This design comes from an exercise in tuning for small area, a short achievable clock period and few clock cycles per item on the open sky130 flow, not from production work. Where RTL was checked, it was by simulation tests only, not by an equivalence proof against the original. The series may have gaps, and a smaller design here may also do less where the tests do not look. For run 3, only the layout was checked, not whether the RTL still works.

<file path="flow/run.sh">
#!/bin/bash
# synth_recipe.tcl (not shown) runs the flow's synth.tcl, then flattens the netlist and writes it again
# the make line also repeats each setting of config.mk as NAME=value (left out here)
make -C /OpenROAD-flow-scripts/flow DESIGN_CONFIG=/design/flow/config.mk WORK_HOME=/design/flow/orfs CLKGATE_MAP_FILE= SYNTH_SCRIPT=/design/flow/synth_recipe.tcl finish
</file>
<file path="flow/config.mk">
export PLATFORM = sky130hd
export DESIGN_NAME = processor
export DESIGN_NICKNAME = processor
export VERILOG_FILES = /design/flow/design.v
export SDC_FILE = /design/flow/constraint.sdc
export NUM_CORES = 4
export LEC_CHECK = 0
export CAP_MARGIN = 20
export CORE_MARGIN = 2
export CORE_UTILIZATION = 40
export PLACE_DENSITY = 0.6
export SLEW_MARGIN = 20
</file>
<file path="flow/design.v">
module shifter #(parameter REG_WIDTH=32) (
    input  logic sin,
    input  logic [REG_WIDTH-1:0] op_a,
    output logic [REG_WIDTH-1:0] result,
    output logic sout,
    input  logic [4:0] nbits,
    input  logic [2:0] mode
);
always_comb begin
    result = '0;
    sout = 1'b0;
    case (mode)
        3'b000: begin  
            result = op_a << nbits;
            if (nbits > 0)
                sout = op_a[REG_WIDTH - nbits];
            else
                sout = 1'b0;
        end
        3'b001: begin  
            result = op_a >> nbits;
            if (nbits > 0)
                sout = op_a[nbits-1];
            else
                sout = 1'b0;
        end
        3'b010: begin  
            result = $signed(op_a) >>> nbits;
            if (nbits > 0)
                sout = op_a[nbits-1];
            else
                sout = 1'b0;
        end
        default: begin
            result = op_a;
            sout = 1'b0;
        end
    endcase
end
endmodule
module alu (
    input logic clock,
    input logic reset,
    input  logic nss,
    input  logic sclk,
    input  logic mosi,
    output logic miso
);
    typedef enum logic [2:0] { 
        IDLE     = 3'b001,
        RECEIVE  = 3'b010,
        THINK    = 3'b011,
        SEND     = 3'b101
    } slave_state_t;
    slave_state_t state; 
    logic [2:0]  opcode;
    logic [31:0] opa;
    logic [31:0] opb;
    logic [31:0] res;
    logic [66:0] buffer;
    logic [6:0]  counter;
    logic        sclkPrev;
    logic        sclkRise;
    assign opcode = buffer[66:64];
    assign opa    = buffer[63:32];
    assign opb    = buffer[31:0];
    assign sclkRise = sclk & ~sclkPrev;
    assign miso = (state == SEND) ? res[31] : 1'b0;
    logic [31:0] thinkRes;
    always_comb begin
        case (opcode)
            3'b000: thinkRes = opa + opb;  
            3'b001: thinkRes = opa & opb;  
            3'b010: thinkRes = opa | opb;  
            default: thinkRes = 32'h0;
        endcase
    end
    always_ff @(posedge clock or negedge reset) begin
        if (!reset) begin
            state <= IDLE;
            sclkPrev <= 1'b0;
            counter <= 0;
            buffer <= 0;
            res <= 0;
        end else begin
            sclkPrev <= sclk;
            case (state)
                IDLE: begin
                    counter <= 0;
                    if (~nss) begin
                        state <= RECEIVE;
                    end
                end
                RECEIVE: begin
                    if (nss) begin
                        state <= IDLE;
                    end else if (sclkRise) begin
                        buffer <= {buffer[65:0], mosi};
                        counter <= counter + 1;
                        if (counter == 7'd66) begin
                            state <= THINK;
                        end
                    end
                end
                THINK: begin
                    res <= thinkRes;
                    counter <= 0;
                    state <= SEND;
                end
                SEND: begin
                    if (nss) begin
                        state <= IDLE;
                    end else if (sclkRise) begin
                        res <= {res[30:0], 1'b0};
                        counter <= counter + 1;
                        if (counter == 7'd31) begin
                            state <= IDLE;
                        end
                    end
                end
                default: state <= IDLE;
            endcase
        end
    end
endmodule
module mul (
    input logic clock,
    input logic reset,
    input  logic nss,
    input  logic sclk,
    input  logic mosi,
    output logic miso
);
    typedef enum logic [2:0] { 
        IDLE     = 3'b001,
        RECEIVE  = 3'b010,
        THINK    = 3'b011,
        SEND     = 3'b101
    } slave_state_t;
    slave_state_t state; 
    logic [2:0]  opcode;
    logic [31:0] opa;
    logic [31:0] opb;
    logic [31:0] res;
    logic [66:0] buffer;
    logic [6:0]  counter;
    logic        sclkPrev;
    logic        sclkRise;
    assign opcode = buffer[66:64];
    assign opa    = buffer[63:32];
    assign opb    = buffer[31:0];
    assign sclkRise = sclk & ~sclkPrev;
    assign miso = (state == SEND) ? res[31] : 1'b0;
    logic [31:0] thinkRes;
    assign thinkRes = opa * opb;
    always_ff @(posedge clock or negedge reset) begin
        if (!reset) begin
            state <= IDLE;
            sclkPrev <= 1'b0;
            counter <= 0;
            buffer <= 0;
            res <= 0;
        end else begin
            sclkPrev <= sclk;
            case (state)
                IDLE: begin
                    counter <= 0;
                    if (~nss) begin
                        state <= RECEIVE;
                    end
                end
                RECEIVE: begin
                    if (nss) begin
                        state <= IDLE;
                    end else if (sclkRise) begin
                        buffer <= {buffer[65:0], mosi};
                        counter <= counter + 1;
                        if (counter == 7'd66) begin
                            state <= THINK;
                        end
                    end
                end
                THINK: begin
                    res <= thinkRes;
                    counter <= 0;
                    state <= SEND;
                end
                SEND: begin
                    if (nss) begin
                        state <= IDLE;
                    end else if (sclkRise) begin
                        res <= {res[30:0], 1'b0};
                        counter <= counter + 1;
                        if (counter == 7'd31) begin
                            state <= IDLE;
                        end
                    end
                end
                default: state <= IDLE;
            endcase
        end
    end
endmodule
module bas (
    input logic clock,
    input logic reset,
    input  logic nss,
    input  logic sclk,
    input  logic mosi,
    output logic miso
);
    typedef enum logic [2:0] { 
        IDLE     = 3'b001,
        RECEIVE  = 3'b010,
        THINK    = 3'b011,
        SEND     = 3'b101
    } slave_state_t;
    slave_state_t state; 
    logic [2:0]  opcode;
    logic [31:0] opa;
    logic [31:0] opb;
    logic [31:0] res;
    logic [66:0] buffer;
    logic [6:0]  counter;
    logic        sclkPrev;
    logic        sclkRise;
    assign opcode = buffer[66:64];
    assign opa    = buffer[63:32];
    assign opb    = buffer[31:0];
    assign sclkRise = sclk & ~sclkPrev;
    assign miso = (state == SEND) ? res[31] : 1'b0;
    logic [31:0] thinkRes;
    logic [2:0]  shifterMode;
    always_comb begin
        case (opcode)
            3'b100: shifterMode = 3'b000;
            3'b101: shifterMode = 3'b001;
            default: shifterMode = 3'b111;
        endcase
    end
    shifter #(32) barrel_shifter_inst (
        .sin(1'b0),
        .op_a(opa),
        .result(thinkRes),
        .sout(),
        .nbits(opb[4:0]),
        .mode(shifterMode)
    );
    always_ff @(posedge clock or negedge reset) begin
        if (!reset) begin
            state <= IDLE;
            sclkPrev <= 1'b0;
            counter <= 0;
            buffer <= 0;
            res <= 0;
        end else begin
            sclkPrev <= sclk;
            case (state)
                IDLE: begin
                    counter <= 0;
                    if (~nss) begin
                        state <= RECEIVE;
                    end
                end
                RECEIVE: begin
                    if (nss) begin
                        state <= IDLE;
                    end else if (sclkRise) begin
                        buffer <= {buffer[65:0], mosi};
                        counter <= counter + 1;
                        if (counter == 7'd66) begin
                            state <= THINK;
                        end
                    end
                end
                THINK: begin
                    res <= thinkRes;
                    counter <= 0;
                    state <= SEND;
                end
                SEND: begin
                    if (nss) begin
                        state <= IDLE;
                    end else if (sclkRise) begin
                        res <= {res[30:0], 1'b0};
                        counter <= counter + 1;
                        if (counter == 7'd31) begin
                            state <= IDLE;
                        end
                    end
                end
                default: state <= IDLE;
            endcase
        end
    end
endmodule
module execute (
    input logic clock,
    input logic reset,
    input logic activateExecute,
    input logic [2:0]   decOpcode,
    input logic [31:0]  decOpa,
    input logic [31:0]  decOpb,
    input logic [3:0]   decAddr,
    output logic [31:0] dataRes,
    output logic [3:0]  dataAddr,
    output logic doneExecute
);
    typedef enum logic [2:0] {
        IDLE,
        START,
        SHIFT_OUT,
        GAP,
        SHIFT_IN,
        FINISH
    } executeState_t;
    executeState_t state;
    logic [66:0] dataSend;
    logic [31:0] result;
    logic [6:0]  counter;
    logic mosi;
    logic sclk;
    logic miso;
    logic nssAlu;
    logic nssMul;
    logic nssBas;
    assign dataAddr = decAddr;
    always_ff @(posedge clock or negedge reset) begin
        if(!reset) begin
            state <= IDLE;
            mosi <= 1'b0;
            sclk <= 1'b0;
            nssAlu <= 1'b1;  
            nssMul <= 1'b1;  
            nssBas <= 1'b1;  
            doneExecute <= 1'b0;
            counter <= '0;
            dataSend <= '0;
            result <= '0;
            dataRes <= '0;
        end 
        else begin
            doneExecute <= 1'b0;
            case(state) 
                IDLE: begin
                    if (activateExecute) begin
                        dataSend <= {decOpcode, decOpa, decOpb};
                        counter <= 7'd67;
                        state <= START;
                    end
                end
                START: begin
                    if (decOpcode <= 3'b010) begin  
                        nssAlu <= 1'b0;
                    end
                    else if (decOpcode == 3'b011) begin  
                        nssMul <= 1'b0;
                    end
                    else begin  
                        nssBas <= 1'b0;
                    end
                    state <= SHIFT_OUT;
                end
                SHIFT_OUT: begin
                    if (~sclk) begin
                        sclk <= 1'b1;
                        mosi <= dataSend[66];
                        dataSend <= {dataSend[65:0], 1'b0};
                    end
                    else begin
                        sclk <= 1'b0;
                        counter <= counter - 1;
                        if (counter == 7'd1) begin
                            state <= GAP;
                        end
                    end
                end
                GAP: begin
                    counter <= 7'd32;
                    state <= SHIFT_IN;
                end
                SHIFT_IN: begin
                    if (~sclk) begin
                        sclk <= 1'b1;
                    end
                    else begin
                        sclk <= 1'b0;
                        counter <= counter - 1;
                        result <= {result[30:0], miso};
                        if (counter == 7'd1) begin
                            nssAlu <= 1'b1;
                            nssMul <= 1'b1;
                            nssBas <= 1'b1;
                            state <= FINISH;
                        end
                    end
                end
                FINISH: begin
                    doneExecute <= 1'b1;
                    dataRes <= result;
                    state <= IDLE;
                end
                default: state <= IDLE;
            endcase
        end
    end
    logic miso_alu, miso_mul, miso_bas;
    assign miso = miso_alu | miso_mul | miso_bas; 
    alu alu_inst (
        .clock(clock),
        .reset(reset),
        .nss(nssAlu),  
        .sclk(sclk),
        .mosi(mosi),
        .miso(miso_alu)
    );
    mul mul_inst (
        .clock(clock),
        .reset(reset),
        .nss(nssMul), 
        .sclk(sclk),
        .mosi(mosi),
        .miso(miso_mul) 
    );
    bas bas_inst (
        .clock(clock),
        .reset(reset),
        .nss(nssBas),  
        .sclk(sclk),
        .mosi(mosi),
        .miso(miso_bas) 
    );
endmodule
module fetch (
    input clock,
    input reset,
    input activateFetch,
    input logic [15:0]  dataIn,
    output logic [7:0]   addr,
    output logic [15:0] dataOut
);
    logic [7:0] PC;
    assign addr = PC;
    logic [15:0] barreiraTemp;
    assign dataOut = barreiraTemp;
    always_ff @(posedge clock or negedge reset) begin
        if (!reset) begin
            PC <= 0;
            barreiraTemp <= 0;
        end 
        else if (activateFetch) begin
            barreiraTemp <= dataIn;
            PC <= PC + 1;
        end
    end
endmodule
module decode (
    input  logic         clock,
    input  logic         reset,
    input  logic         activateDecoder,
    input  logic [15:0]  dataFetch,
    input  logic [511:0] regbank,
    output logic [2:0]   opcode,
    output logic [31:0]  dataOpa,
    output logic [31:0]  dataOpb,
    output logic [3:0]   addrMor
); 
    logic [2:0] Topcode;
    logic       i;
    logic [3:0] TaddrMor;
    logic [3:0] Topa; 
    logic [3:0] Topb;
    logic [7:0] Timm;
    assign Topcode  = dataFetch[15:13];
    assign i        = dataFetch[12];
    assign TaddrMor = dataFetch[11:8];
    assign Topa     = dataFetch[7:4]; 
    assign Topb     = dataFetch[3:0];
    assign Timm     = dataFetch[7:0];
    always_ff @(posedge clock or negedge reset) begin
        if (!reset) begin
            opcode  <= 0;
            dataOpa <= 0;
            dataOpb <= 0;
            addrMor <= 0;
        end
        else if (activateDecoder) begin
            opcode   <= Topcode;
            dataOpa  <= regbank[Topa*32 +: 32];
            addrMor  <= TaddrMor;
            if (i) begin
                dataOpb <= {{24{Timm[7]}}, Timm};
            end
            else begin
                dataOpb <= regbank[Topb*32 +: 32];
            end
        end
    end
endmodule
module write_back (
    input  logic        activateWb,
    input  logic [31:0] exeRes,
    input  logic [3:0]  exeAddr,
    output logic        wbEn,
    output logic [3:0]  wbAddr,
    output logic [31:0] wbData
);
    assign wbAddr = exeAddr;
    assign wbData = exeRes;
    assign wbEn = activateWb;
endmodule
module processor (
    input  logic        clock,
    input  logic        reset,
    output logic [7:0]  memAddr,
    input  logic [15:0] memDataIn,
    output logic        wbEn,
    output logic [3:0]  wbAddr,
    output logic [31:0] wbData
);
    typedef enum logic [2:0] { FETCH, DECODE, EXECUTE, EXEC_WAIT, WRITE_BACK } processorState_t;
    processorState_t state, nextState;
    logic doneExecute;
    always_ff @(posedge clock or negedge reset) begin
        if (!reset) state <= FETCH;
        else        state <= nextState;
    end
    always_comb begin
        case (state)
            FETCH:      nextState = DECODE;
            DECODE:     nextState = EXECUTE;
            EXECUTE:    nextState = EXEC_WAIT;
            EXEC_WAIT:  nextState = doneExecute ? WRITE_BACK : EXEC_WAIT;
            WRITE_BACK: nextState = FETCH;
            default:    nextState = FETCH;
        endcase
    end
    logic activateFetch;
    logic activateDecode;
    logic activateExecute;
    logic activateWb;
    assign activateFetch   = (state == FETCH);
    assign activateDecode  = (state == DECODE);
    assign activateExecute = (state == EXECUTE);
    assign activateWb      = (state == WRITE_BACK);
    logic [31:0] regbank [0:15];
    logic [511:0] regbankFlat;
    always_ff @(posedge clock) begin
        if (wbEn) begin
            regbank[wbAddr] <= wbData;
        end
    end
    genvar g;
    generate
        for (g = 0; g < 16; g = g + 1) begin : flat
            assign regbankFlat[g*32 +: 32] = regbank[g];
        end
    endgenerate
    logic [15:0] fetchInstruction;
    logic [2:0]  decOpcode;
    logic [31:0] decOpa;
    logic [31:0] decOpb;
    logic [3:0]  decAddr;
    logic [31:0] exeRes;
    logic [3:0]  exeAddr;
    fetch fetchStage (
        .clock(clock),
        .reset(reset),
        .activateFetch(activateFetch),
        .dataIn(memDataIn),
        .addr(memAddr),
        .dataOut(fetchInstruction)
    );
    decode decodeStage (
        .clock(clock),
        .reset(reset),
        .activateDecoder(activateDecode),
        .dataFetch(fetchInstruction),
        .regbank(regbankFlat),
        .opcode(decOpcode),
        .dataOpa(decOpa),
        .dataOpb(decOpb),
        .addrMor(decAddr)
    );
    execute executeStage (
        .clock(clock),
        .reset(reset),
        .activateExecute(activateExecute),
        .decOpcode(decOpcode),
        .decOpa(decOpa),
        .decOpb(decOpb),
        .decAddr(decAddr),
        .dataRes(exeRes),
        .dataAddr(exeAddr),
        .doneExecute(doneExecute)
    );
    write_back wbStage (
        .activateWb(activateWb),
        .exeRes(exeRes),
        .exeAddr(exeAddr),
        .wbEn(wbEn),
        .wbAddr(wbAddr),
        .wbData(wbData)
    );
endmodule
</file>
<file path="flow/constraint.sdc">
create_clock -name core_clock -period 10.0 [get_ports {clock}]
set_input_delay 2.0000 -clock core_clock [delete_from_list [all_inputs] [get_ports {clock}]]
set_output_delay 2.0000 -clock core_clock [all_outputs]
set_load 0.01 [all_outputs]
</file>
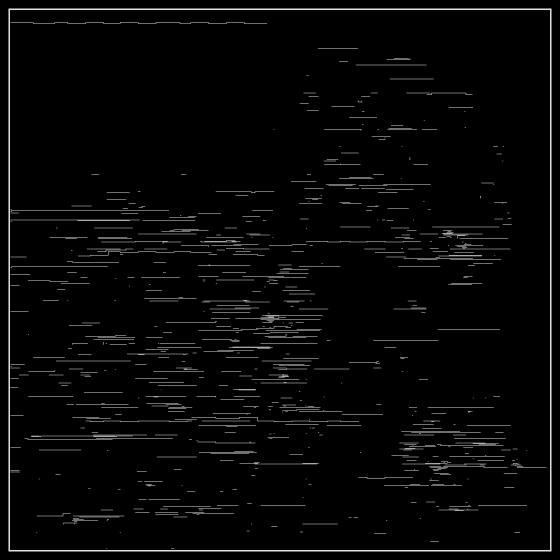
Fig. 1. M3 wires (run 1).
- wire length on this layer: 9470 microns
- share of all routed wire: 5.4%
- main direction: horizontal
- longest straight run: 121 microns
- nets with wire on the layer: 300
GR Layer Usage met3: 2.73%
Vias: 44000
Post-Route WL: 174000 microns

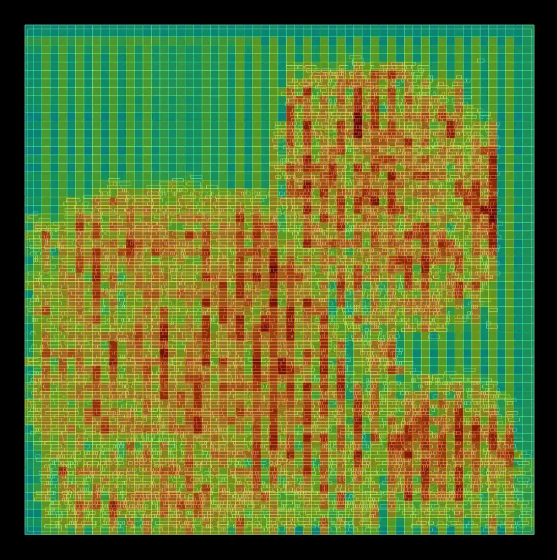
Fig. 2. Congestion heat map (run 1).
GR Layer Usage met1: 28.3%
busiest grt layer: met2
fin util: 44.3%

==> results.sh, run 1 <==
export IMPL_status="finished clean"
export IMPL_die_h_microns=417
export IMPL_wire_per_inst_microns=22.0
export IMPL_area_growth_pct=9.98
export IMPL_min_to="executeStage.mul_inst.res[11]$_DFFE_PN0P_"
export IMPL_setup_violations=0
export IMPL_vias_per_cell=5.54
export IMPL_core_sq_um=169000
export IMPL_crit_path_frequent_cell="fa_1"
export IMPL_end_kind="register"
export IMPL_crit_fanout=30
export IMPL_syn_area_sq_um=68100
export IMPL_first_pass_iters=5
export IMPL_post_cts_resized=0
export IMPL_drv_cap=0
export IMPL_path_delay_family="adder cells"
export IMPL_tightest_slew_ns=1.13
export IMPL_ys_warn_count=8
export IMPL_final_common_cell="nand2_1"
export IMPL_worst_path_buf_inv=2
export IMPL_fin_crit_sh_pct=76.4
export IMPL_cts_made_buffers=117
export IMPL_grt_max_degree=159
export IMPL_rows=151
export IMPL_cpPeakStageDelay_ns=0.99
export IMPL_period_minus_slack_ns=7.64
export IMPL_netlist_top_cell_by_area="edfxtp_1"
export IMPL_hp_start="executeStage.mul_inst.res[11]$_DFFE_PN0P_"
export IMPL_slew_violations=0
export IMPL_skew_ns=0.0569
export IMPL_synth_cell_types=81
Testbench counts for the RTL of run 1, summed over its fixed seeds: cycles 421,888, instrs 2,048.
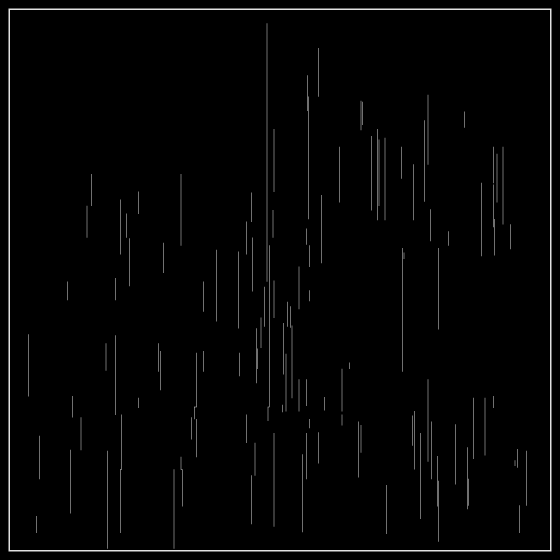
Fig. 3. Metal 4 (run 1).
- longest straight run: 199 microns
- share of all routed wire: 2.5%

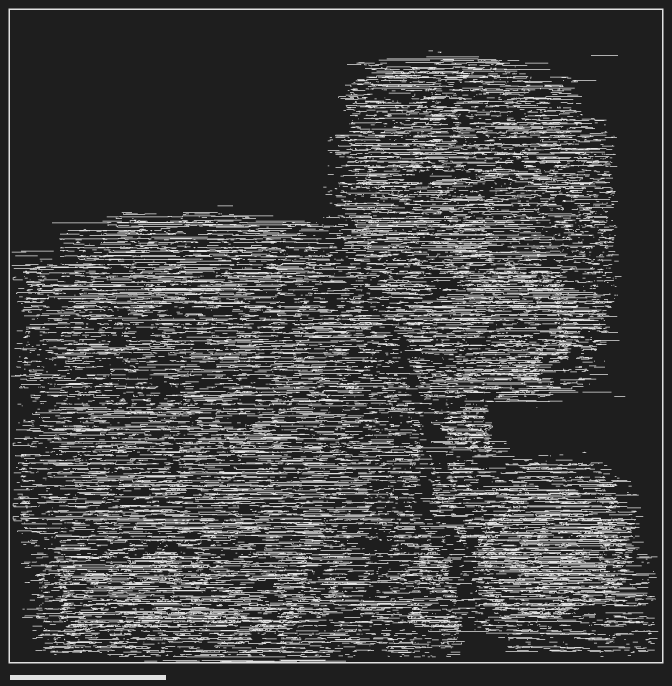
Fig. 4. Signal wires on met1 (run 1).
Scale bar: 100 microns.
- wire length on this layer: 76.3 mm
- nets with wire on the layer: 5792
- share of all routed wire: 44%
- longest straight run: 63.5 microns
- main direction: horizontal

## run 1: routing by layer
| layer | GRT usage (%) | up-vias | routed length (microns) |
|---|---|---|---|
| met3 | 2.73 | 274 | 9470 |
| met1 | 28.3 | 22700 | 76300 |
| met5 | 0 | - | 0 |
| met2 | 33.7 | 1210 | 84400 |
| li1 | - | 19800 | - |
| met4 | 5.15 | 0 | 4320 |
## run 1: synthesized netlist by cell type (10+ instances only)
cell,count
mux2i_1,211
o22ai_1,49
clkbuf_1,303
edfxtp_1,512
dfrtp_1,564
nor4_1,10
a211oi_1,18
xor2_1,31
nand3_1,44
buf_2,29
o21a_1,11
nor2_1,211
a21o_1,29
a22o_1,13
nor3_1,50
a221o_1,20
xnor2_1,87
inv_1,466
nand2b_1,40
mux2_2,189
and2_1,320
ha_1,196
and3_1,31
o21ai_0,346
a22oi_1,17
nor2b_1,21
a221oi_1,38
a31oi_1,17
nand2_1,786
o211ai_1,13
fa_1,409
a21oi_1,144
mux4_2,321
o21ai_1,18
buf_1,51
## run 1: how the worst max path moves through the flow
stage | from | to | slack [ns] | cells after the start
2_1_floorplan | executeStage.mul_inst.buffer[5]$_DFFE_PN0P_ | executeStage.mul_inst.res[28]$_DFFE_PN0P_ | 3.35 | 24
3_3_place_gp | executeStage.mul_inst.buffer[2]$_DFFE_PN0P_ | executeStage.mul_inst.res[31]$_DFFE_PN0P_ | 2.37 | 21
3_5_place_dp | executeStage.mul_inst.buffer[4]$_DFFE_PN0P_ | executeStage.mul_inst.res[31]$_DFFE_PN0P_ | 2.35 | 21
4_1_cts | executeStage.mul_inst.buffer[4]$_DFFE_PN0P_ | executeStage.mul_inst.res[31]$_DFFE_PN0P_ | 2.33 | 21
5_1_grt | executeStage.mul_inst.buffer[4]$_DFFE_PN0P_ | executeStage.mul_inst.res[31]$_DFFE_PN0P_ | 2.00 | 21
6_report | executeStage.mul_inst.buffer[4]$_DFFE_PN0P_ | executeStage.mul_inst.res[31]$_DFFE_PN0P_ | 2.36 | 21
## run 1: worst min-delay path: stages, from the launching register on
cell and delay [ns]:
dfrtp_1 0.33, nand2_1 0.04, o21ai_0 0.06
## run 1: state kept, by name, indices dropped and copies added, names as in the netlist, 8 cells and up
register and count:
executeStage.dataSend 67, executeStage.result 32, executeStage.bas_inst.res 32, executeStage.alu_inst.buffer 67, fetchStage.barreiraTemp 16, decodeStage.dataOpb 32
executeStage.bas_inst.buffer 67, executeStage.alu_inst.res 32, executeStage.mul_inst.buffer 64, executeStage.mul_inst.res 32, fetchStage.PC 8, regbank 512
executeStage.dataRes 32, decodeStage.dataOpa 32
## run 1: cells by family (layout without fill, tap and decap cells)
group / after synthesis / count (layout) / synth area share (%)
buf+inv: 851 / 841 / 4.74
flops: 1082 / 1082 / 43.5
mux: 721 / 721 / 16.8
compound gates: 801 / 801 / 7.12
fa+ha+maj: 605 / 605 / 15.6
xor+xnor: 119 / 119 / 1.55
simple gates: 1561 / 1561 / 10.6
## run 1: area by class of cell
type / count / area (sq um) / area share [%]
clock inverters: 69 / 718 / 0.959
inverters: 468 / 1760 / 2.34
repair buffers: 151 / 1360 / 1.81
multi-input cells: 3807 / 35400 / 47.3
flip-flops and latches: 1082 / 29700 / 39.6
well taps: 2218 / 2780 / 3.70
clock buffers: 153 / 3190 / 4.26
## run 1: metrics by stage
step	utilization, %	setup WS, ns	instances	area, sq um
2_1_floorplan	-	3.35	5740	68100
3_3_place_gp	41.9	2.37	7724	71000
3_5_place_dp	41.9	2.35	7724	71000
4_1_cts	44.2	2.33	7946	74900
5_1_grt	44.3	2.00	7948	74900
6_report	44.3	2.36	7948	74900
Fig. 5: run 1, signal wires on met2
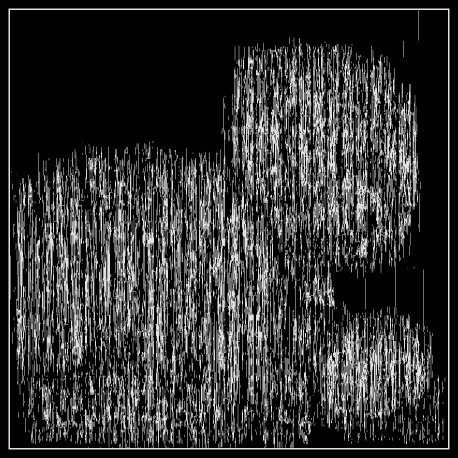

## Run 2: what changed since run 1
==> flow/design.v (replaced) <==
module processor (
    input  logic        clock,
    input  logic        reset,
    output logic [7:0]  memAddr,
    input  logic [15:0] memDataIn,
    output logic        wbEn,
    output logic [3:0]  wbAddr,
    output logic [31:0] wbData
);
    logic [7:0]  pc;
    logic [15:0] ir;
    logic        irValid;
    assign memAddr = pc;
    always_ff @(posedge clock or negedge reset) begin
        if (!reset) begin
            pc      <= 8'd0;
            irValid <= 1'b0;
        end else begin
            pc      <= pc + 8'd1;
            irValid <= 1'b1;
        end
    end
    always_ff @(posedge clock) ir <= memDataIn;
    logic [31:0] rf [0:15];
    always_ff @(posedge clock) begin
        if (wbEn) rf[wbAddr] <= wbData;
    end
    logic [3:0] ra, rb, rd;
    assign ra = ir[7:4];
    assign rb = ir[3:0];
    assign rd = ir[11:8];
    logic [31:0] rdA, rdB;
    assign rdA = (wbEn && wbAddr == ra) ? wbData : rf[ra];
    assign rdB = ir[12] ? {{24{ir[7]}}, ir[7:0]} :
                 (wbEn && wbAddr == rb) ? wbData : rf[rb];
    logic [31:0] exA, exB;
    logic [2:0]  exOp;
    logic [3:0]  exRd;
    logic        exValid, exFwdA, exFwdB;
    always_ff @(posedge clock) begin
        exA  <= rdA;
        exB  <= rdB;
        exOp <= ir[15:13];
        exRd <= rd;
    end
    always_ff @(posedge clock or negedge reset) begin
        if (!reset) begin
            exValid <= 1'b0;
            exFwdA  <= 1'b0;
            exFwdB  <= 1'b0;
        end else begin
            exValid <= irValid;
            exFwdA  <= irValid && exValid && (exRd == ra);
            exFwdB  <= irValid && exValid && (exRd == rb) && !ir[12];
        end
    end
    logic [31:0] a, b, res;
    assign a = exFwdA ? wbData : exA;
    assign b = exFwdB ? wbData : exB;
    always_comb begin
        case (exOp)
            3'd0: res = a + b;
            3'd1: res = a & b;
            3'd2: res = a | b;
            3'd3: res = a * b;
            3'd4: res = a << b[4:0];
            3'd5: res = a >> b[4:0];
            default: res = a;
        endcase
    end
    always_ff @(posedge clock or negedge reset) begin
        if (!reset) wbEn <= 1'b0;
        else        wbEn <= exValid;
    end
    always_ff @(posedge clock) begin
        wbAddr <= exRd;
        wbData <= res;
    end
endmodule
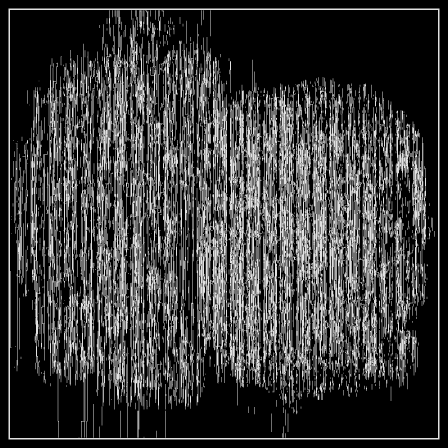
Fig. 6. Signal wires on met2 (run 2).
- wire length on this layer: 80.5 mm
- longest straight run: 125 microns
Vias: 34800
M2 GR Usage: 45.2%
Post-Route WL: 172000 microns

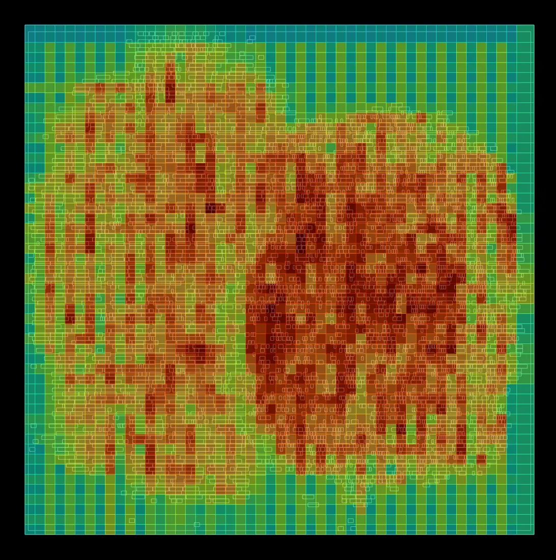
Fig. 7. Congestion heat map (run 2).
GR Layer Usage met3: 5.25%
fin util: 45.1%
GR Layer Usage met1: 37.3%
wire per inst: 29.9 microns
Total GRT Usage: 28.3%

==> results.sh, run 2 <==
export IMPL_status="finished clean"
export IMPL_grt_pass1_vias=35400
export IMPL_cp_slowest_cell="and2_1"
export IMPL_cts_made_buffers=61
export IMPL_syn_area_sq_um=47900
export IMPL_setup_violations=0
export IMPL_clkTransAtPathRegs_ns=0.08
export IMPL_top_regs="rf (512), exB (32), wbData (32)"
export IMPL_slew_limit_headroom_pct=27.3
export IMPL_final_common_cell="edfxtp_1"
export IMPL_fin_crit_sh_pct=96.2
export IMPL_period_minus_slack_ns=9.62
export IMPL_layout_common_cells="edfxtp_1 (512), nor2_1 (490), inv_1 (434)"
export IMPL_vias_per_cell=6.03
export IMPL_worst_path_buf_inv=4
export IMPL_end_kind="register"
export IMPL_cpPeakStageDelay_ns=0.61
export IMPL_start_util_pct=40.5
export IMPL_netlist_top_cell_by_area="edfxtp_1"
export IMPL_hold_buffers=0
export IMPL_fp_dieW_microns=350
export IMPL_grt_max_degree=75
export IMPL_synth_edf_count=512
export IMPL_crit_path_frequent_cell="fa_1"
export IMPL_slew_violations=0
export IMPL_die_h_microns=350
export IMPL_rows=126
export IMPL_core_sq_um=118000
export IMPL_cts_htree_levels=2
export IMPL_crit_fanout=13
export IMPL_drive_gt1_share_pct=17.0
export IMPL_ys_warn_count=1
export IMPL_largest_reg_flops=512
export IMPL_grt_pass1_wl_microns=250000
export IMPL_top_register="rf"
export IMPL_skew_ns=0.0474
export IMPL_synth_cell_types=81
export IMPL_area_growth_pct=11.6
export IMPL_diodes=0
export IMPL_drt_iter0_markers=4444
export IMPL_path_delay_family="adder cells"
export IMPL_grt_busiest_layer="met2"
export IMPL_syn_mean_instance_area_sq_um=11.9
export IMPL_dominantRegCellSynth="edfxtp_1"
export IMPL_cts_buffer_depth=3
export IMPL_synth_top_cells_by_count="edfxtp_1 (512), nor2_1 (503), inv_1 (436)"
export IMPL_first_pass_iters=6
export IMPL_yosys_cell_count_top_type="edfxtp_1"
export IMPL_tightest_slew_ns=1.08
export IMPL_synthCells=4021
export IMPL_syn_num_nets=4637
export IMPL_drv_cap=0
export IMPL_nNetsFinal=4733
Testbench counts for the RTL of run 2, summed over its fixed seeds: cycles 2,072, instrs 2,048.
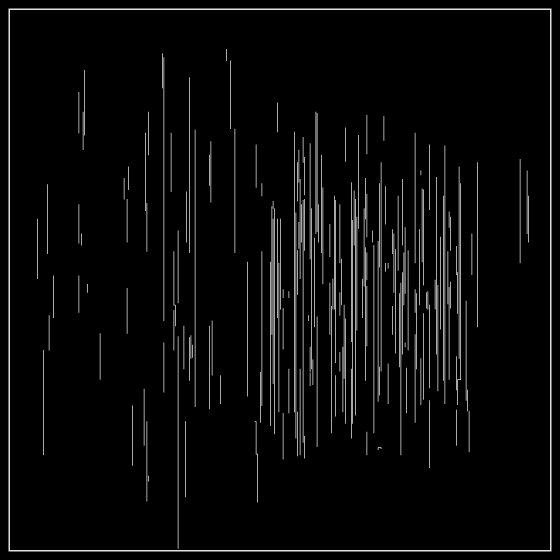
Fig. 8. Metal 4 (run 2).
- main direction: vertical
- nets with wire on the layer: 128

run 2: cell types whose count changed after synthesis, sizes merged, moves of 95 or more:
cell	delta
dfrtp	-551
nand2	-450
and2	-314
nor2	+292
o21ai	-233
mux2	-163
clkbuf	-151
mux2i	-124
dfxtp	+95
run 2: area by class of cell:
type / count / area [sq um] / area share (%)
Timing Repair Buffer: 273 / 2350 / 4.41
Tap cell: 1600 / 2000 / 3.75
Clock buffer: 81 / 1640 / 3.07
Multi-Input combinational cell: 2702 / 27800 / 51.9
Inverter: 459 / 1730 / 3.24
Clock inverter: 32 / 340 / 0.637
Sequential cell: 620 / 17600 / 33.0
run 2: metrics by stage:
stage	std cells	cell area [sq um]	worst slack (ns)	hold slack (ns)
floorplan	4021	47900	0.747	0.310
CTS	5761	53400	0.165	0.314
global placement	5648	51400	0.205	0.313
detailed placement	5648	51400	0.198	0.312
global route	5767	53400	0.113	0.312
finish	5767	53400	0.379	0.302
run 2: path summary, 6_finish.rpt:
check	slack [ns]	cells after the start	start	end
min in group asynchronous	1.70	1	reset	pc[3]$_DFF_PN0_
worst min register to register	0.30	0	ir[9]$_DFF_P_	exRd[1]$_DFF_P_
worst max register to register	0.38	27	register	wbData[31]$_DFF_P_
max in group asynchronous	7.89	1	reset	exFwdB$_DFF_PN0_
worst max-delay path	0.38	27	register	wbData[31]$_DFF_P_
worst min-delay path	0.30	0	ir[9]$_DFF_P_	exRd[1]$_DFF_P_
run 2: repair_timing:
action                                 in CTS  in global routing
endpoints found under the hold margin       0                  0
buffers inserted                            0                  6
resized for setup                           0                  7
setup endpoints to repair                   0                  6
run 2: logic make-up (layout without fill, tap and decap cells):
| group | after synthesis | after routing | synth area share (%) |
|---|---|---|---|
| adder cells (fa/ha/maj) | 598 | 598 | 22.0 |
| flip-flops | 620 | 620 | 36.7 |
| multiplexers | 412 | 412 | 16.6 |
| other | 1 | 1 | 0.00783 |
| buffers and inverters | 699 | 845 | 5.79 |
| AND/OR/NAND/NOR | 1007 | 1007 | 8.64 |
| XOR/XNOR | 121 | 121 | 2.40 |
| AO/OA/AOI/OAI | 563 | 563 | 7.77 |
run 2: worst reg2reg max path: cells and delay by family (launching register included):
kind	cells	cell delay, ns
AOI/OAI and AO/OA	7	1.71
buffers and inverters	4	0.43
muxes	2	1.05
and+or+nand+nor	3	0.94
DFF	1	0.52
adders and majority gates	10	4.76
xor gates and xnor gates	1	0.17
run 2: routing by layer:
layer	wire length [microns]	share of wire, %
met1	66100	38
met2	80500	47
met3	16500	9.6
met4	9300	5.4
met5	27	0.016
Fig. 9: run 2, M3 wires
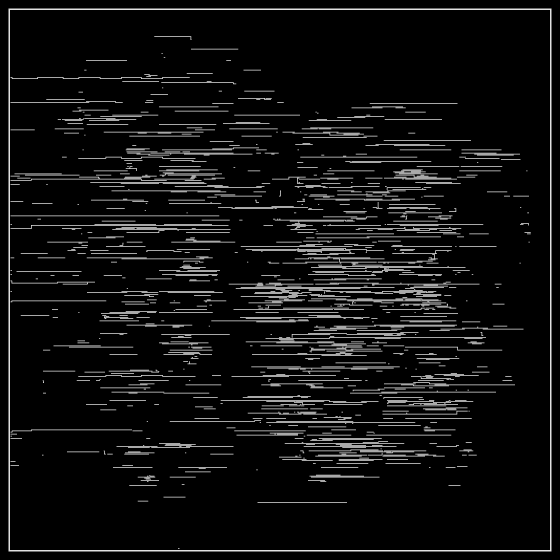

--- run 3: outline of the changes from run 2 ---
flow/design.v: 79 -> 1089 lines; modules unchanged: 0
  mul_s1: new, 742 lines
  mul_s2: new, 217 lines
  processor: edited, 79 -> 130 lines
==> module processor as of run 3 <==
module processor (
    input  logic        clock,
    input  logic        reset,
    output logic [7:0]  memAddr,
    input  logic [15:0] memDataIn,
    output logic        wbEn,
    output logic [3:0]  wbAddr,
    output logic [31:0] wbData
);
    localparam MULB = 167;
    logic stall;
    logic [7:0]  pc;
    logic [15:0] ir;
    logic        irValid;
    assign memAddr = pc;
    always_ff @(posedge clock or negedge reset) begin
        if (!reset) begin
            pc      <= 8'd0;
            irValid <= 1'b0;
        end else if (!stall) begin
            pc      <= pc + 8'd1;
            irValid <= 1'b1;
        end
    end
    always_ff @(posedge clock) if (!stall) ir <= memDataIn;
    logic [31:0] rf [0:15];
    always_ff @(posedge clock) begin
        if (wbEn) rf[wbAddr] <= wbData;
    end
    logic [3:0] ra, rb, rd;
    logic       imm;
    assign ra  = ir[7:4];
    assign rb  = ir[3:0];
    assign rd  = ir[11:8];
    assign imm = ir[12];
    logic [15:0] selA, selB;
    logic        bypA, bypB;
    assign bypA = wbEn && (wbAddr == ra);
    assign bypB = wbEn && (wbAddr == rb);
    always_comb begin
        for (int i = 0; i < 16; i++) begin
            selA[i] = (ra == i[3:0]) && !bypA;
            selB[i] = (rb == i[3:0]) && !bypB;
        end
    end
    logic [31:0] rdA, rdB, rfB;
    always_comb begin
        rdA = {32{bypA}} & wbData;
        rfB = {32{bypB}} & wbData;
        for (int i = 0; i < 16; i++) begin
            rdA = rdA | ({32{selA[i]}} & rf[i]);
            rfB = rfB | ({32{selB[i]}} & rf[i]);
        end
    end
    assign rdB = imm ? {{24{ir[7]}}, ir[7:0]} : rfB;
    logic [31:0] exA, exB;
    logic [2:0]  exOp;
    logic [3:0]  exRd;
    logic        exValid;
    logic        exF1A, exF1B, exF2A, exF2B;
    logic [31:0] m2Res;
    logic [MULB-1:0] m2P;
    logic        m2Mul;
    logic [3:0]  m2Rd;
    logic        m2Valid;
    logic exMul;
    assign exMul = (exOp == 3'd3);
    logic depA1, depB1, depA2, depB2;
    assign depA1 = exValid && (exRd == ra);
    assign depB1 = exValid && (exRd == rb) && !imm;
    assign depA2 = m2Valid && (m2Rd == ra);
    assign depB2 = m2Valid && (m2Rd == rb) && !imm;
    assign stall = irValid && exMul && (depA1 || depB1);
    always_ff @(posedge clock) begin
        exA  <= rdA;
        exB  <= rdB;
        exOp <= ir[15:13];
        exRd <= rd;
    end
    always_ff @(posedge clock or negedge reset) begin
        if (!reset) begin
            exValid <= 1'b0;
            exF1A   <= 1'b0;
            exF1B   <= 1'b0;
            exF2A   <= 1'b0;
            exF2B   <= 1'b0;
        end else begin
            exValid <= irValid && !stall;
            exF1A   <= depA1;
            exF1B   <= depB1;
            exF2A   <= depA2;
            exF2B   <= depB2;
        end
    end
    logic [31:0] a, b, res;
    assign a = exF1A ? m2Res : exF2A ? wbData : exA;
    assign b = exF1B ? m2Res : exF2B ? wbData : exB;
    always_comb begin
        case (exOp)
            3'd0: res = a + b;
            3'd1: res = a & b;
            3'd2: res = a | b;
            3'd4: res = a << b[4:0];
            3'd5: res = a >> b[4:0];
            default: res = a;
        endcase
    end
    logic [MULB-1:0] mulP;
    mul_s1 mulStage1 (.A(a), .B(b), .P(mulP));
    always_ff @(posedge clock) begin
        m2Res <= res;
        m2P   <= mulP;
        m2Mul <= exMul;
        m2Rd  <= exRd;
    end
    always_ff @(posedge clock or negedge reset) begin
        if (!reset) m2Valid <= 1'b0;
        else        m2Valid <= exValid;
    end
    logic [31:0] mulY;
    mul_s2 mulStage2 (.P(m2P), .Y(mulY));
    always_ff @(posedge clock or negedge reset) begin
        if (!reset) wbEn <= 1'b0;
        else        wbEn <= m2Valid;
    end
    always_ff @(posedge clock) begin
        wbAddr <= m2Rd;
        wbData <= m2Mul ? mulY : m2Res;
    end
endmodule
==> module mul_s2 as of run 3 <==
module mul_s2 (input logic [166:0] P, output logic [31:0] Y);
    wire s265 = P[15] ^ P[16];
    wire c266 = P[15] & P[16];
    wire s267 = P[20] ^ P[21];
    wire c268 = P[20] & P[21];
    wire s269 = P[24] ^ P[25] ^ P[26];
    wire c270 = (P[24] & P[25]) | (P[24] & P[26]) | (P[25] & P[26]);
    wire s271 = P[27] ^ P[28];
    wire c272 = P[27] & P[28];
    wire s273 = P[30] ^ P[31] ^ P[32];
    wire c274 = (P[30] & P[31]) | (P[30] & P[32]) | (P[31] & P[32]);
    wire s275 = P[33] ^ P[34];
    wire c276 = P[33] & P[34];
    wire s277 = P[35] ^ P[36] ^ P[37];
    wire c278 = (P[35] & P[36]) | (P[35] & P[37]) | (P[36] & P[37]);
    wire s279 = P[38] ^ P[39] ^ P[40];
    wire c280 = (P[38] & P[39]) | (P[38] & P[40]) | (P[39] & P[40]);
    wire s281 = P[41] ^ P[42] ^ P[43];
    wire c282 = (P[41] & P[42]) | (P[41] & P[43]) | (P[42] & P[43]);
    wire s283 = P[44] ^ P[45] ^ P[46];
    wire c284 = (P[44] & P[45]) | (P[44] & P[46]) | (P[45] & P[46]);
    wire s285 = P[47] ^ P[48] ^ P[49];
    wire c286 = (P[47] & P[48]) | (P[47] & P[49]) | (P[48] & P[49]);
    wire s287 = P[50] ^ P[51] ^ P[52];
    wire c288 = (P[50] & P[51]) | (P[50] & P[52]) | (P[51] & P[52]);
    wire s289 = P[53] ^ P[54] ^ P[55];
    wire c290 = (P[53] & P[54]) | (P[53] & P[55]) | (P[54] & P[55]);
    wire s291 = P[56] ^ P[57] ^ P[58];
    wire c292 = (P[56] & P[57]) | (P[56] & P[58]) | (P[57] & P[58]);
    wire s293 = P[59] ^ P[60] ^ P[61];
    wire c294 = (P[59] & P[60]) | (P[59] & P[61]) | (P[60] & P[61]);
    wire s295 = P[62] ^ P[63] ^ P[64];
    wire c296 = (P[62] & P[63]) | (P[62] & P[64]) | (P[63] & P[64]);
    wire s297 = P[65] ^ P[66] ^ P[67];
    wire c298 = (P[65] & P[66]) | (P[65] & P[67]) | (P[66] & P[67]);
    wire s299 = P[68] ^ P[69] ^ P[70];
    wire c300 = (P[68] & P[69]) | (P[68] & P[70]) | (P[69] & P[70]);
    wire s301 = P[71] ^ P[72] ^ P[73];
    wire c302 = (P[71] & P[72]) | (P[71] & P[73]) | (P[72] & P[73]);
    wire s303 = P[74] ^ P[75] ^ P[76];
    wire c304 = (P[74] & P[75]) | (P[74] & P[76]) | (P[75] & P[76]);
    wire s305 = P[77] ^ P[78] ^ P[79];
    wire c306 = (P[77] & P[78]) | (P[77] & P[79]) | (P[78] & P[79]);
    wire s307 = P[80] ^ P[81] ^ P[82];
    wire c308 = (P[80] & P[81]) | (P[80] & P[82]) | (P[81] & P[82]);
    wire s309 = P[83] ^ P[84] ^ P[85];
    wire c310 = (P[83] & P[84]) | (P[83] & P[85]) | (P[84] & P[85]);
    wire s311 = P[86] ^ P[87] ^ P[88];
    wire c312 = (P[86] & P[87]) | (P[86] & P[88]) | (P[87] & P[88]);
    wire s313 = P[89] ^ P[90] ^ P[91];
    wire c314 = (P[89] & P[90]) | (P[89] & P[91]) | (P[90] & P[91]);
    wire s315 = P[92] ^ P[93] ^ P[94];
    wire c316 = (P[92] & P[93]) | (P[92] & P[94]) | (P[93] & P[94]);
    wire s317 = P[95] ^ P[96] ^ P[97];
    wire c318 = (P[95] & P[96]) | (P[95] & P[97]) | (P[96] & P[97]);
    wire s319 = P[98] ^ P[99] ^ P[100];
    wire c320 = (P[98] & P[99]) | (P[98] & P[100]) | (P[99] & P[100]);
    wire s321 = P[101] ^ P[102] ^ P[103];
    wire c322 = (P[101] & P[102]) | (P[101] & P[103]) | (P[102] & P[103]);
    wire s323 = P[104] ^ P[105] ^ P[106];
    wire c324 = (P[104] & P[105]) | (P[104] & P[106]) | (P[105] & P[106]);
    wire s325 = P[107] ^ P[108] ^ P[109];
    wire c326 = (P[107] & P[108]) | (P[107] & P[109]) | (P[108] & P[109]);
    wire s327 = P[110] ^ P[111] ^ P[112];
    wire c328 = (P[110] & P[111]) | (P[110] & P[112]) | (P[111] & P[112]);
    wire s329 = P[113] ^ P[114] ^ P[115];
    wire c330 = (P[113] & P[114]) | (P[113] & P[115]) | (P[114] & P[115]);
    wire s331 = P[116] ^ P[117] ^ P[118];
    wire c332 = (P[116] & P[117]) | (P[116] & P[118]) | (P[117] & P[118]);
    wire s333 = P[119] ^ P[120] ^ P[121];
    wire c334 = (P[119] & P[120]) | (P[119] & P[121]) | (P[120] & P[121]);
    wire s335 = P[122] ^ P[123] ^ P[124];
    wire c336 = (P[122] & P[123]) | (P[122] & P[124]) | (P[123] & P[124]);
    wire s337 = P[125] ^ P[126] ^ P[127];
    wire c338 = (P[125] & P[126]) | (P[125] & P[127]) | (P[126] & P[127]);
    wire s339 = P[128] ^ P[129] ^ P[130];
    wire c340 = (P[128] & P[129]) | (P[128] & P[130]) | (P[129] & P[130]);
    wire s341 = P[131] ^ P[132] ^ P[133];
    wire c342 = (P[131] & P[132]) | (P[131] & P[133]) | (P[132] & P[133]);
    wire s343 = P[134] ^ P[135] ^ P[136];
    wire c344 = (P[134] & P[135]) | (P[134] & P[136]) | (P[135] & P[136]);
    wire s345 = P[137] ^ P[138] ^ P[139];
    wire c346 = (P[137] & P[138]) | (P[137] & P[139]) | (P[138] & P[139]);
    wire s347 = P[140] ^ P[141] ^ P[142];
    wire c348 = (P[140] & P[141]) | (P[140] & P[142]) | (P[141] & P[142]);
    wire s349 = P[143] ^ P[144] ^ P[145];
    wire c350 = (P[143] & P[144]) | (P[143] & P[145]) | (P[144] & P[145]);
    wire s351 = P[146] ^ P[147] ^ P[148];
    wire c352 = (P[146] & P[147]) | (P[146] & P[148]) | (P[147] & P[148]);
    wire s353 = P[149] ^ P[150] ^ P[151];
    wire c354 = (P[149] & P[150]) | (P[149] & P[151]) | (P[150] & P[151]);
    wire s355 = P[152] ^ P[153] ^ P[154];
    wire c356 = (P[152] & P[153]) | (P[152] & P[154]) | (P[153] & P[154]);
    wire s357 = P[155] ^ P[156] ^ P[157];
    wire c358 = (P[155] & P[156]) | (P[155] & P[157]) | (P[156] & P[157]);
    wire s359 = P[158] ^ P[159] ^ P[160];
    wire c360 = (P[158] & P[159]) | (P[158] & P[160]) | (P[159] & P[160]);
    wire s361 = P[161] ^ P[162] ^ P[163];
    wire s363 = P[164] ^ P[165] ^ P[166];
    wire s365 = P[8] ^ P[9];
    wire c366 = P[8] & P[9];
    wire s367 = P[12] ^ P[13];
    wire c368 = P[12] & P[13];
    wire s369 = P[17] ^ P[18] ^ P[19];
    wire c370 = (P[17] & P[18]) | (P[17] & P[19]) | (P[18] & P[19]);
    wire s371 = P[22] ^ P[23] ^ c266;
    wire c372 = (P[22] & P[23]) | (P[22] & c266) | (P[23] & c266);
    wire s373 = P[29] ^ c268 ^ s269;
    wire c374 = (P[29] & c268) | (P[29] & s269) | (c268 & s269);
    wire s375 = c270 ^ c272 ^ s273;
    wire c376 = (c270 & c272) | (c270 & s273) | (c272 & s273);
    wire s377 = c274 ^ c276 ^ s277;
    wire c378 = (c274 & c276) | (c274 & s277) | (c276 & s277);
    wire s379 = c278 ^ c280 ^ s281;
    wire c380 = (c278 & c280) | (c278 & s281) | (c280 & s281);
    wire s381 = c282 ^ c284 ^ s285;
    wire c382 = (c282 & c284) | (c282 & s285) | (c284 & s285);
    wire s383 = c286 ^ c288 ^ s289;
    wire c384 = (c286 & c288) | (c286 & s289) | (c288 & s289);
    wire s385 = c290 ^ c292 ^ s293;
    wire c386 = (c290 & c292) | (c290 & s293) | (c292 & s293);
    wire s387 = c294 ^ c296 ^ s297;
    wire c388 = (c294 & c296) | (c294 & s297) | (c296 & s297);
    wire s389 = c298 ^ c300 ^ s301;
    wire c390 = (c298 & c300) | (c298 & s301) | (c300 & s301);
    wire s391 = c302 ^ c304 ^ s305;
    wire c392 = (c302 & c304) | (c302 & s305) | (c304 & s305);
    wire s393 = c306 ^ c308 ^ s309;
    wire c394 = (c306 & c308) | (c306 & s309) | (c308 & s309);
    wire s395 = c310 ^ c312 ^ s313;
    wire c396 = (c310 & c312) | (c310 & s313) | (c312 & s313);
    wire s397 = c314 ^ c316 ^ s317;
    wire c398 = (c314 & c316) | (c314 & s317) | (c316 & s317);
    wire s399 = c318 ^ c320 ^ s321;
    wire c400 = (c318 & c320) | (c318 & s321) | (c320 & s321);
    wire s401 = c322 ^ c324 ^ s325;
    wire c402 = (c322 & c324) | (c322 & s325) | (c324 & s325);
    wire s403 = c326 ^ c328 ^ s329;
    wire c404 = (c326 & c328) | (c326 & s329) | (c328 & s329);
    wire s405 = c330 ^ c332 ^ s333;
    wire c406 = (c330 & c332) | (c330 & s333) | (c332 & s333);
    wire s407 = c334 ^ c336 ^ s337;
    wire c408 = (c334 & c336) | (c334 & s337) | (c336 & s337);
    wire s409 = c338 ^ c340 ^ s341;
    wire c410 = (c338 & c340) | (c338 & s341) | (c340 & s341);
    wire s411 = c342 ^ c344 ^ s345;
    wire c412 = (c342 & c344) | (c342 & s345) | (c344 & s345);
    wire s413 = c346 ^ c348 ^ s349;
    wire c414 = (c346 & c348) | (c346 & s349) | (c348 & s349);
    wire s415 = c350 ^ c352 ^ s353;
    wire c416 = (c350 & c352) | (c350 & s353) | (c352 & s353);
    wire s417 = c354 ^ c356 ^ s357;
    wire c418 = (c354 & c356) | (c354 & s357) | (c356 & s357);
    wire s419 = c358 ^ c360 ^ s361;
    wire s421 = P[3] ^ P[4];
    wire c422 = P[3] & P[4];
    wire s423 = P[6] ^ P[7];
    wire c424 = P[6] & P[7];
    wire s425 = P[10] ^ P[11] ^ s365;
    wire c426 = (P[10] & P[11]) | (P[10] & s365) | (P[11] & s365);
    wire s427 = P[14] ^ c366 ^ s367;
    wire c428 = (P[14] & c366) | (P[14] & s367) | (c366 & s367);
    wire s429 = s265 ^ c368 ^ s369;
    wire c430 = (s265 & c368) | (s265 & s369) | (c368 & s369);
    wire s431 = s267 ^ c370 ^ s371;
    wire c432 = (s267 & c370) | (s267 & s371) | (c370 & s371);
    wire s433 = s271 ^ c372 ^ s373;
    wire c434 = (s271 & c372) | (s271 & s373) | (c372 & s373);
    wire s435 = s275 ^ c374 ^ s375;
    wire c436 = (s275 & c374) | (s275 & s375) | (c374 & s375);
    wire s437 = s279 ^ c376 ^ s377;
    wire c438 = (s279 & c376) | (s279 & s377) | (c376 & s377);
    wire s439 = s283 ^ c378 ^ s379;
    wire c440 = (s283 & c378) | (s283 & s379) | (c378 & s379);
    wire s441 = s287 ^ c380 ^ s381;
    wire c442 = (s287 & c380) | (s287 & s381) | (c380 & s381);
    wire s443 = s291 ^ c382 ^ s383;
    wire c444 = (s291 & c382) | (s291 & s383) | (c382 & s383);
    wire s445 = s295 ^ c384 ^ s385;
    wire c446 = (s295 & c384) | (s295 & s385) | (c384 & s385);
    wire s447 = s299 ^ c386 ^ s387;
    wire c448 = (s299 & c386) | (s299 & s387) | (c386 & s387);
    wire s449 = s303 ^ c388 ^ s389;
    wire c450 = (s303 & c388) | (s303 & s389) | (c388 & s389);
    wire s451 = s307 ^ c390 ^ s391;
    wire c452 = (s307 & c390) | (s307 & s391) | (c390 & s391);
    wire s453 = s311 ^ c392 ^ s393;
    wire c454 = (s311 & c392) | (s311 & s393) | (c392 & s393);
    wire s455 = s315 ^ c394 ^ s395;
    wire c456 = (s315 & c394) | (s315 & s395) | (c394 & s395);
    wire s457 = s319 ^ c396 ^ s397;
    wire c458 = (s319 & c396) | (s319 & s397) | (c396 & s397);
    wire s459 = s323 ^ c398 ^ s399;
    wire c460 = (s323 & c398) | (s323 & s399) | (c398 & s399);
    wire s461 = s327 ^ c400 ^ s401;
    wire c462 = (s327 & c400) | (s327 & s401) | (c400 & s401);
    wire s463 = s331 ^ c402 ^ s403;
    wire c464 = (s331 & c402) | (s331 & s403) | (c402 & s403);
    wire s465 = s335 ^ c404 ^ s405;
    wire c466 = (s335 & c404) | (s335 & s405) | (c404 & s405);
    wire s467 = s339 ^ c406 ^ s407;
    wire c468 = (s339 & c406) | (s339 & s407) | (c406 & s407);
    wire s469 = s343 ^ c408 ^ s409;
    wire c470 = (s343 & c408) | (s343 & s409) | (c408 & s409);
    wire s471 = s347 ^ c410 ^ s411;
    wire c472 = (s347 & c410) | (s347 & s411) | (c410 & s411);
    wire s473 = s351 ^ c412 ^ s413;
    wire c474 = (s351 & c412) | (s351 & s413) | (c412 & s413);
    wire s475 = s355 ^ c414 ^ s415;
    wire c476 = (s355 & c414) | (s355 & s415) | (c414 & s415);
    wire s477 = s359 ^ c416 ^ s417;
    wire c478 = (s359 & c416) | (s359 & s417) | (c416 & s417);
    wire s479 = s363 ^ c418 ^ s419;
    wire [31:0] row0 = {c478, c476, c474, c472, c470, c468, c466, c464, c462, c460, c458, c456, c454, c452, c450, c448, c446, c444, c442, c440, c438, c436, c434, c432, c430, c428, c426, c424, c422, P[5], P[2], P[0]};
    wire [31:0] row1 = {s479, s477, s475, s473, s471, s469, s467, s465, s463, s461, s459, s457, s455, s453, s451, s449, s447, s445, s443, s441, s439, s437, s435, s433, s431, s429, s427, s425, s423, s421, 1'b0, P[1]};
    assign Y = row0 + row1;
endmodule
==> flow/flow/run.sh (new file) <==
#!/bin/bash
export SETUP_SLACK_MARGIN=${MARGIN:-6.5}
bash standard.sh > standard.log 2>&1
==> flow/standard.sh (new file) <==
#!/bin/bash
# synth_recipe.tcl (not shown) runs the flow's synth.tcl, then flattens the netlist and writes it again
# the make line also repeats each setting of config.mk as NAME=value (left out here)
make -C /OpenROAD-flow-scripts/flow DESIGN_CONFIG=/design/flow/config.mk WORK_HOME=/design/flow/orfs CLKGATE_MAP_FILE= SYNTH_SCRIPT=/design/flow/synth_recipe.tcl "${@:-finish}"
removed: flow/run.sh
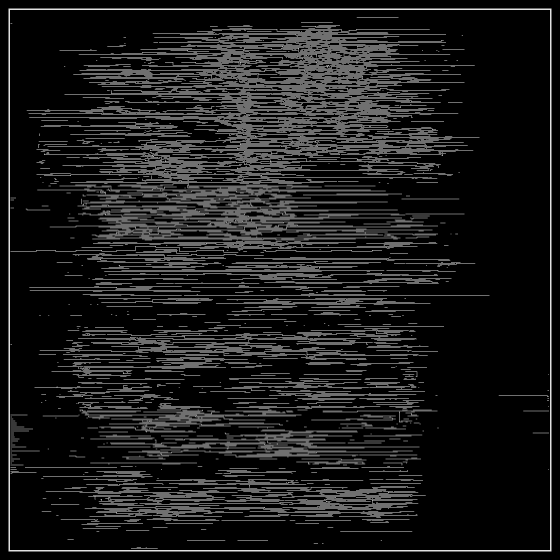
Fig. 10. M3 wires (run 3).
- nets with wire on the layer: 1197
- main direction: horizontal
- longest straight run: 207 microns

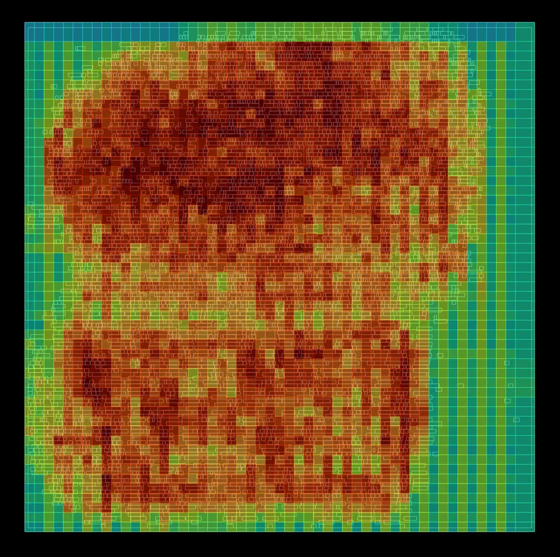
Fig. 11. Congestion heat map (run 3).
M2 GR Usage: 54.0%
GR Layer Usage met3: 17.6%
wire per inst: 37.2 microns

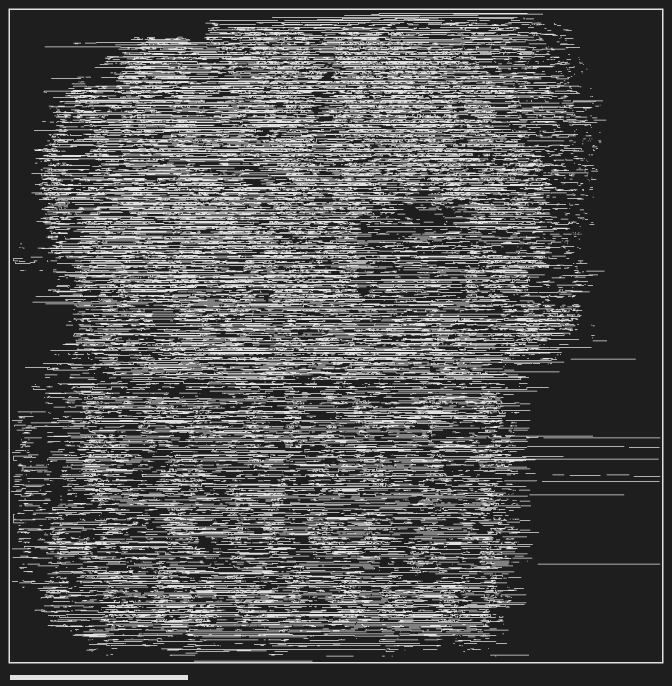
Fig. 12. Signal wires on met1 (run 3).
Scale bar: 100 microns.
Post-Route WL: 275000 microns
GR Layer Usage met1: 48.7%

==> results.sh, run 3 <==
export IMPL_grt_usage_pct=39.2
export IMPL_clkTransAtPathRegs_ns=0.06
export IMPL_skew_ns=0.0685
export IMPL_synth_edf_count=528
export IMPL_slew_violations=0
export IMPL_final_common_cell="edfxtp_1"
export IMPL_core_sq_um=130000
export IMPL_fp_dieW_microns=366
export IMPL_synth_compound_area_share_pct=24.8
export IMPL_grt_pass1_vias=48600
export IMPL_area_growth_pct=30.2
export IMPL_dominantRegCellSynth="edfxtp_1"
export IMPL_first_pass_iters=17
export IMPL_hold_depth=0
export IMPL_crit_fanout=3
export IMPL_synthCells=5221
export IMPL_largest_reg_flops=512
export IMPL_synth_cell_types=98
export IMPL_start_util_pct=40.3
export IMPL_synthMuxAreaShare_pct=4.67
export IMPL_drive_gt1_share_pct=27.9
export IMPL_tightest_slew_ns=1.31
export IMPL_top_register="rf"
export IMPL_grt_busiest_layer="met2"
export IMPL_status="finished clean"
[run 3: layout make-up]
class	instances	area (sq um)	area share (%)
Tap cell	1742	2180	3.20
Timing Repair inverter	7	56.3	0.0827
Sequential cell	855	22600	33.2
Clock buffer	124	2640	3.87
Timing Repair Buffer	690	8100	11.9
Inverter	352	1550	2.27
Multi-Input combinational cell	3557	30400	44.6
Antenna cell	14	35.0	0.0514
Clock inverter	47	529	0.777
[run 3: metal layers]
layer | vias up | share of wire [%] | wire, microns
met3 | 1536 | 17 | 46800
met2 | 5311 | 39 | 108000
met5 | - | 0.34 | 926
met4 | 26 | 8.9 | 24600
met1 | 25200 | 34 | 94600
li1 | 20400 | - | -
[run 3: cells by family (layout without fill, tap and decap cells)]
group / Yosys count / count (layout)
mux: 237 / 237
fa+ha+maj: 317 / 317
buf+inv: 829 / 1220
simple gates: 960 / 974
xor+xnor: 146 / 146
flops: 855 / 855
compound gates: 1876 / 1882
other cells: 1 / 15
[run 3: what timing repair did]
action	CTS	global route
endpoints found under the setup margin	290	147
gates cloned	67	14
hold buffers	0	0
buffers inserted	307	116
pin swaps	178	201
gates resized for setup	893	364
[run 3: path summary, 6_finish.rpt]
path	from	end	slack (ns)
max in group asynchronous	reset	exF1A$_DFF_PN0_	7.72
min in group asynchronous	reset	m2Valid$_DFF_PN0_	1.73
max	m2P[49]$_DFF_P_	wbData[29]$_DFF_P_	5.67
min	ir[15]$_DFFE_PN_	exOp[2]$_DFF_P_	0.34
min reg2reg	ir[15]$_DFFE_PN_	exOp[2]$_DFF_P_	0.34
max reg2reg	m2P[49]$_DFF_P_	wbData[29]$_DFF_P_	5.67
[run 3: worst max-delay path, cell delays in order, from the launching register on]
cell	delay (ns)
dfxtp_2	0.32
inv_2	0.03
fa_1	0.58
inv_2	0.08
fa_2	0.59
fa_1	0.48
ha_4	0.28
a21o_1	0.16
o21bai_4	0.18
a211oi_4	0.22
o31a_1	0.20
o2111a_1	0.24
nor2_2	0.07
a31oi_1	0.22
xnor2_2	0.19
mux2_2	0.30
[run 3: through the flow]
step	utilization, %	hold WS (ns)	instances	setup WS [ns]
global placement	42.4	0.324	6699	4.97
detailed placement	42.4	0.327	6699	4.99
finish	52.5	0.336	7388	5.67
CTS	50.5	0.338	7244	5.70
floorplan	-	0.323	5221	6.19
global route	52.5	0.342	7380	5.57
Fig. 13: run 3, metal 4
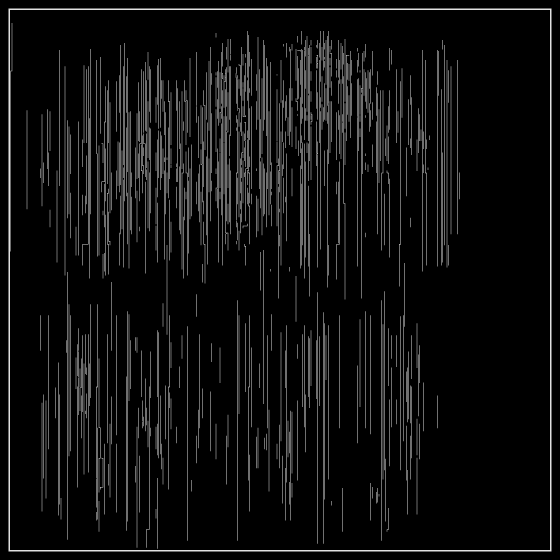

## Run 4: what changed since run 3
--- a/flow/design.v
+++ b/flow/design.v
@@ -1,5 +1,5 @@
-module mul_s1 (input logic [31:0] A, input logic [31:0] B, output logic [166:0] P);
-    wire one0 = B[0] ^ 1'b0;
-    wire two0 = (B[1] & ~B[0] & ~1'b0) | (~B[1] & B[0] & 1'b0);
-    wire neg0 = B[1];
+module mul_s1 (input logic [31:0] A, input logic [31:0] B, input logic S, output logic [166:0] P);
+    wire one0 = S ? (B[4:0] == 5'd0) : (B[0] ^ 1'b0);
+    wire two0 = S ? (B[4:0] == 5'd1) : ((B[1] & ~B[0] & ~1'b0) | (~B[1] & B[0] & 1'b0));
+    wire neg0 = ~S & B[1];
     wire pp0_0 = (one0 & A[0]) ^ neg0;
@@ -36,5 +36,5 @@
     wire pp0_31 = ((one0 & A[31]) | (two0 & A[30])) ^ neg0;
-    wire one1 = B[2] ^ B[1];
-    wire two1 = (B[3] & ~B[2] & ~B[1]) | (~B[3] & B[2] & B[1]);
-    wire neg1 = B[3];
+    wire one1 = S ? (B[4:0] == 5'd2) : (B[2] ^ B[1]);
+    wire two1 = S ? (B[4:0] == 5'd3) : ((B[3] & ~B[2] & ~B[1]) | (~B[3] & B[2] & B[1]));
+    wire neg1 = ~S & B[3];
     wire pp1_0 = (one1 & A[0]) ^ neg1;
@@ -69,5 +69,5 @@
     wire pp1_29 = ((one1 & A[29]) | (two1 & A[28])) ^ neg1;
-    wire one2 = B[4] ^ B[3];
-    wire two2 = (B[5] & ~B[4] & ~B[3]) | (~B[5] & B[4] & B[3]);
-    wire neg2 = B[5];
+    wire one2 = S ? (B[4:0] == 5'd4) : (B[4] ^ B[3]);
+    wire two2 = S ? (B[4:0] == 5'd5) : ((B[5] & ~B[4] & ~B[3]) | (~B[5] & B[4] & B[3]));
+    wire neg2 = ~S & B[5];
     wire pp2_0 = (one2 & A[0]) ^ neg2;
@@ -100,5 +100,5 @@
     wire pp2_27 = ((one2 & A[27]) | (two2 & A[26])) ^ neg2;
-    wire one3 = B[6] ^ B[5];
-    wire two3 = (B[7] & ~B[6] & ~B[5]) | (~B[7] & B[6] & B[5]);
-    wire neg3 = B[7];
+    wire one3 = S ? (B[4:0] == 5'd6) : (B[6] ^ B[5]);
+    wire two3 = S ? (B[4:0] == 5'd7) : ((B[7] & ~B[6] & ~B[5]) | (~B[7] & B[6] & B[5]));
+    wire neg3 = ~S & B[7];
     wire pp3_0 = (one3 & A[0]) ^ neg3;
@@ -129,5 +129,5 @@
     wire pp3_25 = ((one3 & A[25]) | (two3 & A[24])) ^ neg3;
-    wire one4 = B[8] ^ B[7];
-    wire two4 = (B[9] & ~B[8] & ~B[7]) | (~B[9] & B[8] & B[7]);
-    wire neg4 = B[9];
+    wire one4 = S ? (B[4:0] == 5'd8) : (B[8] ^ B[7]);
+    wire two4 = S ? (B[4:0] == 5'd9) : ((B[9] & ~B[8] & ~B[7]) | (~B[9] & B[8] & B[7]));
+    wire neg4 = ~S & B[9];
     wire pp4_0 = (one4 & A[0]) ^ neg4;
@@ -156,5 +156,5 @@
     wire pp4_23 = ((one4 & A[23]) | (two4 & A[22])) ^ neg4;
-    wire one5 = B[10] ^ B[9];
-    wire two5 = (B[11] & ~B[10] & ~B[9]) | (~B[11] & B[10] & B[9]);
-    wire neg5 = B[11];
+    wire one5 = S ? (B[4:0] == 5'd10) : (B[10] ^ B[9]);
+    wire two5 = S ? (B[4:0] == 5'd11) : ((B[11] & ~B[10] & ~B[9]) | (~B[11] & B[10] & B[9]));
+    wire neg5 = ~S & B[11];
     wire pp5_0 = (one5 & A[0]) ^ neg5;
@@ -181,5 +181,5 @@
     wire pp5_21 = ((one5 & A[21]) | (two5 & A[20])) ^ neg5;
-    wire one6 = B[12] ^ B[11];
-    wire two6 = (B[13] & ~B[12] & ~B[11]) | (~B[13] & B[12] & B[11]);
-    wire neg6 = B[13];
+    wire one6 = S ? (B[4:0] == 5'd12) : (B[12] ^ B[11]);
+    wire two6 = S ? (B[4:0] == 5'd13) : ((B[13] & ~B[12] & ~B[11]) | (~B[13] & B[12] & B[11]));
+    wire neg6 = ~S & B[13];
     wire pp6_0 = (one6 & A[0]) ^ neg6;
@@ -204,5 +204,5 @@
     wire pp6_19 = ((one6 & A[19]) | (two6 & A[18])) ^ neg6;
-    wire one7 = B[14] ^ B[13];
-    wire two7 = (B[15] & ~B[14] & ~B[13]) | (~B[15] & B[14] & B[13]);
-    wire neg7 = B[15];
+    wire one7 = S ? (B[4:0] == 5'd14) : (B[14] ^ B[13]);
+    wire two7 = S ? (B[4:0] == 5'd15) : ((B[15] & ~B[14] & ~B[13]) | (~B[15] & B[14] & B[13]));
+    wire neg7 = ~S & B[15];
     wire pp7_0 = (one7 & A[0]) ^ neg7;
@@ -225,5 +225,5 @@
     wire pp7_17 = ((one7 & A[17]) | (two7 & A[16])) ^ neg7;
-    wire one8 = B[16] ^ B[15];
-    wire two8 = (B[17] & ~B[16] & ~B[15]) | (~B[17] & B[16] & B[15]);
-    wire neg8 = B[17];
+    wire one8 = S ? (B[4:0] == 5'd16) : (B[16] ^ B[15]);
+    wire two8 = S ? (B[4:0] == 5'd17) : ((B[17] & ~B[16] & ~B[15]) | (~B[17] & B[16] & B[15]));
+    wire neg8 = ~S & B[17];
     wire pp8_0 = (one8 & A[0]) ^ neg8;
@@ -244,5 +244,5 @@
     wire pp8_15 = ((one8 & A[15]) | (two8 & A[14])) ^ neg8;
-    wire one9 = B[18] ^ B[17];
-    wire two9 = (B[19] & ~B[18] & ~B[17]) | (~B[19] & B[18] & B[17]);
-    wire neg9 = B[19];
+    wire one9 = S ? (B[4:0] == 5'd18) : (B[18] ^ B[17]);
+    wire two9 = S ? (B[4:0] == 5'd19) : ((B[19] & ~B[18] & ~B[17]) | (~B[19] & B[18] & B[17]));
+    wire neg9 = ~S & B[19];
     wire pp9_0 = (one9 & A[0]) ^ neg9;
@@ -261,5 +261,5 @@
     wire pp9_13 = ((one9 & A[13]) | (two9 & A[12])) ^ neg9;
-    wire one10 = B[20] ^ B[19];
-    wire two10 = (B[21] & ~B[20] & ~B[19]) | (~B[21] & B[20] & B[19]);
-    wire neg10 = B[21];
+    wire one10 = S ? (B[4:0] == 5'd20) : (B[20] ^ B[19]);
+    wire two10 = S ? (B[4:0] == 5'd21) : ((B[21] & ~B[20] & ~B[19]) | (~B[21] & B[20] & B[19]));
+    wire neg10 = ~S & B[21];
     wire pp10_0 = (one10 & A[0]) ^ neg10;
@@ -276,5 +276,5 @@
     wire pp10_11 = ((one10 & A[11]) | (two10 & A[10])) ^ neg10;
-    wire one11 = B[22] ^ B[21];
-    wire two11 = (B[23] & ~B[22] & ~B[21]) | (~B[23] & B[22] & B[21]);
-    wire neg11 = B[23];
+    wire one11 = S ? (B[4:0] == 5'd22) : (B[22] ^ B[21]);
+    wire two11 = S ? (B[4:0] == 5'd23) : ((B[23] & ~B[22] & ~B[21]) | (~B[23] & B[22] & B[21]));
+    wire neg11 = ~S & B[23];
     wire pp11_0 = (one11 & A[0]) ^ neg11;
@@ -289,5 +289,5 @@
     wire pp11_9 = ((one11 & A[9]) | (two11 & A[8])) ^ neg11;
-    wire one12 = B[24] ^ B[23];
-    wire two12 = (B[25] & ~B[24] & ~B[23]) | (~B[25] & B[24] & B[23]);
-    wire neg12 = B[25];
+    wire one12 = S ? (B[4:0] == 5'd24) : (B[24] ^ B[23]);
+    wire two12 = S ? (B[4:0] == 5'd25) : ((B[25] & ~B[24] & ~B[23]) | (~B[25] & B[24] & B[23]));
+    wire neg12 = ~S & B[25];
     wire pp12_0 = (one12 & A[0]) ^ neg12;
@@ -300,5 +300,5 @@
     wire pp12_7 = ((one12 & A[7]) | (two12 & A[6])) ^ neg12;
-    wire one13 = B[26] ^ B[25];
-    wire two13 = (B[27] & ~B[26] & ~B[25]) | (~B[27] & B[26] & B[25]);
-    wire neg13 = B[27];
+    wire one13 = S ? (B[4:0] == 5'd26) : (B[26] ^ B[25]);
+    wire two13 = S ? (B[4:0] == 5'd27) : ((B[27] & ~B[26] & ~B[25]) | (~B[27] & B[26] & B[25]));
+    wire neg13 = ~S & B[27];
     wire pp13_0 = (one13 & A[0]) ^ neg13;
@@ -309,5 +309,5 @@
     wire pp13_5 = ((one13 & A[5]) | (two13 & A[4])) ^ neg13;
-    wire one14 = B[28] ^ B[27];
-    wire two14 = (B[29] & ~B[28] & ~B[27]) | (~B[29] & B[28] & B[27]);
-    wire neg14 = B[29];
+    wire one14 = S ? (B[4:0] == 5'd28) : (B[28] ^ B[27]);
+    wire two14 = S ? (B[4:0] == 5'd29) : ((B[29] & ~B[28] & ~B[27]) | (~B[29] & B[28] & B[27]));
+    wire neg14 = ~S & B[29];
     wire pp14_0 = (one14 & A[0]) ^ neg14;
@@ -316,5 +316,5 @@
     wire pp14_3 = ((one14 & A[3]) | (two14 & A[2])) ^ neg14;
-    wire one15 = B[30] ^ B[29];
-    wire two15 = (B[31] & ~B[30] & ~B[29]) | (~B[31] & B[30] & B[29]);
-    wire neg15 = B[31];
+    wire one15 = S ? (B[4:0] == 5'd30) : (B[30] ^ B[29]);
+    wire two15 = S ? (B[4:0] == 5'd31) : ((B[31] & ~B[30] & ~B[29]) | (~B[31] & B[30] & B[29]));
+    wire neg15 = ~S & B[31];
     wire pp15_0 = (one15 & A[0]) ^ neg15;
@@ -1025,3 +1025,3 @@
     logic exMul;
-    assign exMul = (exOp == 3'd3);
+    assign exMul = (exOp == 3'd3) || (exOp == 3'd4);    
     logic depA1, depB1, depA2, depB2;
@@ -1061,3 +1061,2 @@
             3'd2: res = a | b;
-            3'd4: res = a << b[4:0];
             3'd5: res = a >> b[4:0];
@@ -1067,3 +1066,3 @@
     logic [MULB-1:0] mulP;
-    mul_s1 mulStage1 (.A(a), .B(b), .P(mulP));
+    mul_s1 mulStage1 (.A(a), .B(b), .S(exOp[2]), .P(mulP));
     always_ff @(posedge clock) begin
==> flow/flow/run.sh (replaced) <==
#!/bin/bash
# The standard layout (standard.sh), with two changes to how it is made:
#  - no full-adder cell extraction in synthesis (ADDER_MAP_FILE empty), so ABC
#    maps the adders and the multiplier tree itself, with timing in view;
#  - timing repair aims for setup slack of 6.5 ns at the 10 ns clock.
# The registers are those of the standard synthesis.
export ADDER_MAP_FILE=
export SETUP_SLACK_MARGIN=6.5
bash standard.sh > standard.log 2>&1
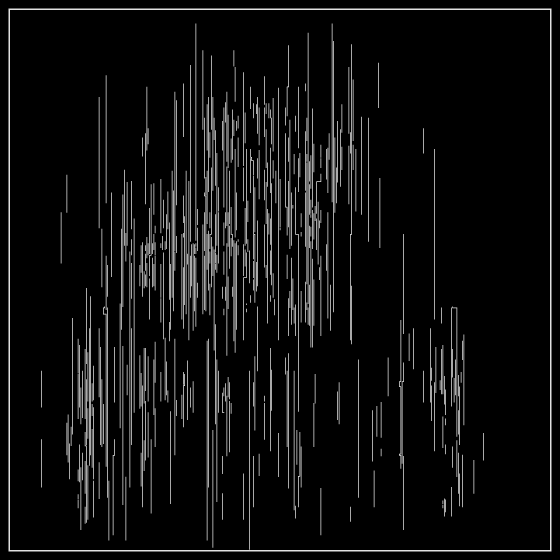
Fig. 14. Metal 4 (run 4).
- share of all routed wire: 7.4%
- wire length on this layer: 15400 microns
- nets with wire on the layer: 310

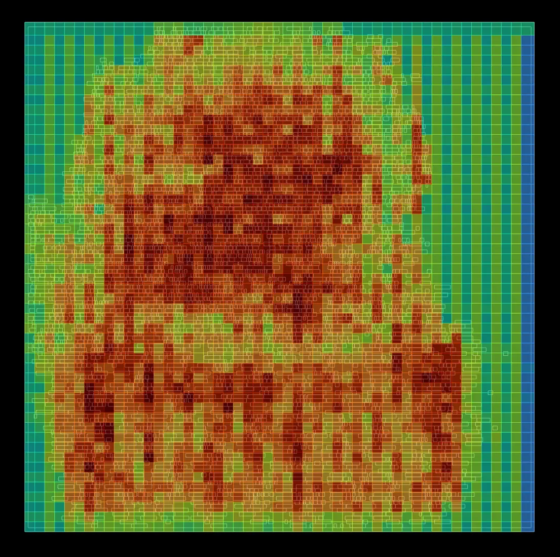
Fig. 15. Congestion heat map (run 4).
GR Layer Usage met1: 40.8%
GR Layer Usage met3: 7.92%
wire per inst: 31.0 microns
fin util: 52.7%

==> results.sh, run 4 <==
export IMPL_status="finished clean"
export IMPL_syn_num_nets=4720
export IMPL_fin_crit_sh_pct=43.1
export IMPL_yosys_area_share_xor_xnor_pct=15.7
export IMPL_cpPeakStageDelay_ns=0.45
export IMPL_ys_warn_count=1
export IMPL_die_h_microns=354
export IMPL_end_kind="register"
export IMPL_vias_per_cell=6.69
export IMPL_cts_made_buffers=88
export IMPL_synthCells=4702
export IMPL_drv_cap=0
export IMPL_drive_gt1_share_pct=29.4
export IMPL_hold_buffers=0
export IMPL_crit_chain="xor3_1 -> xor3_1 -> maj3_2 -> o2111ai_4 -> o311ai_4 -> maj3_2 -> a41o_4 -> a31o_4 -> or3b_4 -> a211oi_4 -> nor3_1 -> or3_1 -> a31o_1"
export IMPL_skew_ns=0.0672
export IMPL_grt_pass1_vias=42300
export IMPL_rows=128
export IMPL_final_area_sq_um=64200
export IMPL_top_register="rf"
export IMPL_multiInputGateArea_sq_um=29800
export IMPL_area_growth_pct=30.9
export IMPL_layout_common_cells="edfxtp_1 (528), buf_4 (345), xnor2_1 (331)"
export IMPL_slew_limit_headroom_pct=12.0
export IMPL_netlist_top_cell_by_area="edfxtp_1"
export IMPL_largest_reg_flops=512
export IMPL_first_pass_iters=11
export IMPL_period_minus_slack_ns=4.31
export IMPL_final_common_cell="edfxtp_1"
export IMPL_core_sq_um=122000
export IMPL_ff_latch_area_sq_um=22600
export IMPL_synth_compound_area_share_pct=19.4
export IMPL_fp_dieW_microns=354
export IMPL_start_util_pct=40.3
export IMPL_clkTransAtPathRegs_ns=0.06
export IMPL_worst_path_buf_inv=0
export IMPL_yosys_area_share_adder_pct=4.34
export IMPL_top_regs="rf (512), m2P (167)"
export IMPL_cp_slowest_cell="xor3_1"
export IMPL_synthMuxAreaShare_pct=2.96
export IMPL_yosys_cell_count_top_type="edfxtp_1"
export IMPL_synth_cell_types=85
Testbench counts for the RTL of run 4, summed over its fixed seeds: cycles 2,129, instrs 2,048.
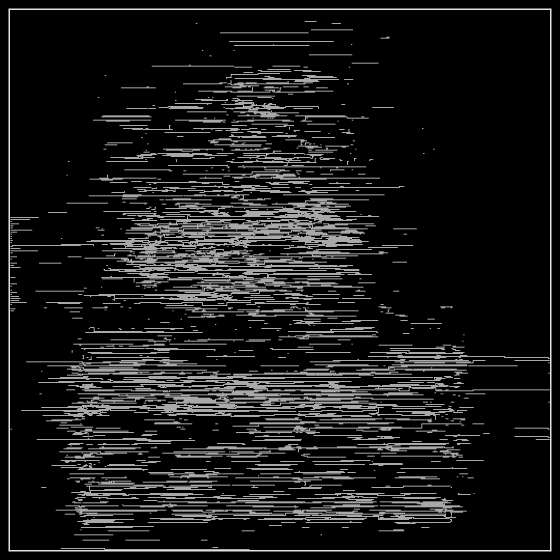
Fig. 16. M3 wires (run 4).
- main direction: horizontal
- wire length on this layer: 29.1 mm
- nets with wire on the layer: 863
- share of all routed wire: 14%
- longest straight run: 112 microns
Post-Route WL: 209000 microns
Vias: 45000

## run 4: changes by cell type after synthesis, sizes merged, moves of 166 or more
| cell | delta |
|---|---|
| inv | -305 |
| xor2 | +301 |
| xnor2 | +315 |
| fa | -191 |
| a21oi | -271 |
| maj3 | +212 |
| o22ai | +168 |
| a221oi | -166 |
## run 4: per-layer routing
metal  global-route usage (%)  part of all wire (%)  vias to the layer above
met2                     46.3                    42                     3836
met3                     7.92                    14                     1011
met4                     18.2                   7.4                        4
met1                     40.8                    36                    21700
met5                        0                 0.014                        -
li1                         -                     -                    18500
## run 4: logic make-up after synthesis
family,count (synthesis)
AO/OA/AOI/OAI,1354
XOR/XNOR,805
adder cells (fa/ha/maj),212
buffers and inverters,397
flip-flops,855
multiplexers,138
other,1
AND/OR/NAND/NOR,940
## run 4: through the flow
stage                     instances  hold WS (ns)  utilization, %  setup WS, ns
after CTS                      6603         0.343            49.7          5.66
after global placement         6167         0.324            42.7          5.04
after detailed placement       6167         0.329            42.7          4.99
final                          6736         0.341            52.7          5.69
after floorplan                4702         0.323               -          5.75
after global routing           6734         0.342            52.7          5.56
## run 4: cell type report
class                      instances  share of cell area (%)
multi-input combinational       3458                    46.5
sequential                       855                    35.3
timing repair buffer             589                    10.0
clock buffer                     115                    3.81
tap                             1625                    3.17
clock inverter                    50                   0.993
inverter                          42                   0.259
antenna                            2                 0.00780
## run 4: worst paths after layout
check                                 startpoint                 end  slack (ns)  cells past startpoint
worst max-delay path             m2P[37]$_DFF_P_  wbData[29]$_DFF_P_        5.69                     13
worst min-delay path            ir[15]$_DFFE_PN_     exOp[2]$_DFF_P_        0.34                      0
worst max register to register   m2P[37]$_DFF_P_  wbData[29]$_DFF_P_        5.69                     13
worst min register to register  ir[15]$_DFFE_PN_     exOp[2]$_DFF_P_        0.34                      0
max in group asynchronous                  reset     exF2B$_DFF_PN0_        7.65                      1
min in group asynchronous                  reset   pc[0]$_DFFE_PN0N_        1.77                      1
## run 4: repair_timing
item	in CTS	in global routing
cloned	39	4
setup endpoints to repair	303	149
setup buffers	232	127
pin swaps	157	271
gates resized for setup	664	498
Fig. 17: run 4, signal wires on met2
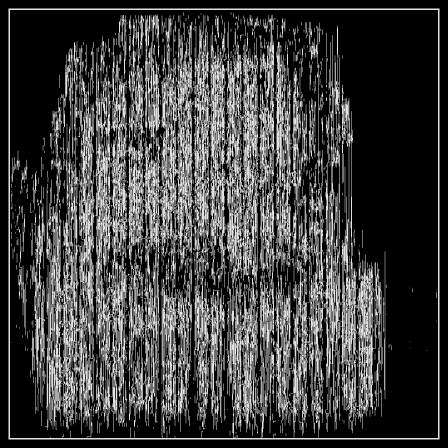

==> run 5: too many edits to list; what changed since run 4 <==
flow/design.v: 1088 -> 1058 lines; modules unchanged: 0
  mul_s1: edited, 742 -> 792 lines
  mul_s2: edited, 217 -> 119 lines
  processor: edited, 129 -> 147 lines
==> module processor as of run 5 <==
module processor (
    input  logic        clock,
    input  logic        reset,
    output logic [7:0]  memAddr,
    input  logic [15:0] memDataIn,
    output logic        wbEn,
    output logic [3:0]  wbAddr,
    output logic [31:0] wbData
);
    localparam MULB = 119;
    logic stall;
    logic [7:0]  pc;
    logic [15:0] ir;
    logic        irValid;
    assign memAddr = pc;
    always_ff @(posedge clock or negedge reset) begin
        if (!reset) begin
            pc      <= 8'd0;
            irValid <= 1'b0;
        end else if (!stall) begin
            pc      <= pc + 8'd1;
            irValid <= 1'b1;
        end
    end
    always_ff @(posedge clock) if (!stall) ir <= memDataIn;
    logic [31:0] rf [0:15];
    always_ff @(posedge clock) begin
        if (wbEn) rf[wbAddr] <= wbData;
    end
    logic [3:0] ra, rb, rd;
    logic       imm, irMul;
    assign ra    = ir[7:4];
    assign rb    = ir[3:0];
    assign rd    = ir[11:8];
    assign imm   = ir[12];
    assign irMul = (ir[15:13] == 3'd3) || (ir[15:13] == 3'd4);
    logic [31:0] exA, exB;
    logic [2:0]  exOp;
    logic [3:0]  exRd;
    logic        exValid, exMul;
    logic        exFA, exFB;
    logic [31:0] m2Res;
    logic [MULB-1:0] m2P;
    logic        m2Mul;
    logic [3:0]  m2Rd;
    logic        m2Valid;
    logic depA1, depB1, depA2, depB2, depA3, depB3;
    assign depA1 = exValid && (exRd == ra);
    assign depB1 = exValid && (exRd == rb) && !imm;
    assign depA2 = m2Valid && (m2Rd == ra);
    assign depB2 = m2Valid && (m2Rd == rb) && !imm;
    assign depA3 = wbEn && (wbAddr == ra);
    assign depB3 = wbEn && (wbAddr == rb);
    assign stall = irValid && (((depA1 || depB1) && (irMul || exMul)) ||
                               ((depA2 || depB2) && m2Mul));
    logic [15:0] selA, selB;
    logic        bypA2, bypB2, bypA3, bypB3;
    assign bypA2 = depA2;
    assign bypB2 = m2Valid && (m2Rd == rb);
    assign bypA3 = depA3 && !bypA2;
    assign bypB3 = depB3 && !bypB2;
    always_comb begin
        for (int i = 0; i < 16; i++) begin
            selA[i] = (ra == i[3:0]) && !bypA2 && !bypA3;
            selB[i] = (rb == i[3:0]) && !bypB2 && !bypB3;
        end
    end
    logic [31:0] rdA, rdB, rfB;
    always_comb begin
        rdA = ({32{bypA2}} & m2Res) | ({32{bypA3}} & wbData);
        rfB = ({32{bypB2}} & m2Res) | ({32{bypB3}} & wbData);
        for (int i = 0; i < 16; i++) begin
            rdA = rdA | ({32{selA[i]}} & rf[i]);
            rfB = rfB | ({32{selB[i]}} & rf[i]);
        end
    end
    assign rdB = imm ? {{24{ir[7]}}, ir[7:0]} : rfB;
    always_ff @(posedge clock) begin
        exA  <= rdA;
        exB  <= rdB;
        exOp <= ir[15:13];
        exRd <= rd;
    end
    always_ff @(posedge clock or negedge reset) begin
        if (!reset) begin
            exValid <= 1'b0;
            exMul   <= 1'b0;
            exFA    <= 1'b0;
            exFB    <= 1'b0;
        end else begin
            exValid <= irValid && !stall;
            exMul   <= irValid && !stall && irMul;
            exFA    <= depA1;
            exFB    <= depB1;
        end
    end
    logic [31:0] a, b, sum, res;
    assign a = exFA ? m2Res : exA;
    assign b = exFB ? m2Res : exB;
    logic [31:0] sumRR, sumFR, sumRF;
    assign sumRR = exA + exB;
    assign sumFR = m2Res + exB;
    assign sumRF = exA + m2Res;
    always_comb begin
        case ({exFA, exFB})
            2'b00:   sum = sumRR;
            2'b10:   sum = sumFR;
            2'b01:   sum = sumRF;
            default: sum = {m2Res[30:0], 1'b0};
        endcase
    end
    always_comb begin
        case (exOp)
            3'd0: res = sum;
            3'd1: res = a & b;
            3'd2: res = a | b;
            3'd5: res = a >> b[4:0];
            default: res = a;
        endcase
    end
    logic [MULB-1:0] mulP;
    mul_s1 mulStage1 (.A(exA), .B(exB), .S(exOp[2]), .P(mulP));
    always_ff @(posedge clock) begin
        m2Res <= res;
        m2P   <= mulP;
        m2Rd  <= exRd;
    end
    always_ff @(posedge clock or negedge reset) begin
        if (!reset) begin
            m2Valid <= 1'b0;
            m2Mul   <= 1'b0;
        end else begin
            m2Valid <= exValid;
            m2Mul   <= exMul;
        end
    end
    logic [31:0] mulY;
    mul_s2 mulStage2 (.P(m2P), .Y(mulY));
    always_ff @(posedge clock or negedge reset) begin
        if (!reset) wbEn <= 1'b0;
        else        wbEn <= m2Valid;
    end
    always_ff @(posedge clock) begin
        wbAddr <= m2Rd;
        wbData <= m2Mul ? mulY : m2Res;
    end
endmodule
==> module mul_s2 as of run 5 <==
module mul_s2 (input logic [118:0] P, output logic [31:0] Y);
    wire s365 = P[8] ^ P[9];
    wire c366 = P[8] & P[9];
    wire s367 = P[12] ^ P[13];
    wire c368 = P[12] & P[13];
    wire s369 = P[15] ^ P[16] ^ P[17];
    wire c370 = (P[15] & P[16]) | (P[15] & P[17]) | (P[16] & P[17]);
    wire s371 = P[19] ^ P[20] ^ P[21];
    wire c372 = (P[19] & P[20]) | (P[19] & P[21]) | (P[20] & P[21]);
    wire s373 = P[23] ^ P[24] ^ P[25];
    wire c374 = (P[23] & P[24]) | (P[23] & P[25]) | (P[24] & P[25]);
    wire s375 = P[27] ^ P[28] ^ P[29];
    wire c376 = (P[27] & P[28]) | (P[27] & P[29]) | (P[28] & P[29]);
    wire s377 = P[31] ^ P[32] ^ P[33];
    wire c378 = (P[31] & P[32]) | (P[31] & P[33]) | (P[32] & P[33]);
    wire s379 = P[35] ^ P[36] ^ P[37];
    wire c380 = (P[35] & P[36]) | (P[35] & P[37]) | (P[36] & P[37]);
    wire s381 = P[39] ^ P[40] ^ P[41];
    wire c382 = (P[39] & P[40]) | (P[39] & P[41]) | (P[40] & P[41]);
    wire s383 = P[43] ^ P[44] ^ P[45];
    wire c384 = (P[43] & P[44]) | (P[43] & P[45]) | (P[44] & P[45]);
    wire s385 = P[47] ^ P[48] ^ P[49];
    wire c386 = (P[47] & P[48]) | (P[47] & P[49]) | (P[48] & P[49]);
    wire s387 = P[51] ^ P[52] ^ P[53];
    wire c388 = (P[51] & P[52]) | (P[51] & P[53]) | (P[52] & P[53]);
    wire s389 = P[55] ^ P[56] ^ P[57];
    wire c390 = (P[55] & P[56]) | (P[55] & P[57]) | (P[56] & P[57]);
    wire s391 = P[59] ^ P[60] ^ P[61];
    wire c392 = (P[59] & P[60]) | (P[59] & P[61]) | (P[60] & P[61]);
    wire s393 = P[63] ^ P[64] ^ P[65];
    wire c394 = (P[63] & P[64]) | (P[63] & P[65]) | (P[64] & P[65]);
    wire s395 = P[67] ^ P[68] ^ P[69];
    wire c396 = (P[67] & P[68]) | (P[67] & P[69]) | (P[68] & P[69]);
    wire s397 = P[71] ^ P[72] ^ P[73];
    wire c398 = (P[71] & P[72]) | (P[71] & P[73]) | (P[72] & P[73]);
    wire s399 = P[75] ^ P[76] ^ P[77];
    wire c400 = (P[75] & P[76]) | (P[75] & P[77]) | (P[76] & P[77]);
    wire s401 = P[79] ^ P[80] ^ P[81];
    wire c402 = (P[79] & P[80]) | (P[79] & P[81]) | (P[80] & P[81]);
    wire s403 = P[83] ^ P[84] ^ P[85];
    wire c404 = (P[83] & P[84]) | (P[83] & P[85]) | (P[84] & P[85]);
    wire s405 = P[87] ^ P[88] ^ P[89];
    wire c406 = (P[87] & P[88]) | (P[87] & P[89]) | (P[88] & P[89]);
    wire s407 = P[91] ^ P[92] ^ P[93];
    wire c408 = (P[91] & P[92]) | (P[91] & P[93]) | (P[92] & P[93]);
    wire s409 = P[95] ^ P[96] ^ P[97];
    wire c410 = (P[95] & P[96]) | (P[95] & P[97]) | (P[96] & P[97]);
    wire s411 = P[99] ^ P[100] ^ P[101];
    wire c412 = (P[99] & P[100]) | (P[99] & P[101]) | (P[100] & P[101]);
    wire s413 = P[103] ^ P[104] ^ P[105];
    wire c414 = (P[103] & P[104]) | (P[103] & P[105]) | (P[104] & P[105]);
    wire s415 = P[107] ^ P[108] ^ P[109];
    wire c416 = (P[107] & P[108]) | (P[107] & P[109]) | (P[108] & P[109]);
    wire s417 = P[111] ^ P[112] ^ P[113];
    wire c418 = (P[111] & P[112]) | (P[111] & P[113]) | (P[112] & P[113]);
    wire s419 = P[115] ^ P[116] ^ P[117];
    wire s421 = P[3] ^ P[4];
    wire c422 = P[3] & P[4];
    wire s423 = P[6] ^ P[7];
    wire c424 = P[6] & P[7];
    wire s425 = P[10] ^ P[11] ^ s365;
    wire c426 = (P[10] & P[11]) | (P[10] & s365) | (P[11] & s365);
    wire s427 = P[14] ^ c366 ^ s367;
    wire c428 = (P[14] & c366) | (P[14] & s367) | (c366 & s367);
    wire s429 = P[18] ^ c368 ^ s369;
    wire c430 = (P[18] & c368) | (P[18] & s369) | (c368 & s369);
    wire s431 = P[22] ^ c370 ^ s371;
    wire c432 = (P[22] & c370) | (P[22] & s371) | (c370 & s371);
    wire s433 = P[26] ^ c372 ^ s373;
    wire c434 = (P[26] & c372) | (P[26] & s373) | (c372 & s373);
    wire s435 = P[30] ^ c374 ^ s375;
    wire c436 = (P[30] & c374) | (P[30] & s375) | (c374 & s375);
    wire s437 = P[34] ^ c376 ^ s377;
    wire c438 = (P[34] & c376) | (P[34] & s377) | (c376 & s377);
    wire s439 = P[38] ^ c378 ^ s379;
    wire c440 = (P[38] & c378) | (P[38] & s379) | (c378 & s379);
    wire s441 = P[42] ^ c380 ^ s381;
    wire c442 = (P[42] & c380) | (P[42] & s381) | (c380 & s381);
    wire s443 = P[46] ^ c382 ^ s383;
    wire c444 = (P[46] & c382) | (P[46] & s383) | (c382 & s383);
    wire s445 = P[50] ^ c384 ^ s385;
    wire c446 = (P[50] & c384) | (P[50] & s385) | (c384 & s385);
    wire s447 = P[54] ^ c386 ^ s387;
    wire c448 = (P[54] & c386) | (P[54] & s387) | (c386 & s387);
    wire s449 = P[58] ^ c388 ^ s389;
    wire c450 = (P[58] & c388) | (P[58] & s389) | (c388 & s389);
    wire s451 = P[62] ^ c390 ^ s391;
    wire c452 = (P[62] & c390) | (P[62] & s391) | (c390 & s391);
    wire s453 = P[66] ^ c392 ^ s393;
    wire c454 = (P[66] & c392) | (P[66] & s393) | (c392 & s393);
    wire s455 = P[70] ^ c394 ^ s395;
    wire c456 = (P[70] & c394) | (P[70] & s395) | (c394 & s395);
    wire s457 = P[74] ^ c396 ^ s397;
    wire c458 = (P[74] & c396) | (P[74] & s397) | (c396 & s397);
    wire s459 = P[78] ^ c398 ^ s399;
    wire c460 = (P[78] & c398) | (P[78] & s399) | (c398 & s399);
    wire s461 = P[82] ^ c400 ^ s401;
    wire c462 = (P[82] & c400) | (P[82] & s401) | (c400 & s401);
    wire s463 = P[86] ^ c402 ^ s403;
    wire c464 = (P[86] & c402) | (P[86] & s403) | (c402 & s403);
    wire s465 = P[90] ^ c404 ^ s405;
    wire c466 = (P[90] & c404) | (P[90] & s405) | (c404 & s405);
    wire s467 = P[94] ^ c406 ^ s407;
    wire c468 = (P[94] & c406) | (P[94] & s407) | (c406 & s407);
    wire s469 = P[98] ^ c408 ^ s409;
    wire c470 = (P[98] & c408) | (P[98] & s409) | (c408 & s409);
    wire s471 = P[102] ^ c410 ^ s411;
    wire c472 = (P[102] & c410) | (P[102] & s411) | (c410 & s411);
    wire s473 = P[106] ^ c412 ^ s413;
    wire c474 = (P[106] & c412) | (P[106] & s413) | (c412 & s413);
    wire s475 = P[110] ^ c414 ^ s415;
    wire c476 = (P[110] & c414) | (P[110] & s415) | (c414 & s415);
    wire s477 = P[114] ^ c416 ^ s417;
    wire c478 = (P[114] & c416) | (P[114] & s417) | (c416 & s417);
    wire s479 = P[118] ^ c418 ^ s419;
    wire [31:0] row0 = {c478, c476, c474, c472, c470, c468, c466, c464, c462, c460, c458, c456, c454, c452, c450, c448, c446, c444, c442, c440, c438, c436, c434, c432, c430, c428, c426, c424, c422, P[5], P[2], P[0]};
    wire [31:0] row1 = {s479, s477, s475, s473, s471, s469, s467, s465, s463, s461, s459, s457, s455, s453, s451, s449, s447, s445, s443, s441, s439, s437, s435, s433, s431, s429, s427, s425, s423, s421, 1'b0, P[1]};
    assign Y = row0 + row1;
endmodule
==> flow/flow/run.sh (replaced) <==
#!/bin/bash
set -euo pipefail
W=$(pwd)
F=$W/flow
sed 's#log_cmd abc {\*}\$abc_args#log_cmd abc {*}[lreplace $abc_args 1 1 '"$F"'/abc_delay.script]#' \
    "$FLOW_HOME/scripts/synth.tcl" > "$W/synth_core.tcl"
grep -q abc_delay.script "$W/synth_core.tcl"
sed "s#source \$::env(SCRIPTS_DIR)/synth.tcl#source $W/synth_core.tcl#" synth_recipe.tcl > "$W/synth_top.tcl"
grep -q synth_core.tcl "$W/synth_top.tcl"
sed "s#SYNTH_SCRIPT=[^ ]*#SYNTH_SCRIPT=$W/synth_top.tcl#" standard.sh > "$W/standard_mod.sh"
grep -q synth_top.tcl "$W/standard_mod.sh"
export ADDER_MAP_FILE=
export SETUP_SLACK_MARGIN=${SETUP_SLACK_MARGIN_OVERRIDE:-6.5}
bash "$W/standard_mod.sh" > "$W/standard.log" 2>&1
==> flow/flow/abc_delay.script (new file) <==
&get -n
&st
&dch
&nf -D 2000
&put
buffer -c
topo
stime -c
upsize -c
dnsize -c
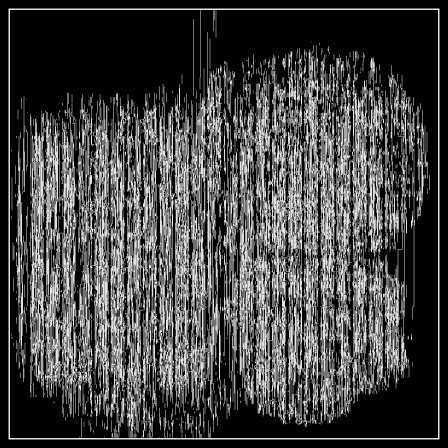
Fig. 18. Signal wires on met2 (run 5).
M2 GR Usage: 48.9%
Post-Route WL: 223000 microns
Vias: 47500

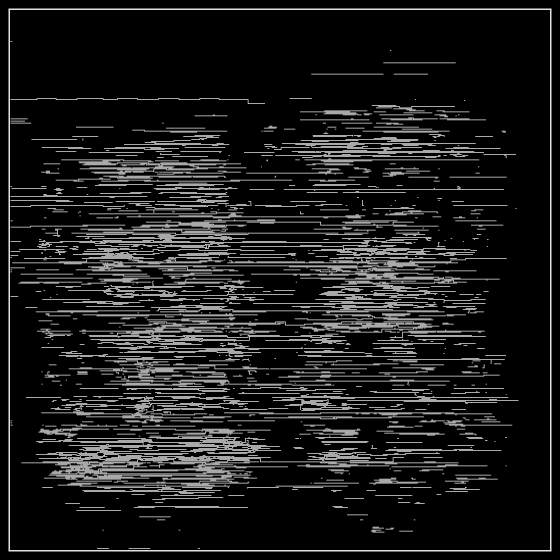
Fig. 19. M3 wires (run 5).
GR Layer Usage met3: 9.81%

==> results.sh, run 5 <==
export IMPL_synthMuxAreaShare_pct=1.87
export IMPL_synth_edf_count=528
export IMPL_wire_per_inst_microns=31.5
export IMPL_grt_ovfl_total=0
export IMPL_grt_max_degree=65
export IMPL_core_sq_um=126000
export IMPL_ioPinCount=63
export IMPL_drive_gt1_share_pct=22.3
export IMPL_nNetsFinal=5394
export IMPL_start_util_pct=40.3
export IMPL_synth_top_family_by_area="compound AO/OA/AOI/OAI gates"
export IMPL_largest_reg_flops=512
export IMPL_vias_per_cell=6.69
export IMPL_synthCells=5193
export IMPL_die_h_microns=360
export IMPL_yosys_area_share_adder_pct=2.22
export IMPL_tightest_slew_ns=1.18
export IMPL_drt_iter0_markers=8691
export IMPL_synth_top_cells_by_count="xnor2_1 (531), edfxtp_1 (528), nand2_1 (454)"
export IMPL_grt_pass1_vias=43900
export IMPL_cts_buffer_depth=3
export IMPL_yosys_area_share_simple_pct=12.8
export IMPL_final_common_cell="edfxtp_1"
export IMPL_ff_latch_area_sq_um=21700
export IMPL_setup_violations=0
export IMPL_dominantRegCellSynth="edfxtp_1"
export IMPL_period_minus_slack_ns=3.92
export IMPL_yosys_area_share_xor_xnor_pct=14.9
export IMPL_slew_violations=0
export IMPL_slew_limit_headroom_pct=21.5
export IMPL_clkTransAtPathRegs_ns=0.06
export IMPL_grt_usage_pct=32.5
export IMPL_antenna_found_initial=10
export IMPL_cts_htree_levels=3
export IMPL_skew_ns=0.0696
export IMPL_syn_mean_instance_area_sq_um=9.76
export IMPL_status="finished clean"
export IMPL_first_pass_iters=12
export IMPL_synth_cell_types=99
export IMPL_top_regs="rf (512), m2P (119)"
export IMPL_yosys_cell_count_top_type="xnor2_1"
export IMPL_place_ws_ns=5.07
export IMPL_area_growth_pct=22.9
export IMPL_end_kind="register"
export IMPL_ys_warn_count=1
export IMPL_yosysTopAreaCellShare_pct=31.3
export IMPL_rows=130
export IMPL_syn_num_nets=5211
export IMPL_top_register="rf"
export IMPL_synth_compound_area_share_pct=21.9
export IMPL_grt_pass1_wl_microns=311000
export IMPL_cts_made_buffers=89
export IMPL_layout_common_cells="edfxtp_1 (528), xnor2_1 (457), nand2_1 (451)"
Testbench counts for the RTL of run 5, summed over its fixed seeds: cycles 2,264, instrs 2,048.
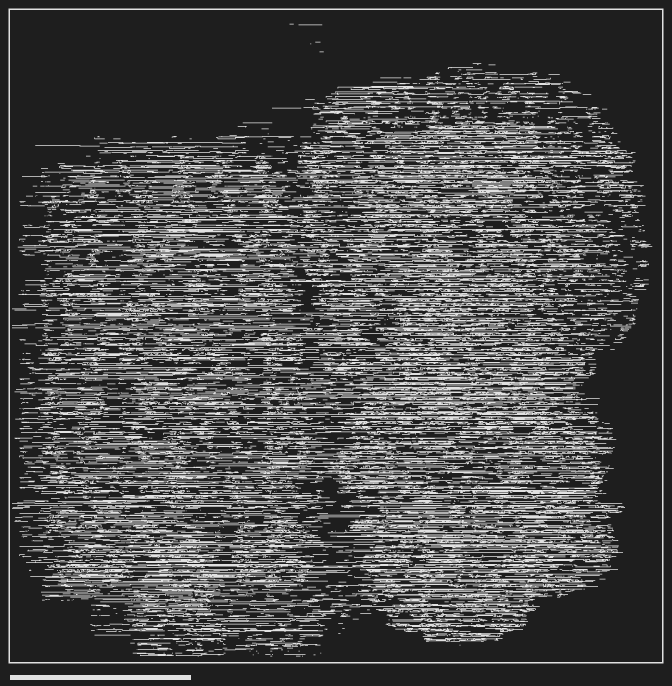
Fig. 20. Signal wires on met1 (run 5).
Scale bar: 100 microns.
GR Layer Usage met1: 41.0%

## run 5: cell count changes in the layout (fill, tap and decap cells not counted), moves of 64 or more
cell / before / now
nand2_1: 255 / 451
o22ai_1: 184 / 7
a22oi_1: 245 / 405
o21ai_0: 102 / 240
xnor2_1: 331 / 457
a21oi_1: 162 / 242
dfxtp_1: 268 / 194
a222oi_1: 92 / 165
maj3_2: 108 / 44
## run 5: kinds of logic after synthesis
group / Yosys count
muxes: 92
and+or+nand+nor: 1333
xor gates and xnor gates: 809
adders and majority gates: 111
AOI/OAI and AO/OA: 1557
other: 1
buffers and inverters: 484
DFF: 806
## run 5: final timing paths
check,startpoint,endpoint,slack (ns),depth (start not counted)
min in group asynchronous,reset,pc[1]$_DFFE_PN0N_,1.73,1
min,ir[9]$_DFFE_PN_,exRd[1]$_DFF_P_,0.34,0
max,exFA$_DFF_PN0_,m2Res[28]$_DFF_P_,6.08,12
max in group asynchronous,reset,exFA$_DFF_PN0_,7.74,1
min reg2reg,ir[9]$_DFFE_PN_,exRd[1]$_DFF_P_,0.34,0
max reg2reg,exFA$_DFF_PN0_,m2Res[28]$_DFF_P_,6.08,12
## run 5: stage by stage
stage	util (%)	area [sq um]	hold WS, ns	std cells
final	49.5	62300	0.339	7104
after global routing	49.5	62300	0.354	7102
after CTS	47.5	59700	0.338	6987
after detailed placement	42.4	53300	0.331	6647
after global placement	42.4	53300	0.329	6647
after floorplan	-	50700	0.323	5193
## run 5: repair_timing
item                       in CTS  in global routing
resized for setup             451                346
hold buffers                    0                  0
pin swaps                     105                176
gates cloned                   19                  9
setup endpoints to repair     242                113
buffers inserted              154                106
## run 5: final cells by class
type / instances / area share (%)
inverter: 55 / 0.351
clock buffer: 117 / 4.08
multi-input combinational: 3907 / 48.0
timing repair buffer: 517 / 8.34
sequential: 806 / 34.8
antenna: 2 / 0.00803
tap: 1650 / 3.31
clock inverter: 50 / 1.03
## run 5: worst max-delay path: stages, from the launching register on
cell      delay, ns
dfrtp_4        0.56
nand2b_4       0.18
buf_12         0.14
mux2i_4        0.19
maj3_2         0.34
o31a_1         0.35
o21ai_4        0.24
a41oi_4        0.18
o31a_1         0.37
o41ai_2        0.24
xnor2_1        0.24
a21boi_1       0.14
or4_4          0.56
## run 5: layer usage
metal | global-route usage (%) | up-vias | wire length, microns
met5 | 0 | - | 65
met4 | 19.2 | 10 | 16300
met3 | 9.81 | 998 | 31200
met2 | 48.9 | 3801 | 95400
met1 | 41.0 | 22800 | 80500
li1 | - | 19900 | -
Fig. 21: run 5, metal 4
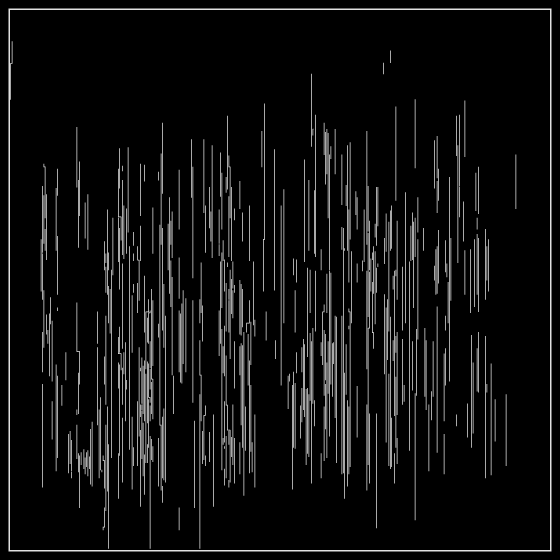

## Run 6: what changed since run 5
--- a/flow/design.v
+++ b/flow/design.v
@@ -964,3 +964,3 @@
     assign depB3 = wbEn && (wbAddr == rb);
-    assign stall = irValid && (((depA1 || depB1) && (irMul || exMul)) ||
+    assign stall = irValid && ((depA1 && exMul) || (depB1 && (irMul || exMul)) ||
                                ((depA2 || depB2) && m2Mul));
@@ -1010,14 +1010,3 @@
     assign b = exFB ? m2Res : exB;
-    logic [31:0] sumRR, sumFR, sumRF;
-    assign sumRR = exA + exB;
-    assign sumFR = m2Res + exB;
-    assign sumRF = exA + m2Res;
-    always_comb begin
-        case ({exFA, exFB})
-            2'b00:   sum = sumRR;
-            2'b10:   sum = sumFR;
-            2'b01:   sum = sumRF;
-            default: sum = {m2Res[30:0], 1'b0};
-        endcase
-    end
+    assign sum = a + b;
     always_comb begin
@@ -1032,3 +1021,3 @@
     logic [MULB-1:0] mulP;
-    mul_s1 mulStage1 (.A(exA), .B(exB), .S(exOp[2]), .P(mulP));
+    mul_s1 mulStage1 (.A(a), .B(exB), .S(exOp[2]), .P(mulP));
     always_ff @(posedge clock) begin
--- a/flow/flow/run.sh
+++ b/flow/flow/run.sh
@@ -12,3 +12,3 @@
 export ADDER_MAP_FILE=
-export SETUP_SLACK_MARGIN=${SETUP_SLACK_MARGIN_OVERRIDE:-6.5}
+export SETUP_SLACK_MARGIN=6.5
 bash "$W/standard_mod.sh" > "$W/standard.log" 2>&1
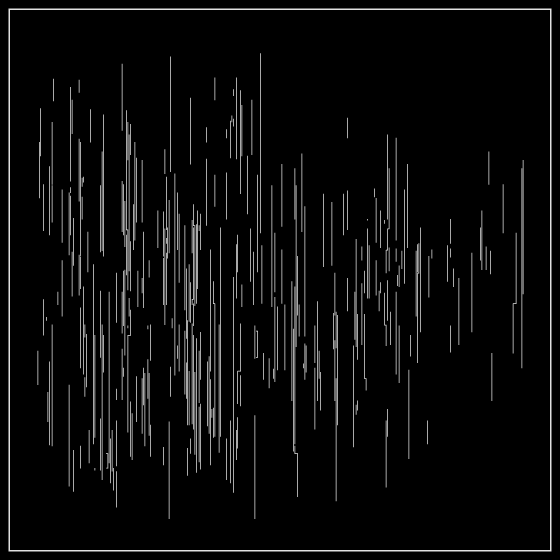
Fig. 22. Metal 4 (run 6).
Post-Route WL: 197000 microns
Vias: 42000

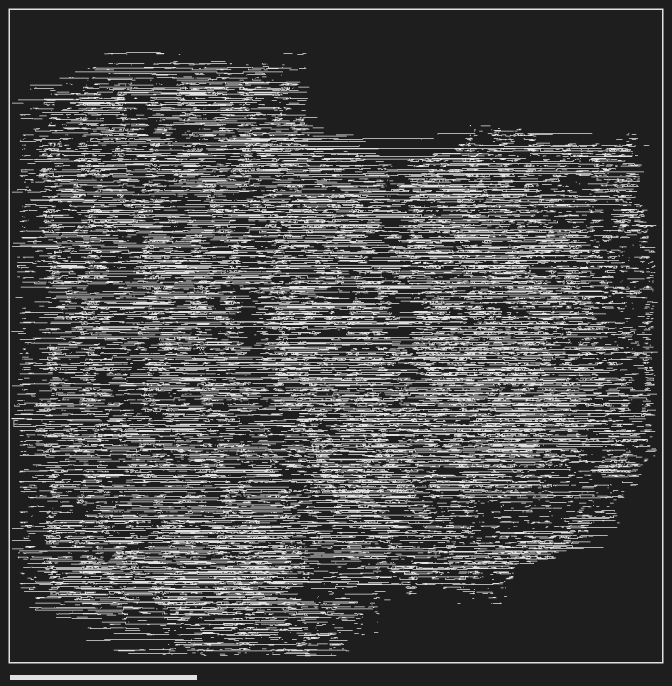
Fig. 23. Signal wires on met1 (run 6).
Scale bar: 100 microns.
- wire length on this layer: 73.8 mm
- nets with wire on the layer: 4617
- longest straight run: 133 microns
- main direction: horizontal
- share of all routed wire: 37%
GR Layer Usage met1: 39.0%

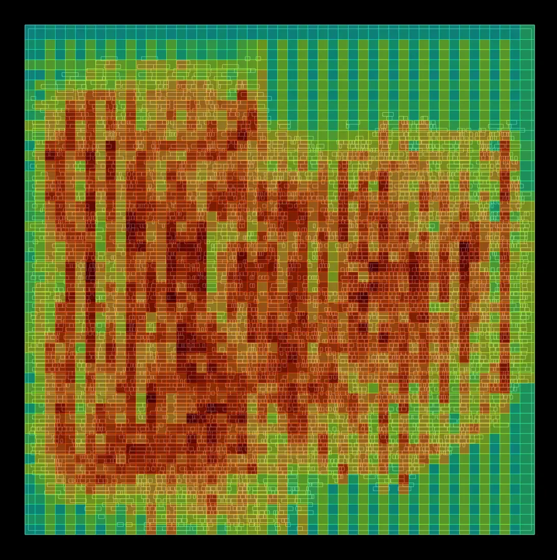
Fig. 24. Congestion heat map (run 6).
Total GRT Usage: 30.7%
fin util: 48.8%
M2 GR Usage: 48.7%
wire per inst: 30.8 microns

==> results.sh, run 6 <==
export IMPL_cts_buffer_depth=3
export IMPL_syn_num_nets=4623
export IMPL_antenna_found_initial=9
export IMPL_netlist_top_cell_by_area="edfxtp_1"
export IMPL_top_register="rf"
export IMPL_ys_warn_count=1
export IMPL_status="finished clean"
export IMPL_first_pass_iters=9
export IMPL_top_regs="rf (512), m2P (119)"
export IMPL_multiInputGateArea_sq_um=26900
export IMPL_ff_latch_area_sq_um=21600
export IMPL_area_growth_pct=21.4
export IMPL_rows=126
export IMPL_start_util_pct=40.2
export IMPL_layout_common_cells="edfxtp_1 (528), nand2_1 (444), xnor2_1 (419)"
export IMPL_vias_per_cell=6.56
export IMPL_largest_reg_flops=512
export IMPL_die_h_microns=348
export IMPL_yosysTopAreaCellShare_pct=33.5
export IMPL_grt_pass1_vias=39200
Testbench counts for the RTL of run 6, summed over its fixed seeds: cycles 2,238, instrs 2,048.
==> run 6: cell types whose count changed after synthesis, moves of 23 or more <==
cell | before | now
a22oi_1 | 408 | 265
o21ai_0 | 276 | 154
clkbuf_1 | 318 | 230
xnor2_1 | 531 | 474
a222oi_1 | 165 | 202
o22ai_1 | 7 | 42
a211oi_1 | 37 | 11
o211ai_1 | 46 | 20
nor2_1 | 333 | 308
xor2_1 | 244 | 220
a221oi_1 | 83 | 106
==> run 6: layout make-up <==
cell class                 instances  share of cell area, %
multi-input combinational       3463                   46.8
antenna                            4                 0.0174
inverter                          36                  0.248
clock inverter                    43                  0.817
clock buffer                     120                   4.27
tap                             1536                   3.34
timing repair buffer             394                   6.81
sequential                       806                   37.7
==> run 6: path summary, 6_finish.rpt <==
kind | from | end | slack (ns) | cells after the start
setup / recovery | exB[1]$_DFF_P_ | m2P[116]$_DFF_P_ | 6.40 | 12
min in group asynchronous | reset | pc[3]$_DFFE_PN0N_ | 1.73 | 1
hold reg to reg | ir[10]$_DFFE_PN_ | exRd[2]$_DFF_P_ | 0.34 | 0
hold / removal | ir[10]$_DFFE_PN_ | exRd[2]$_DFF_P_ | 0.34 | 0
max in group asynchronous | reset | m2Mul$_DFF_PN0_ | 7.76 | 1
setup reg to reg | exB[1]$_DFF_P_ | m2P[116]$_DFF_P_ | 6.40 | 12
==> run 6: logic make-up after synthesis <==
logic type / share of synthesized area (%)
xor gates and xnor gates: 14.8
adders and majority gates: 2.51
muxes: 2.52
DFF: 45.4
AOI/OAI and AO/OA: 20.0
buffers and inverters: 2.92
and+or+nand+nor: 11.9
other: 0.00792
==> run 6: layer usage <==
metal	global-route usage, %	vias to the layer above	share of wire [%]
met5	0	-	0.078
li1	-	17900	-
met3	8.00	668	12
met2	48.7	2917	45
met4	14.3	10	5.4
met1	39.0	20500	37
==> run 6: critical path: stages (launching register included) <==
cell and delay (ns):
dfxtp_4 0.40, or4b_4 0.59, a2111o_1 0.46, buf_12 0.19
o22ai_2 0.14, xnor2_1 0.22, xor2_1 0.26, xnor2_2 0.18
xor2_1 0.25, xnor2_2 0.16, xnor2_1 0.11, xnor2_1 0.18
maj3_2 0.32
==> run 6: stage by stage <==
stage               hold slack [ns]  std cells  util, %  setup slack (ns)  area [sq um]
floorplan                     0.323       4605        -              6.61         47300
finish                        0.342       6402     48.8              6.40         57500
global route                  0.346       6399     48.8              6.31         57500
CTS                           0.343       6286     47.1              6.41         55400
detailed placement            0.329       5990     42.3              4.89         49900
global placement              0.326       5990     42.3              4.85         49800
==> run 6: timing repair <==
item                       in CTS  in global routing
hold endpoints to repair        0                  0
setup endpoints to repair     251                123
cloned                         17                 12
buffers inserted              116                100
gates resized for setup       395                202
pin swaps                      40                 75
Fig. 25: run 6, M3 wires
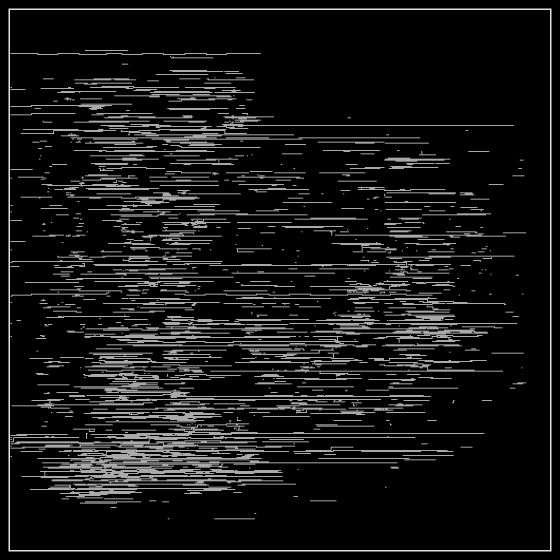

## Run 7: what changed since run 6
--- a/flow/design.v
+++ b/flow/design.v
@@ -1,5 +1,5 @@
-module mul_s1 (input logic [31:0] A, input logic [31:0] B, input logic S, output logic [118:0] P);
-    wire one0 = S ? (B[4:0] == 5'd0) : (B[0] ^ 1'b0);
-    wire two0 = S ? (B[4:0] == 5'd1) : ((B[1] & ~B[0] & ~1'b0) | (~B[1] & B[0] & 1'b0));
-    wire neg0 = ~S & B[1];
+module mul_s1 (input logic [31:0] A, input logic [31:0] B, output logic [118:0] P);
+    wire one0 = B[0] ^ 1'b0;
+    wire two0 = (B[1] & ~B[0] & ~1'b0) | (~B[1] & B[0] & 1'b0);
+    wire neg0 = B[1];
     wire pp0_0 = (one0 & A[0]) ^ neg0;
@@ -36,5 +36,5 @@
     wire pp0_31 = ((one0 & A[31]) | (two0 & A[30])) ^ neg0;
-    wire one1 = S ? (B[4:0] == 5'd2) : (B[2] ^ B[1]);
-    wire two1 = S ? (B[4:0] == 5'd3) : ((B[3] & ~B[2] & ~B[1]) | (~B[3] & B[2] & B[1]));
-    wire neg1 = ~S & B[3];
+    wire one1 = B[2] ^ B[1];
+    wire two1 = (B[3] & ~B[2] & ~B[1]) | (~B[3] & B[2] & B[1]);
+    wire neg1 = B[3];
     wire pp1_0 = (one1 & A[0]) ^ neg1;
@@ -69,5 +69,5 @@
     wire pp1_29 = ((one1 & A[29]) | (two1 & A[28])) ^ neg1;
-    wire one2 = S ? (B[4:0] == 5'd4) : (B[4] ^ B[3]);
-    wire two2 = S ? (B[4:0] == 5'd5) : ((B[5] & ~B[4] & ~B[3]) | (~B[5] & B[4] & B[3]));
-    wire neg2 = ~S & B[5];
+    wire one2 = B[4] ^ B[3];
+    wire two2 = (B[5] & ~B[4] & ~B[3]) | (~B[5] & B[4] & B[3]);
+    wire neg2 = B[5];
     wire pp2_0 = (one2 & A[0]) ^ neg2;
@@ -100,5 +100,5 @@
     wire pp2_27 = ((one2 & A[27]) | (two2 & A[26])) ^ neg2;
-    wire one3 = S ? (B[4:0] == 5'd6) : (B[6] ^ B[5]);
-    wire two3 = S ? (B[4:0] == 5'd7) : ((B[7] & ~B[6] & ~B[5]) | (~B[7] & B[6] & B[5]));
-    wire neg3 = ~S & B[7];
+    wire one3 = B[6] ^ B[5];
+    wire two3 = (B[7] & ~B[6] & ~B[5]) | (~B[7] & B[6] & B[5]);
+    wire neg3 = B[7];
     wire pp3_0 = (one3 & A[0]) ^ neg3;
@@ -129,5 +129,5 @@
     wire pp3_25 = ((one3 & A[25]) | (two3 & A[24])) ^ neg3;
-    wire one4 = S ? (B[4:0] == 5'd8) : (B[8] ^ B[7]);
-    wire two4 = S ? (B[4:0] == 5'd9) : ((B[9] & ~B[8] & ~B[7]) | (~B[9] & B[8] & B[7]));
-    wire neg4 = ~S & B[9];
+    wire one4 = B[8] ^ B[7];
+    wire two4 = (B[9] & ~B[8] & ~B[7]) | (~B[9] & B[8] & B[7]);
+    wire neg4 = B[9];
     wire pp4_0 = (one4 & A[0]) ^ neg4;
@@ -156,5 +156,5 @@
     wire pp4_23 = ((one4 & A[23]) | (two4 & A[22])) ^ neg4;
-    wire one5 = S ? (B[4:0] == 5'd10) : (B[10] ^ B[9]);
-    wire two5 = S ? (B[4:0] == 5'd11) : ((B[11] & ~B[10] & ~B[9]) | (~B[11] & B[10] & B[9]));
-    wire neg5 = ~S & B[11];
+    wire one5 = B[10] ^ B[9];
+    wire two5 = (B[11] & ~B[10] & ~B[9]) | (~B[11] & B[10] & B[9]);
+    wire neg5 = B[11];
     wire pp5_0 = (one5 & A[0]) ^ neg5;
@@ -181,5 +181,5 @@
     wire pp5_21 = ((one5 & A[21]) | (two5 & A[20])) ^ neg5;
-    wire one6 = S ? (B[4:0] == 5'd12) : (B[12] ^ B[11]);
-    wire two6 = S ? (B[4:0] == 5'd13) : ((B[13] & ~B[12] & ~B[11]) | (~B[13] & B[12] & B[11]));
-    wire neg6 = ~S & B[13];
+    wire one6 = B[12] ^ B[11];
+    wire two6 = (B[13] & ~B[12] & ~B[11]) | (~B[13] & B[12] & B[11]);
+    wire neg6 = B[13];
     wire pp6_0 = (one6 & A[0]) ^ neg6;
@@ -204,5 +204,5 @@
     wire pp6_19 = ((one6 & A[19]) | (two6 & A[18])) ^ neg6;
-    wire one7 = S ? (B[4:0] == 5'd14) : (B[14] ^ B[13]);
-    wire two7 = S ? (B[4:0] == 5'd15) : ((B[15] & ~B[14] & ~B[13]) | (~B[15] & B[14] & B[13]));
-    wire neg7 = ~S & B[15];
+    wire one7 = B[14] ^ B[13];
+    wire two7 = (B[15] & ~B[14] & ~B[13]) | (~B[15] & B[14] & B[13]);
+    wire neg7 = B[15];
     wire pp7_0 = (one7 & A[0]) ^ neg7;
@@ -225,5 +225,5 @@
     wire pp7_17 = ((one7 & A[17]) | (two7 & A[16])) ^ neg7;
-    wire one8 = S ? (B[4:0] == 5'd16) : (B[16] ^ B[15]);
-    wire two8 = S ? (B[4:0] == 5'd17) : ((B[17] & ~B[16] & ~B[15]) | (~B[17] & B[16] & B[15]));
-    wire neg8 = ~S & B[17];
+    wire one8 = B[16] ^ B[15];
+    wire two8 = (B[17] & ~B[16] & ~B[15]) | (~B[17] & B[16] & B[15]);
+    wire neg8 = B[17];
     wire pp8_0 = (one8 & A[0]) ^ neg8;
@@ -244,5 +244,5 @@
     wire pp8_15 = ((one8 & A[15]) | (two8 & A[14])) ^ neg8;
-    wire one9 = S ? (B[4:0] == 5'd18) : (B[18] ^ B[17]);
-    wire two9 = S ? (B[4:0] == 5'd19) : ((B[19] & ~B[18] & ~B[17]) | (~B[19] & B[18] & B[17]));
-    wire neg9 = ~S & B[19];
+    wire one9 = B[18] ^ B[17];
+    wire two9 = (B[19] & ~B[18] & ~B[17]) | (~B[19] & B[18] & B[17]);
+    wire neg9 = B[19];
     wire pp9_0 = (one9 & A[0]) ^ neg9;
@@ -261,5 +261,5 @@
     wire pp9_13 = ((one9 & A[13]) | (two9 & A[12])) ^ neg9;
-    wire one10 = S ? (B[4:0] == 5'd20) : (B[20] ^ B[19]);
-    wire two10 = S ? (B[4:0] == 5'd21) : ((B[21] & ~B[20] & ~B[19]) | (~B[21] & B[20] & B[19]));
-    wire neg10 = ~S & B[21];
+    wire one10 = B[20] ^ B[19];
+    wire two10 = (B[21] & ~B[20] & ~B[19]) | (~B[21] & B[20] & B[19]);
+    wire neg10 = B[21];
     wire pp10_0 = (one10 & A[0]) ^ neg10;
@@ -276,5 +276,5 @@
     wire pp10_11 = ((one10 & A[11]) | (two10 & A[10])) ^ neg10;
-    wire one11 = S ? (B[4:0] == 5'd22) : (B[22] ^ B[21]);
-    wire two11 = S ? (B[4:0] == 5'd23) : ((B[23] & ~B[22] & ~B[21]) | (~B[23] & B[22] & B[21]));
-    wire neg11 = ~S & B[23];
+    wire one11 = B[22] ^ B[21];
+    wire two11 = (B[23] & ~B[22] & ~B[21]) | (~B[23] & B[22] & B[21]);
+    wire neg11 = B[23];
     wire pp11_0 = (one11 & A[0]) ^ neg11;
@@ -289,5 +289,5 @@
     wire pp11_9 = ((one11 & A[9]) | (two11 & A[8])) ^ neg11;
-    wire one12 = S ? (B[4:0] == 5'd24) : (B[24] ^ B[23]);
-    wire two12 = S ? (B[4:0] == 5'd25) : ((B[25] & ~B[24] & ~B[23]) | (~B[25] & B[24] & B[23]));
-    wire neg12 = ~S & B[25];
+    wire one12 = B[24] ^ B[23];
+    wire two12 = (B[25] & ~B[24] & ~B[23]) | (~B[25] & B[24] & B[23]);
+    wire neg12 = B[25];
     wire pp12_0 = (one12 & A[0]) ^ neg12;
@@ -300,5 +300,5 @@
     wire pp12_7 = ((one12 & A[7]) | (two12 & A[6])) ^ neg12;
-    wire one13 = S ? (B[4:0] == 5'd26) : (B[26] ^ B[25]);
-    wire two13 = S ? (B[4:0] == 5'd27) : ((B[27] & ~B[26] & ~B[25]) | (~B[27] & B[26] & B[25]));
-    wire neg13 = ~S & B[27];
+    wire one13 = B[26] ^ B[25];
+    wire two13 = (B[27] & ~B[26] & ~B[25]) | (~B[27] & B[26] & B[25]);
+    wire neg13 = B[27];
     wire pp13_0 = (one13 & A[0]) ^ neg13;
@@ -309,5 +309,5 @@
     wire pp13_5 = ((one13 & A[5]) | (two13 & A[4])) ^ neg13;
-    wire one14 = S ? (B[4:0] == 5'd28) : (B[28] ^ B[27]);
-    wire two14 = S ? (B[4:0] == 5'd29) : ((B[29] & ~B[28] & ~B[27]) | (~B[29] & B[28] & B[27]));
-    wire neg14 = ~S & B[29];
+    wire one14 = B[28] ^ B[27];
+    wire two14 = (B[29] & ~B[28] & ~B[27]) | (~B[29] & B[28] & B[27]);
+    wire neg14 = B[29];
     wire pp14_0 = (one14 & A[0]) ^ neg14;
@@ -316,5 +316,5 @@
     wire pp14_3 = ((one14 & A[3]) | (two14 & A[2])) ^ neg14;
-    wire one15 = S ? (B[4:0] == 5'd30) : (B[30] ^ B[29]);
-    wire two15 = S ? (B[4:0] == 5'd31) : ((B[31] & ~B[30] & ~B[29]) | (~B[31] & B[30] & B[29]));
-    wire neg15 = ~S & B[31];
+    wire one15 = B[30] ^ B[29];
+    wire two15 = (B[31] & ~B[30] & ~B[29]) | (~B[31] & B[30] & B[29]);
+    wire neg15 = B[31];
     wire pp15_0 = (one15 & A[0]) ^ neg15;
@@ -951,3 +951,3 @@
     logic        exValid, exMul;
-    logic        exFA, exFB;
+    logic        exFA, exFB, exGA, exGB;
     logic [31:0] m2Res;
@@ -964,22 +964,22 @@
     assign depB3 = wbEn && (wbAddr == rb);
-    assign stall = irValid && ((depA1 && exMul) || (depB1 && (irMul || exMul)) ||
-                               ((depA2 || depB2) && m2Mul));
+    assign stall = irValid && (((depA1 || depB1) && exMul) ||
+                               (depB1 && irMul) ||
+                               (depB2 && irMul && m2Mul));
     logic [15:0] selA, selB;
-    logic        bypA2, bypB2, bypA3, bypB3;
-    assign bypA2 = depA2;
+    logic        bypB2, bypA3, bypB3;
     assign bypB2 = m2Valid && (m2Rd == rb);
-    assign bypA3 = depA3 && !bypA2;
-    assign bypB3 = depB3 && !bypB2;
+    assign bypA3 = wbEn && (wbAddr == ra);
+    assign bypB3 = wbEn && (wbAddr == rb);
     always_comb begin
         for (int i = 0; i < 16; i++) begin
-            selA[i] = (ra == i[3:0]) && !bypA2 && !bypA3;
-            selB[i] = (rb == i[3:0]) && !bypB2 && !bypB3;
+            selA[i] = (ra == i[3:0]);
+            selB[i] = (rb == i[3:0]);
         end
     end
-    logic [31:0] rdA, rdB, rfB;
+    logic [31:0] rfA, rfB, rdA, rdB;
     always_comb begin
-        rdA = ({32{bypA2}} & m2Res) | ({32{bypA3}} & wbData);
-        rfB = ({32{bypB2}} & m2Res) | ({32{bypB3}} & wbData);
+        rfA = '0;
+        rfB = '0;
         for (int i = 0; i < 16; i++) begin
-            rdA = rdA | ({32{selA[i]}} & rf[i]);
+            rfA = rfA | ({32{selA[i]}} & rf[i]);
             rfB = rfB | ({32{selB[i]}} & rf[i]);
@@ -987,3 +987,6 @@
     end
-    assign rdB = imm ? {{24{ir[7]}}, ir[7:0]} : rfB;
+    assign rdA = bypA3 ? wbData : rfA;
+    logic [31:0] opB;
+    assign opB = imm ? {{24{ir[7]}}, ir[7:0]} : bypB2 ? m2Res : bypB3 ? wbData : rfB;
+    assign rdB = (ir[15:13] == 3'd4) ? (32'd1 << opB[4:0]) : opB;
     always_ff @(posedge clock) begin
@@ -1000,2 +1003,4 @@
             exFB    <= 1'b0;
+            exGA    <= 1'b0;
+            exGB    <= 1'b0;
         end else begin
@@ -1005,2 +1010,4 @@
             exFB    <= depB1;
+            exGA    <= depA2 && !depA1;
+            exGB    <= depB2 && !depB1;
         end
@@ -1008,4 +1015,4 @@
     logic [31:0] a, b, sum, res;
-    assign a = exFA ? m2Res : exA;
-    assign b = exFB ? m2Res : exB;
+    assign a = exFA ? m2Res : exGA ? wbData : exA;
+    assign b = exFB ? m2Res : exGB ? wbData : exB;
     assign sum = a + b;
@@ -1021,3 +1028,3 @@
     logic [MULB-1:0] mulP;
-    mul_s1 mulStage1 (.A(a), .B(exB), .S(exOp[2]), .P(mulP));
+    mul_s1 mulStage1 (.A(a), .B(exB), .P(mulP));
     always_ff @(posedge clock) begin
--- a/flow/flow/run.sh
+++ b/flow/flow/run.sh
@@ -13,2 +13,3 @@
 export SETUP_SLACK_MARGIN=6.5
+export BUFFER_PORTS_ARGS="-buffer_cell sky130_fd_sc_hd__buf_4"
 bash "$W/standard_mod.sh" > "$W/standard.log" 2>&1
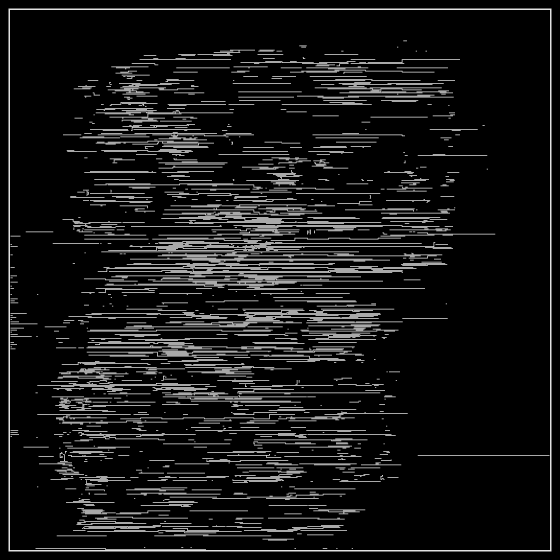
Fig. 26. M3 wires (run 7).
- wire length on this layer: 24.3 mm
- nets with wire on the layer: 716
- share of all routed wire: 13%

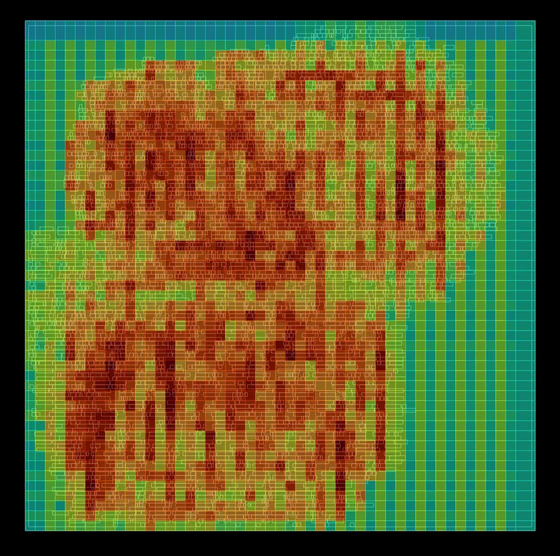
Fig. 27. Congestion heat map (run 7).
GR Layer Usage met1: 39.1%
M2 GR Usage: 44.6%
fin util: 46.9%

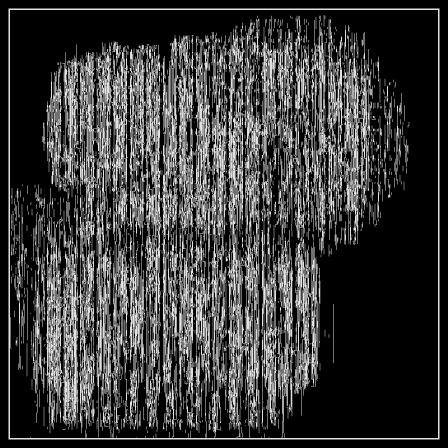
Fig. 28. Signal wires on met2 (run 7).
- wire length on this layer: 81.2 mm
- longest straight run: 112 microns

==> results.sh, run 7 <==
export IMPL_vias=41300
export IMPL_layout_common_cells="edfxtp_1 (528), xnor2_1 (511), nand2_1 (396)"
export IMPL_cts_made_buffers=88
export IMPL_grt_max_degree=66
export IMPL_start_util_pct=40.3
export IMPL_cp_num_cells=10
export IMPL_final_common_cell="edfxtp_1"
export IMPL_vias_per_cell=6.58
export IMPL_use_met3_pct=7.09
export IMPL_skew_ns=0.0633
export IMPL_cts_setup_buffers=27
export IMPL_drive_gt1_share_pct=16.3
export IMPL_syn_num_nets=4575
export IMPL_drt_iter0_markers=7142
export IMPL_finalWirelength_microns=190000
export IMPL_synthCells=4557
export IMPL_post_cts_resized=155
export IMPL_met1_length_microns=71600
export IMPL_status="finished clean"
export IMPL_grt_busiest_layer="met2"
export IMPL_die_h_microns=352
export IMPL_grt_pass1_vias=39300
export IMPL_cpPeakStageDelay_ns=0.57
export IMPL_reg2reg_to="m2Res[15]$_DFF_P_"
export IMPL_syn_mean_instance_area_sq_um=10.6
export IMPL_diodes=0
export IMPL_worst_path_buf_inv=1
export IMPL_nMultiInputCombCells=3388
export IMPL_stdcell_count=6278
export IMPL_yosys_cell_count_top_type="xnor2_1"
export IMPL_slew_limit_headroom_pct=28.2
Testbench counts for the RTL of run 7, summed over its fixed seeds: cycles 2,150, instrs 2,048.
==> run 7: cell families (layout without fill, tap and decap cells) <==
logic type | Yosys count | after routing | synth area share, %
AOI/OAI and AO/OA | 1251 | 1251 | 19.3
and+or+nand+nor | 1051 | 1053 | 10.1
DFF | 808 | 808 | 44.6
xor gates and xnor gates | 780 | 781 | 16.1
buffers and inverters | 364 | 470 | 3.38
muxes | 159 | 159 | 3.43
adders and majority gates | 143 | 143 | 3.00
other | 1 | 1 | 0.00776
==> run 7: worst min path at each step <==
stage,from,to,slack [ns],cells after the start
finish,ir[11]$_DFFE_PN_,exRd[3]$_DFF_P_,0.34,0
global route,ir[11]$_DFFE_PN_,exRd[3]$_DFF_P_,0.36,0
CTS,ir[9]$_DFFE_PN_,exRd[1]$_DFF_P_,0.35,0
detailed placement,ir[9]$_DFFE_PN_,exRd[1]$_DFF_P_,0.33,0
global placement,ir[9]$_DFFE_PN_,exRd[1]$_DFF_P_,0.33,0
floorplan,ir[8]$_DFFE_PN_,exRd[0]$_DFF_P_,0.32,0
==> run 7: stage by stage <==
stage                     hold WS [ns]  util [%]  setup slack, ns
after floorplan                  0.323         -             6.59
after global placement           0.330      42.4             5.71
after detailed placement         0.332      42.4             5.82
after CTS                        0.346      45.7             6.32
after global routing             0.355      46.9             6.38
final                            0.343      46.9             6.42

[re-timing with driven ports]
In the flow no input, the clock included, has a driving cell. The finished layouts below were timed again as built, in two steps. Step 1 (the two cells are an assumption about what drives the block):
set clk [get_ports {clock}]
set_driving_cell -lib_cell sky130_fd_sc_hd__clkbuf_16 $clk
set_driving_cell -lib_cell sky130_fd_sc_hd__buf_2 [delete_from_list [all_inputs] $clk]
Step 2 times the ports against the registers' clock, not the clock port: input delays grow and output delays shrink by t, the midpoint of the rising clock arrivals with the driver on. Slacks: ideal / step 1 / step 2; pairs: ideal / step 1.
run | shift t [ns] | setup WS [ns] | latest minus earliest clock arrival (ns) | worst slew at a driven data input, ns | cell pins on the clock port's net
run 1 | 0.833 | 2.364 / 2.364 / 2.364 | 0.083 / 0.083 | 0.09 | 1
run 2 | 0.716 | 0.379 / 0.379 / 0.379 | 0.048 / 0.047 | 0.04 | 1
run 3 | 0.776 | 5.674 / 5.674 / 5.674 | 0.069 / 0.070 | 0.04 | 1
run 4 | 0.759 | 5.688 / 5.688 / 5.688 | 0.067 / 0.068 | 0.04 | 1
run 5 | 0.751 | 6.079 / 6.079 / 6.079 | 0.070 / 0.070 | 0.05 | 1
run 6 | 0.756 | 6.395 / 6.395 / 6.395 | 0.056 / 0.057 | 0.04 | 1
run 7 | 0.756 | 6.418 / 6.418 / 6.418 | 0.063 / 0.064 | 0.04 | 1
After both steps setup and hold are still met in every run listed.
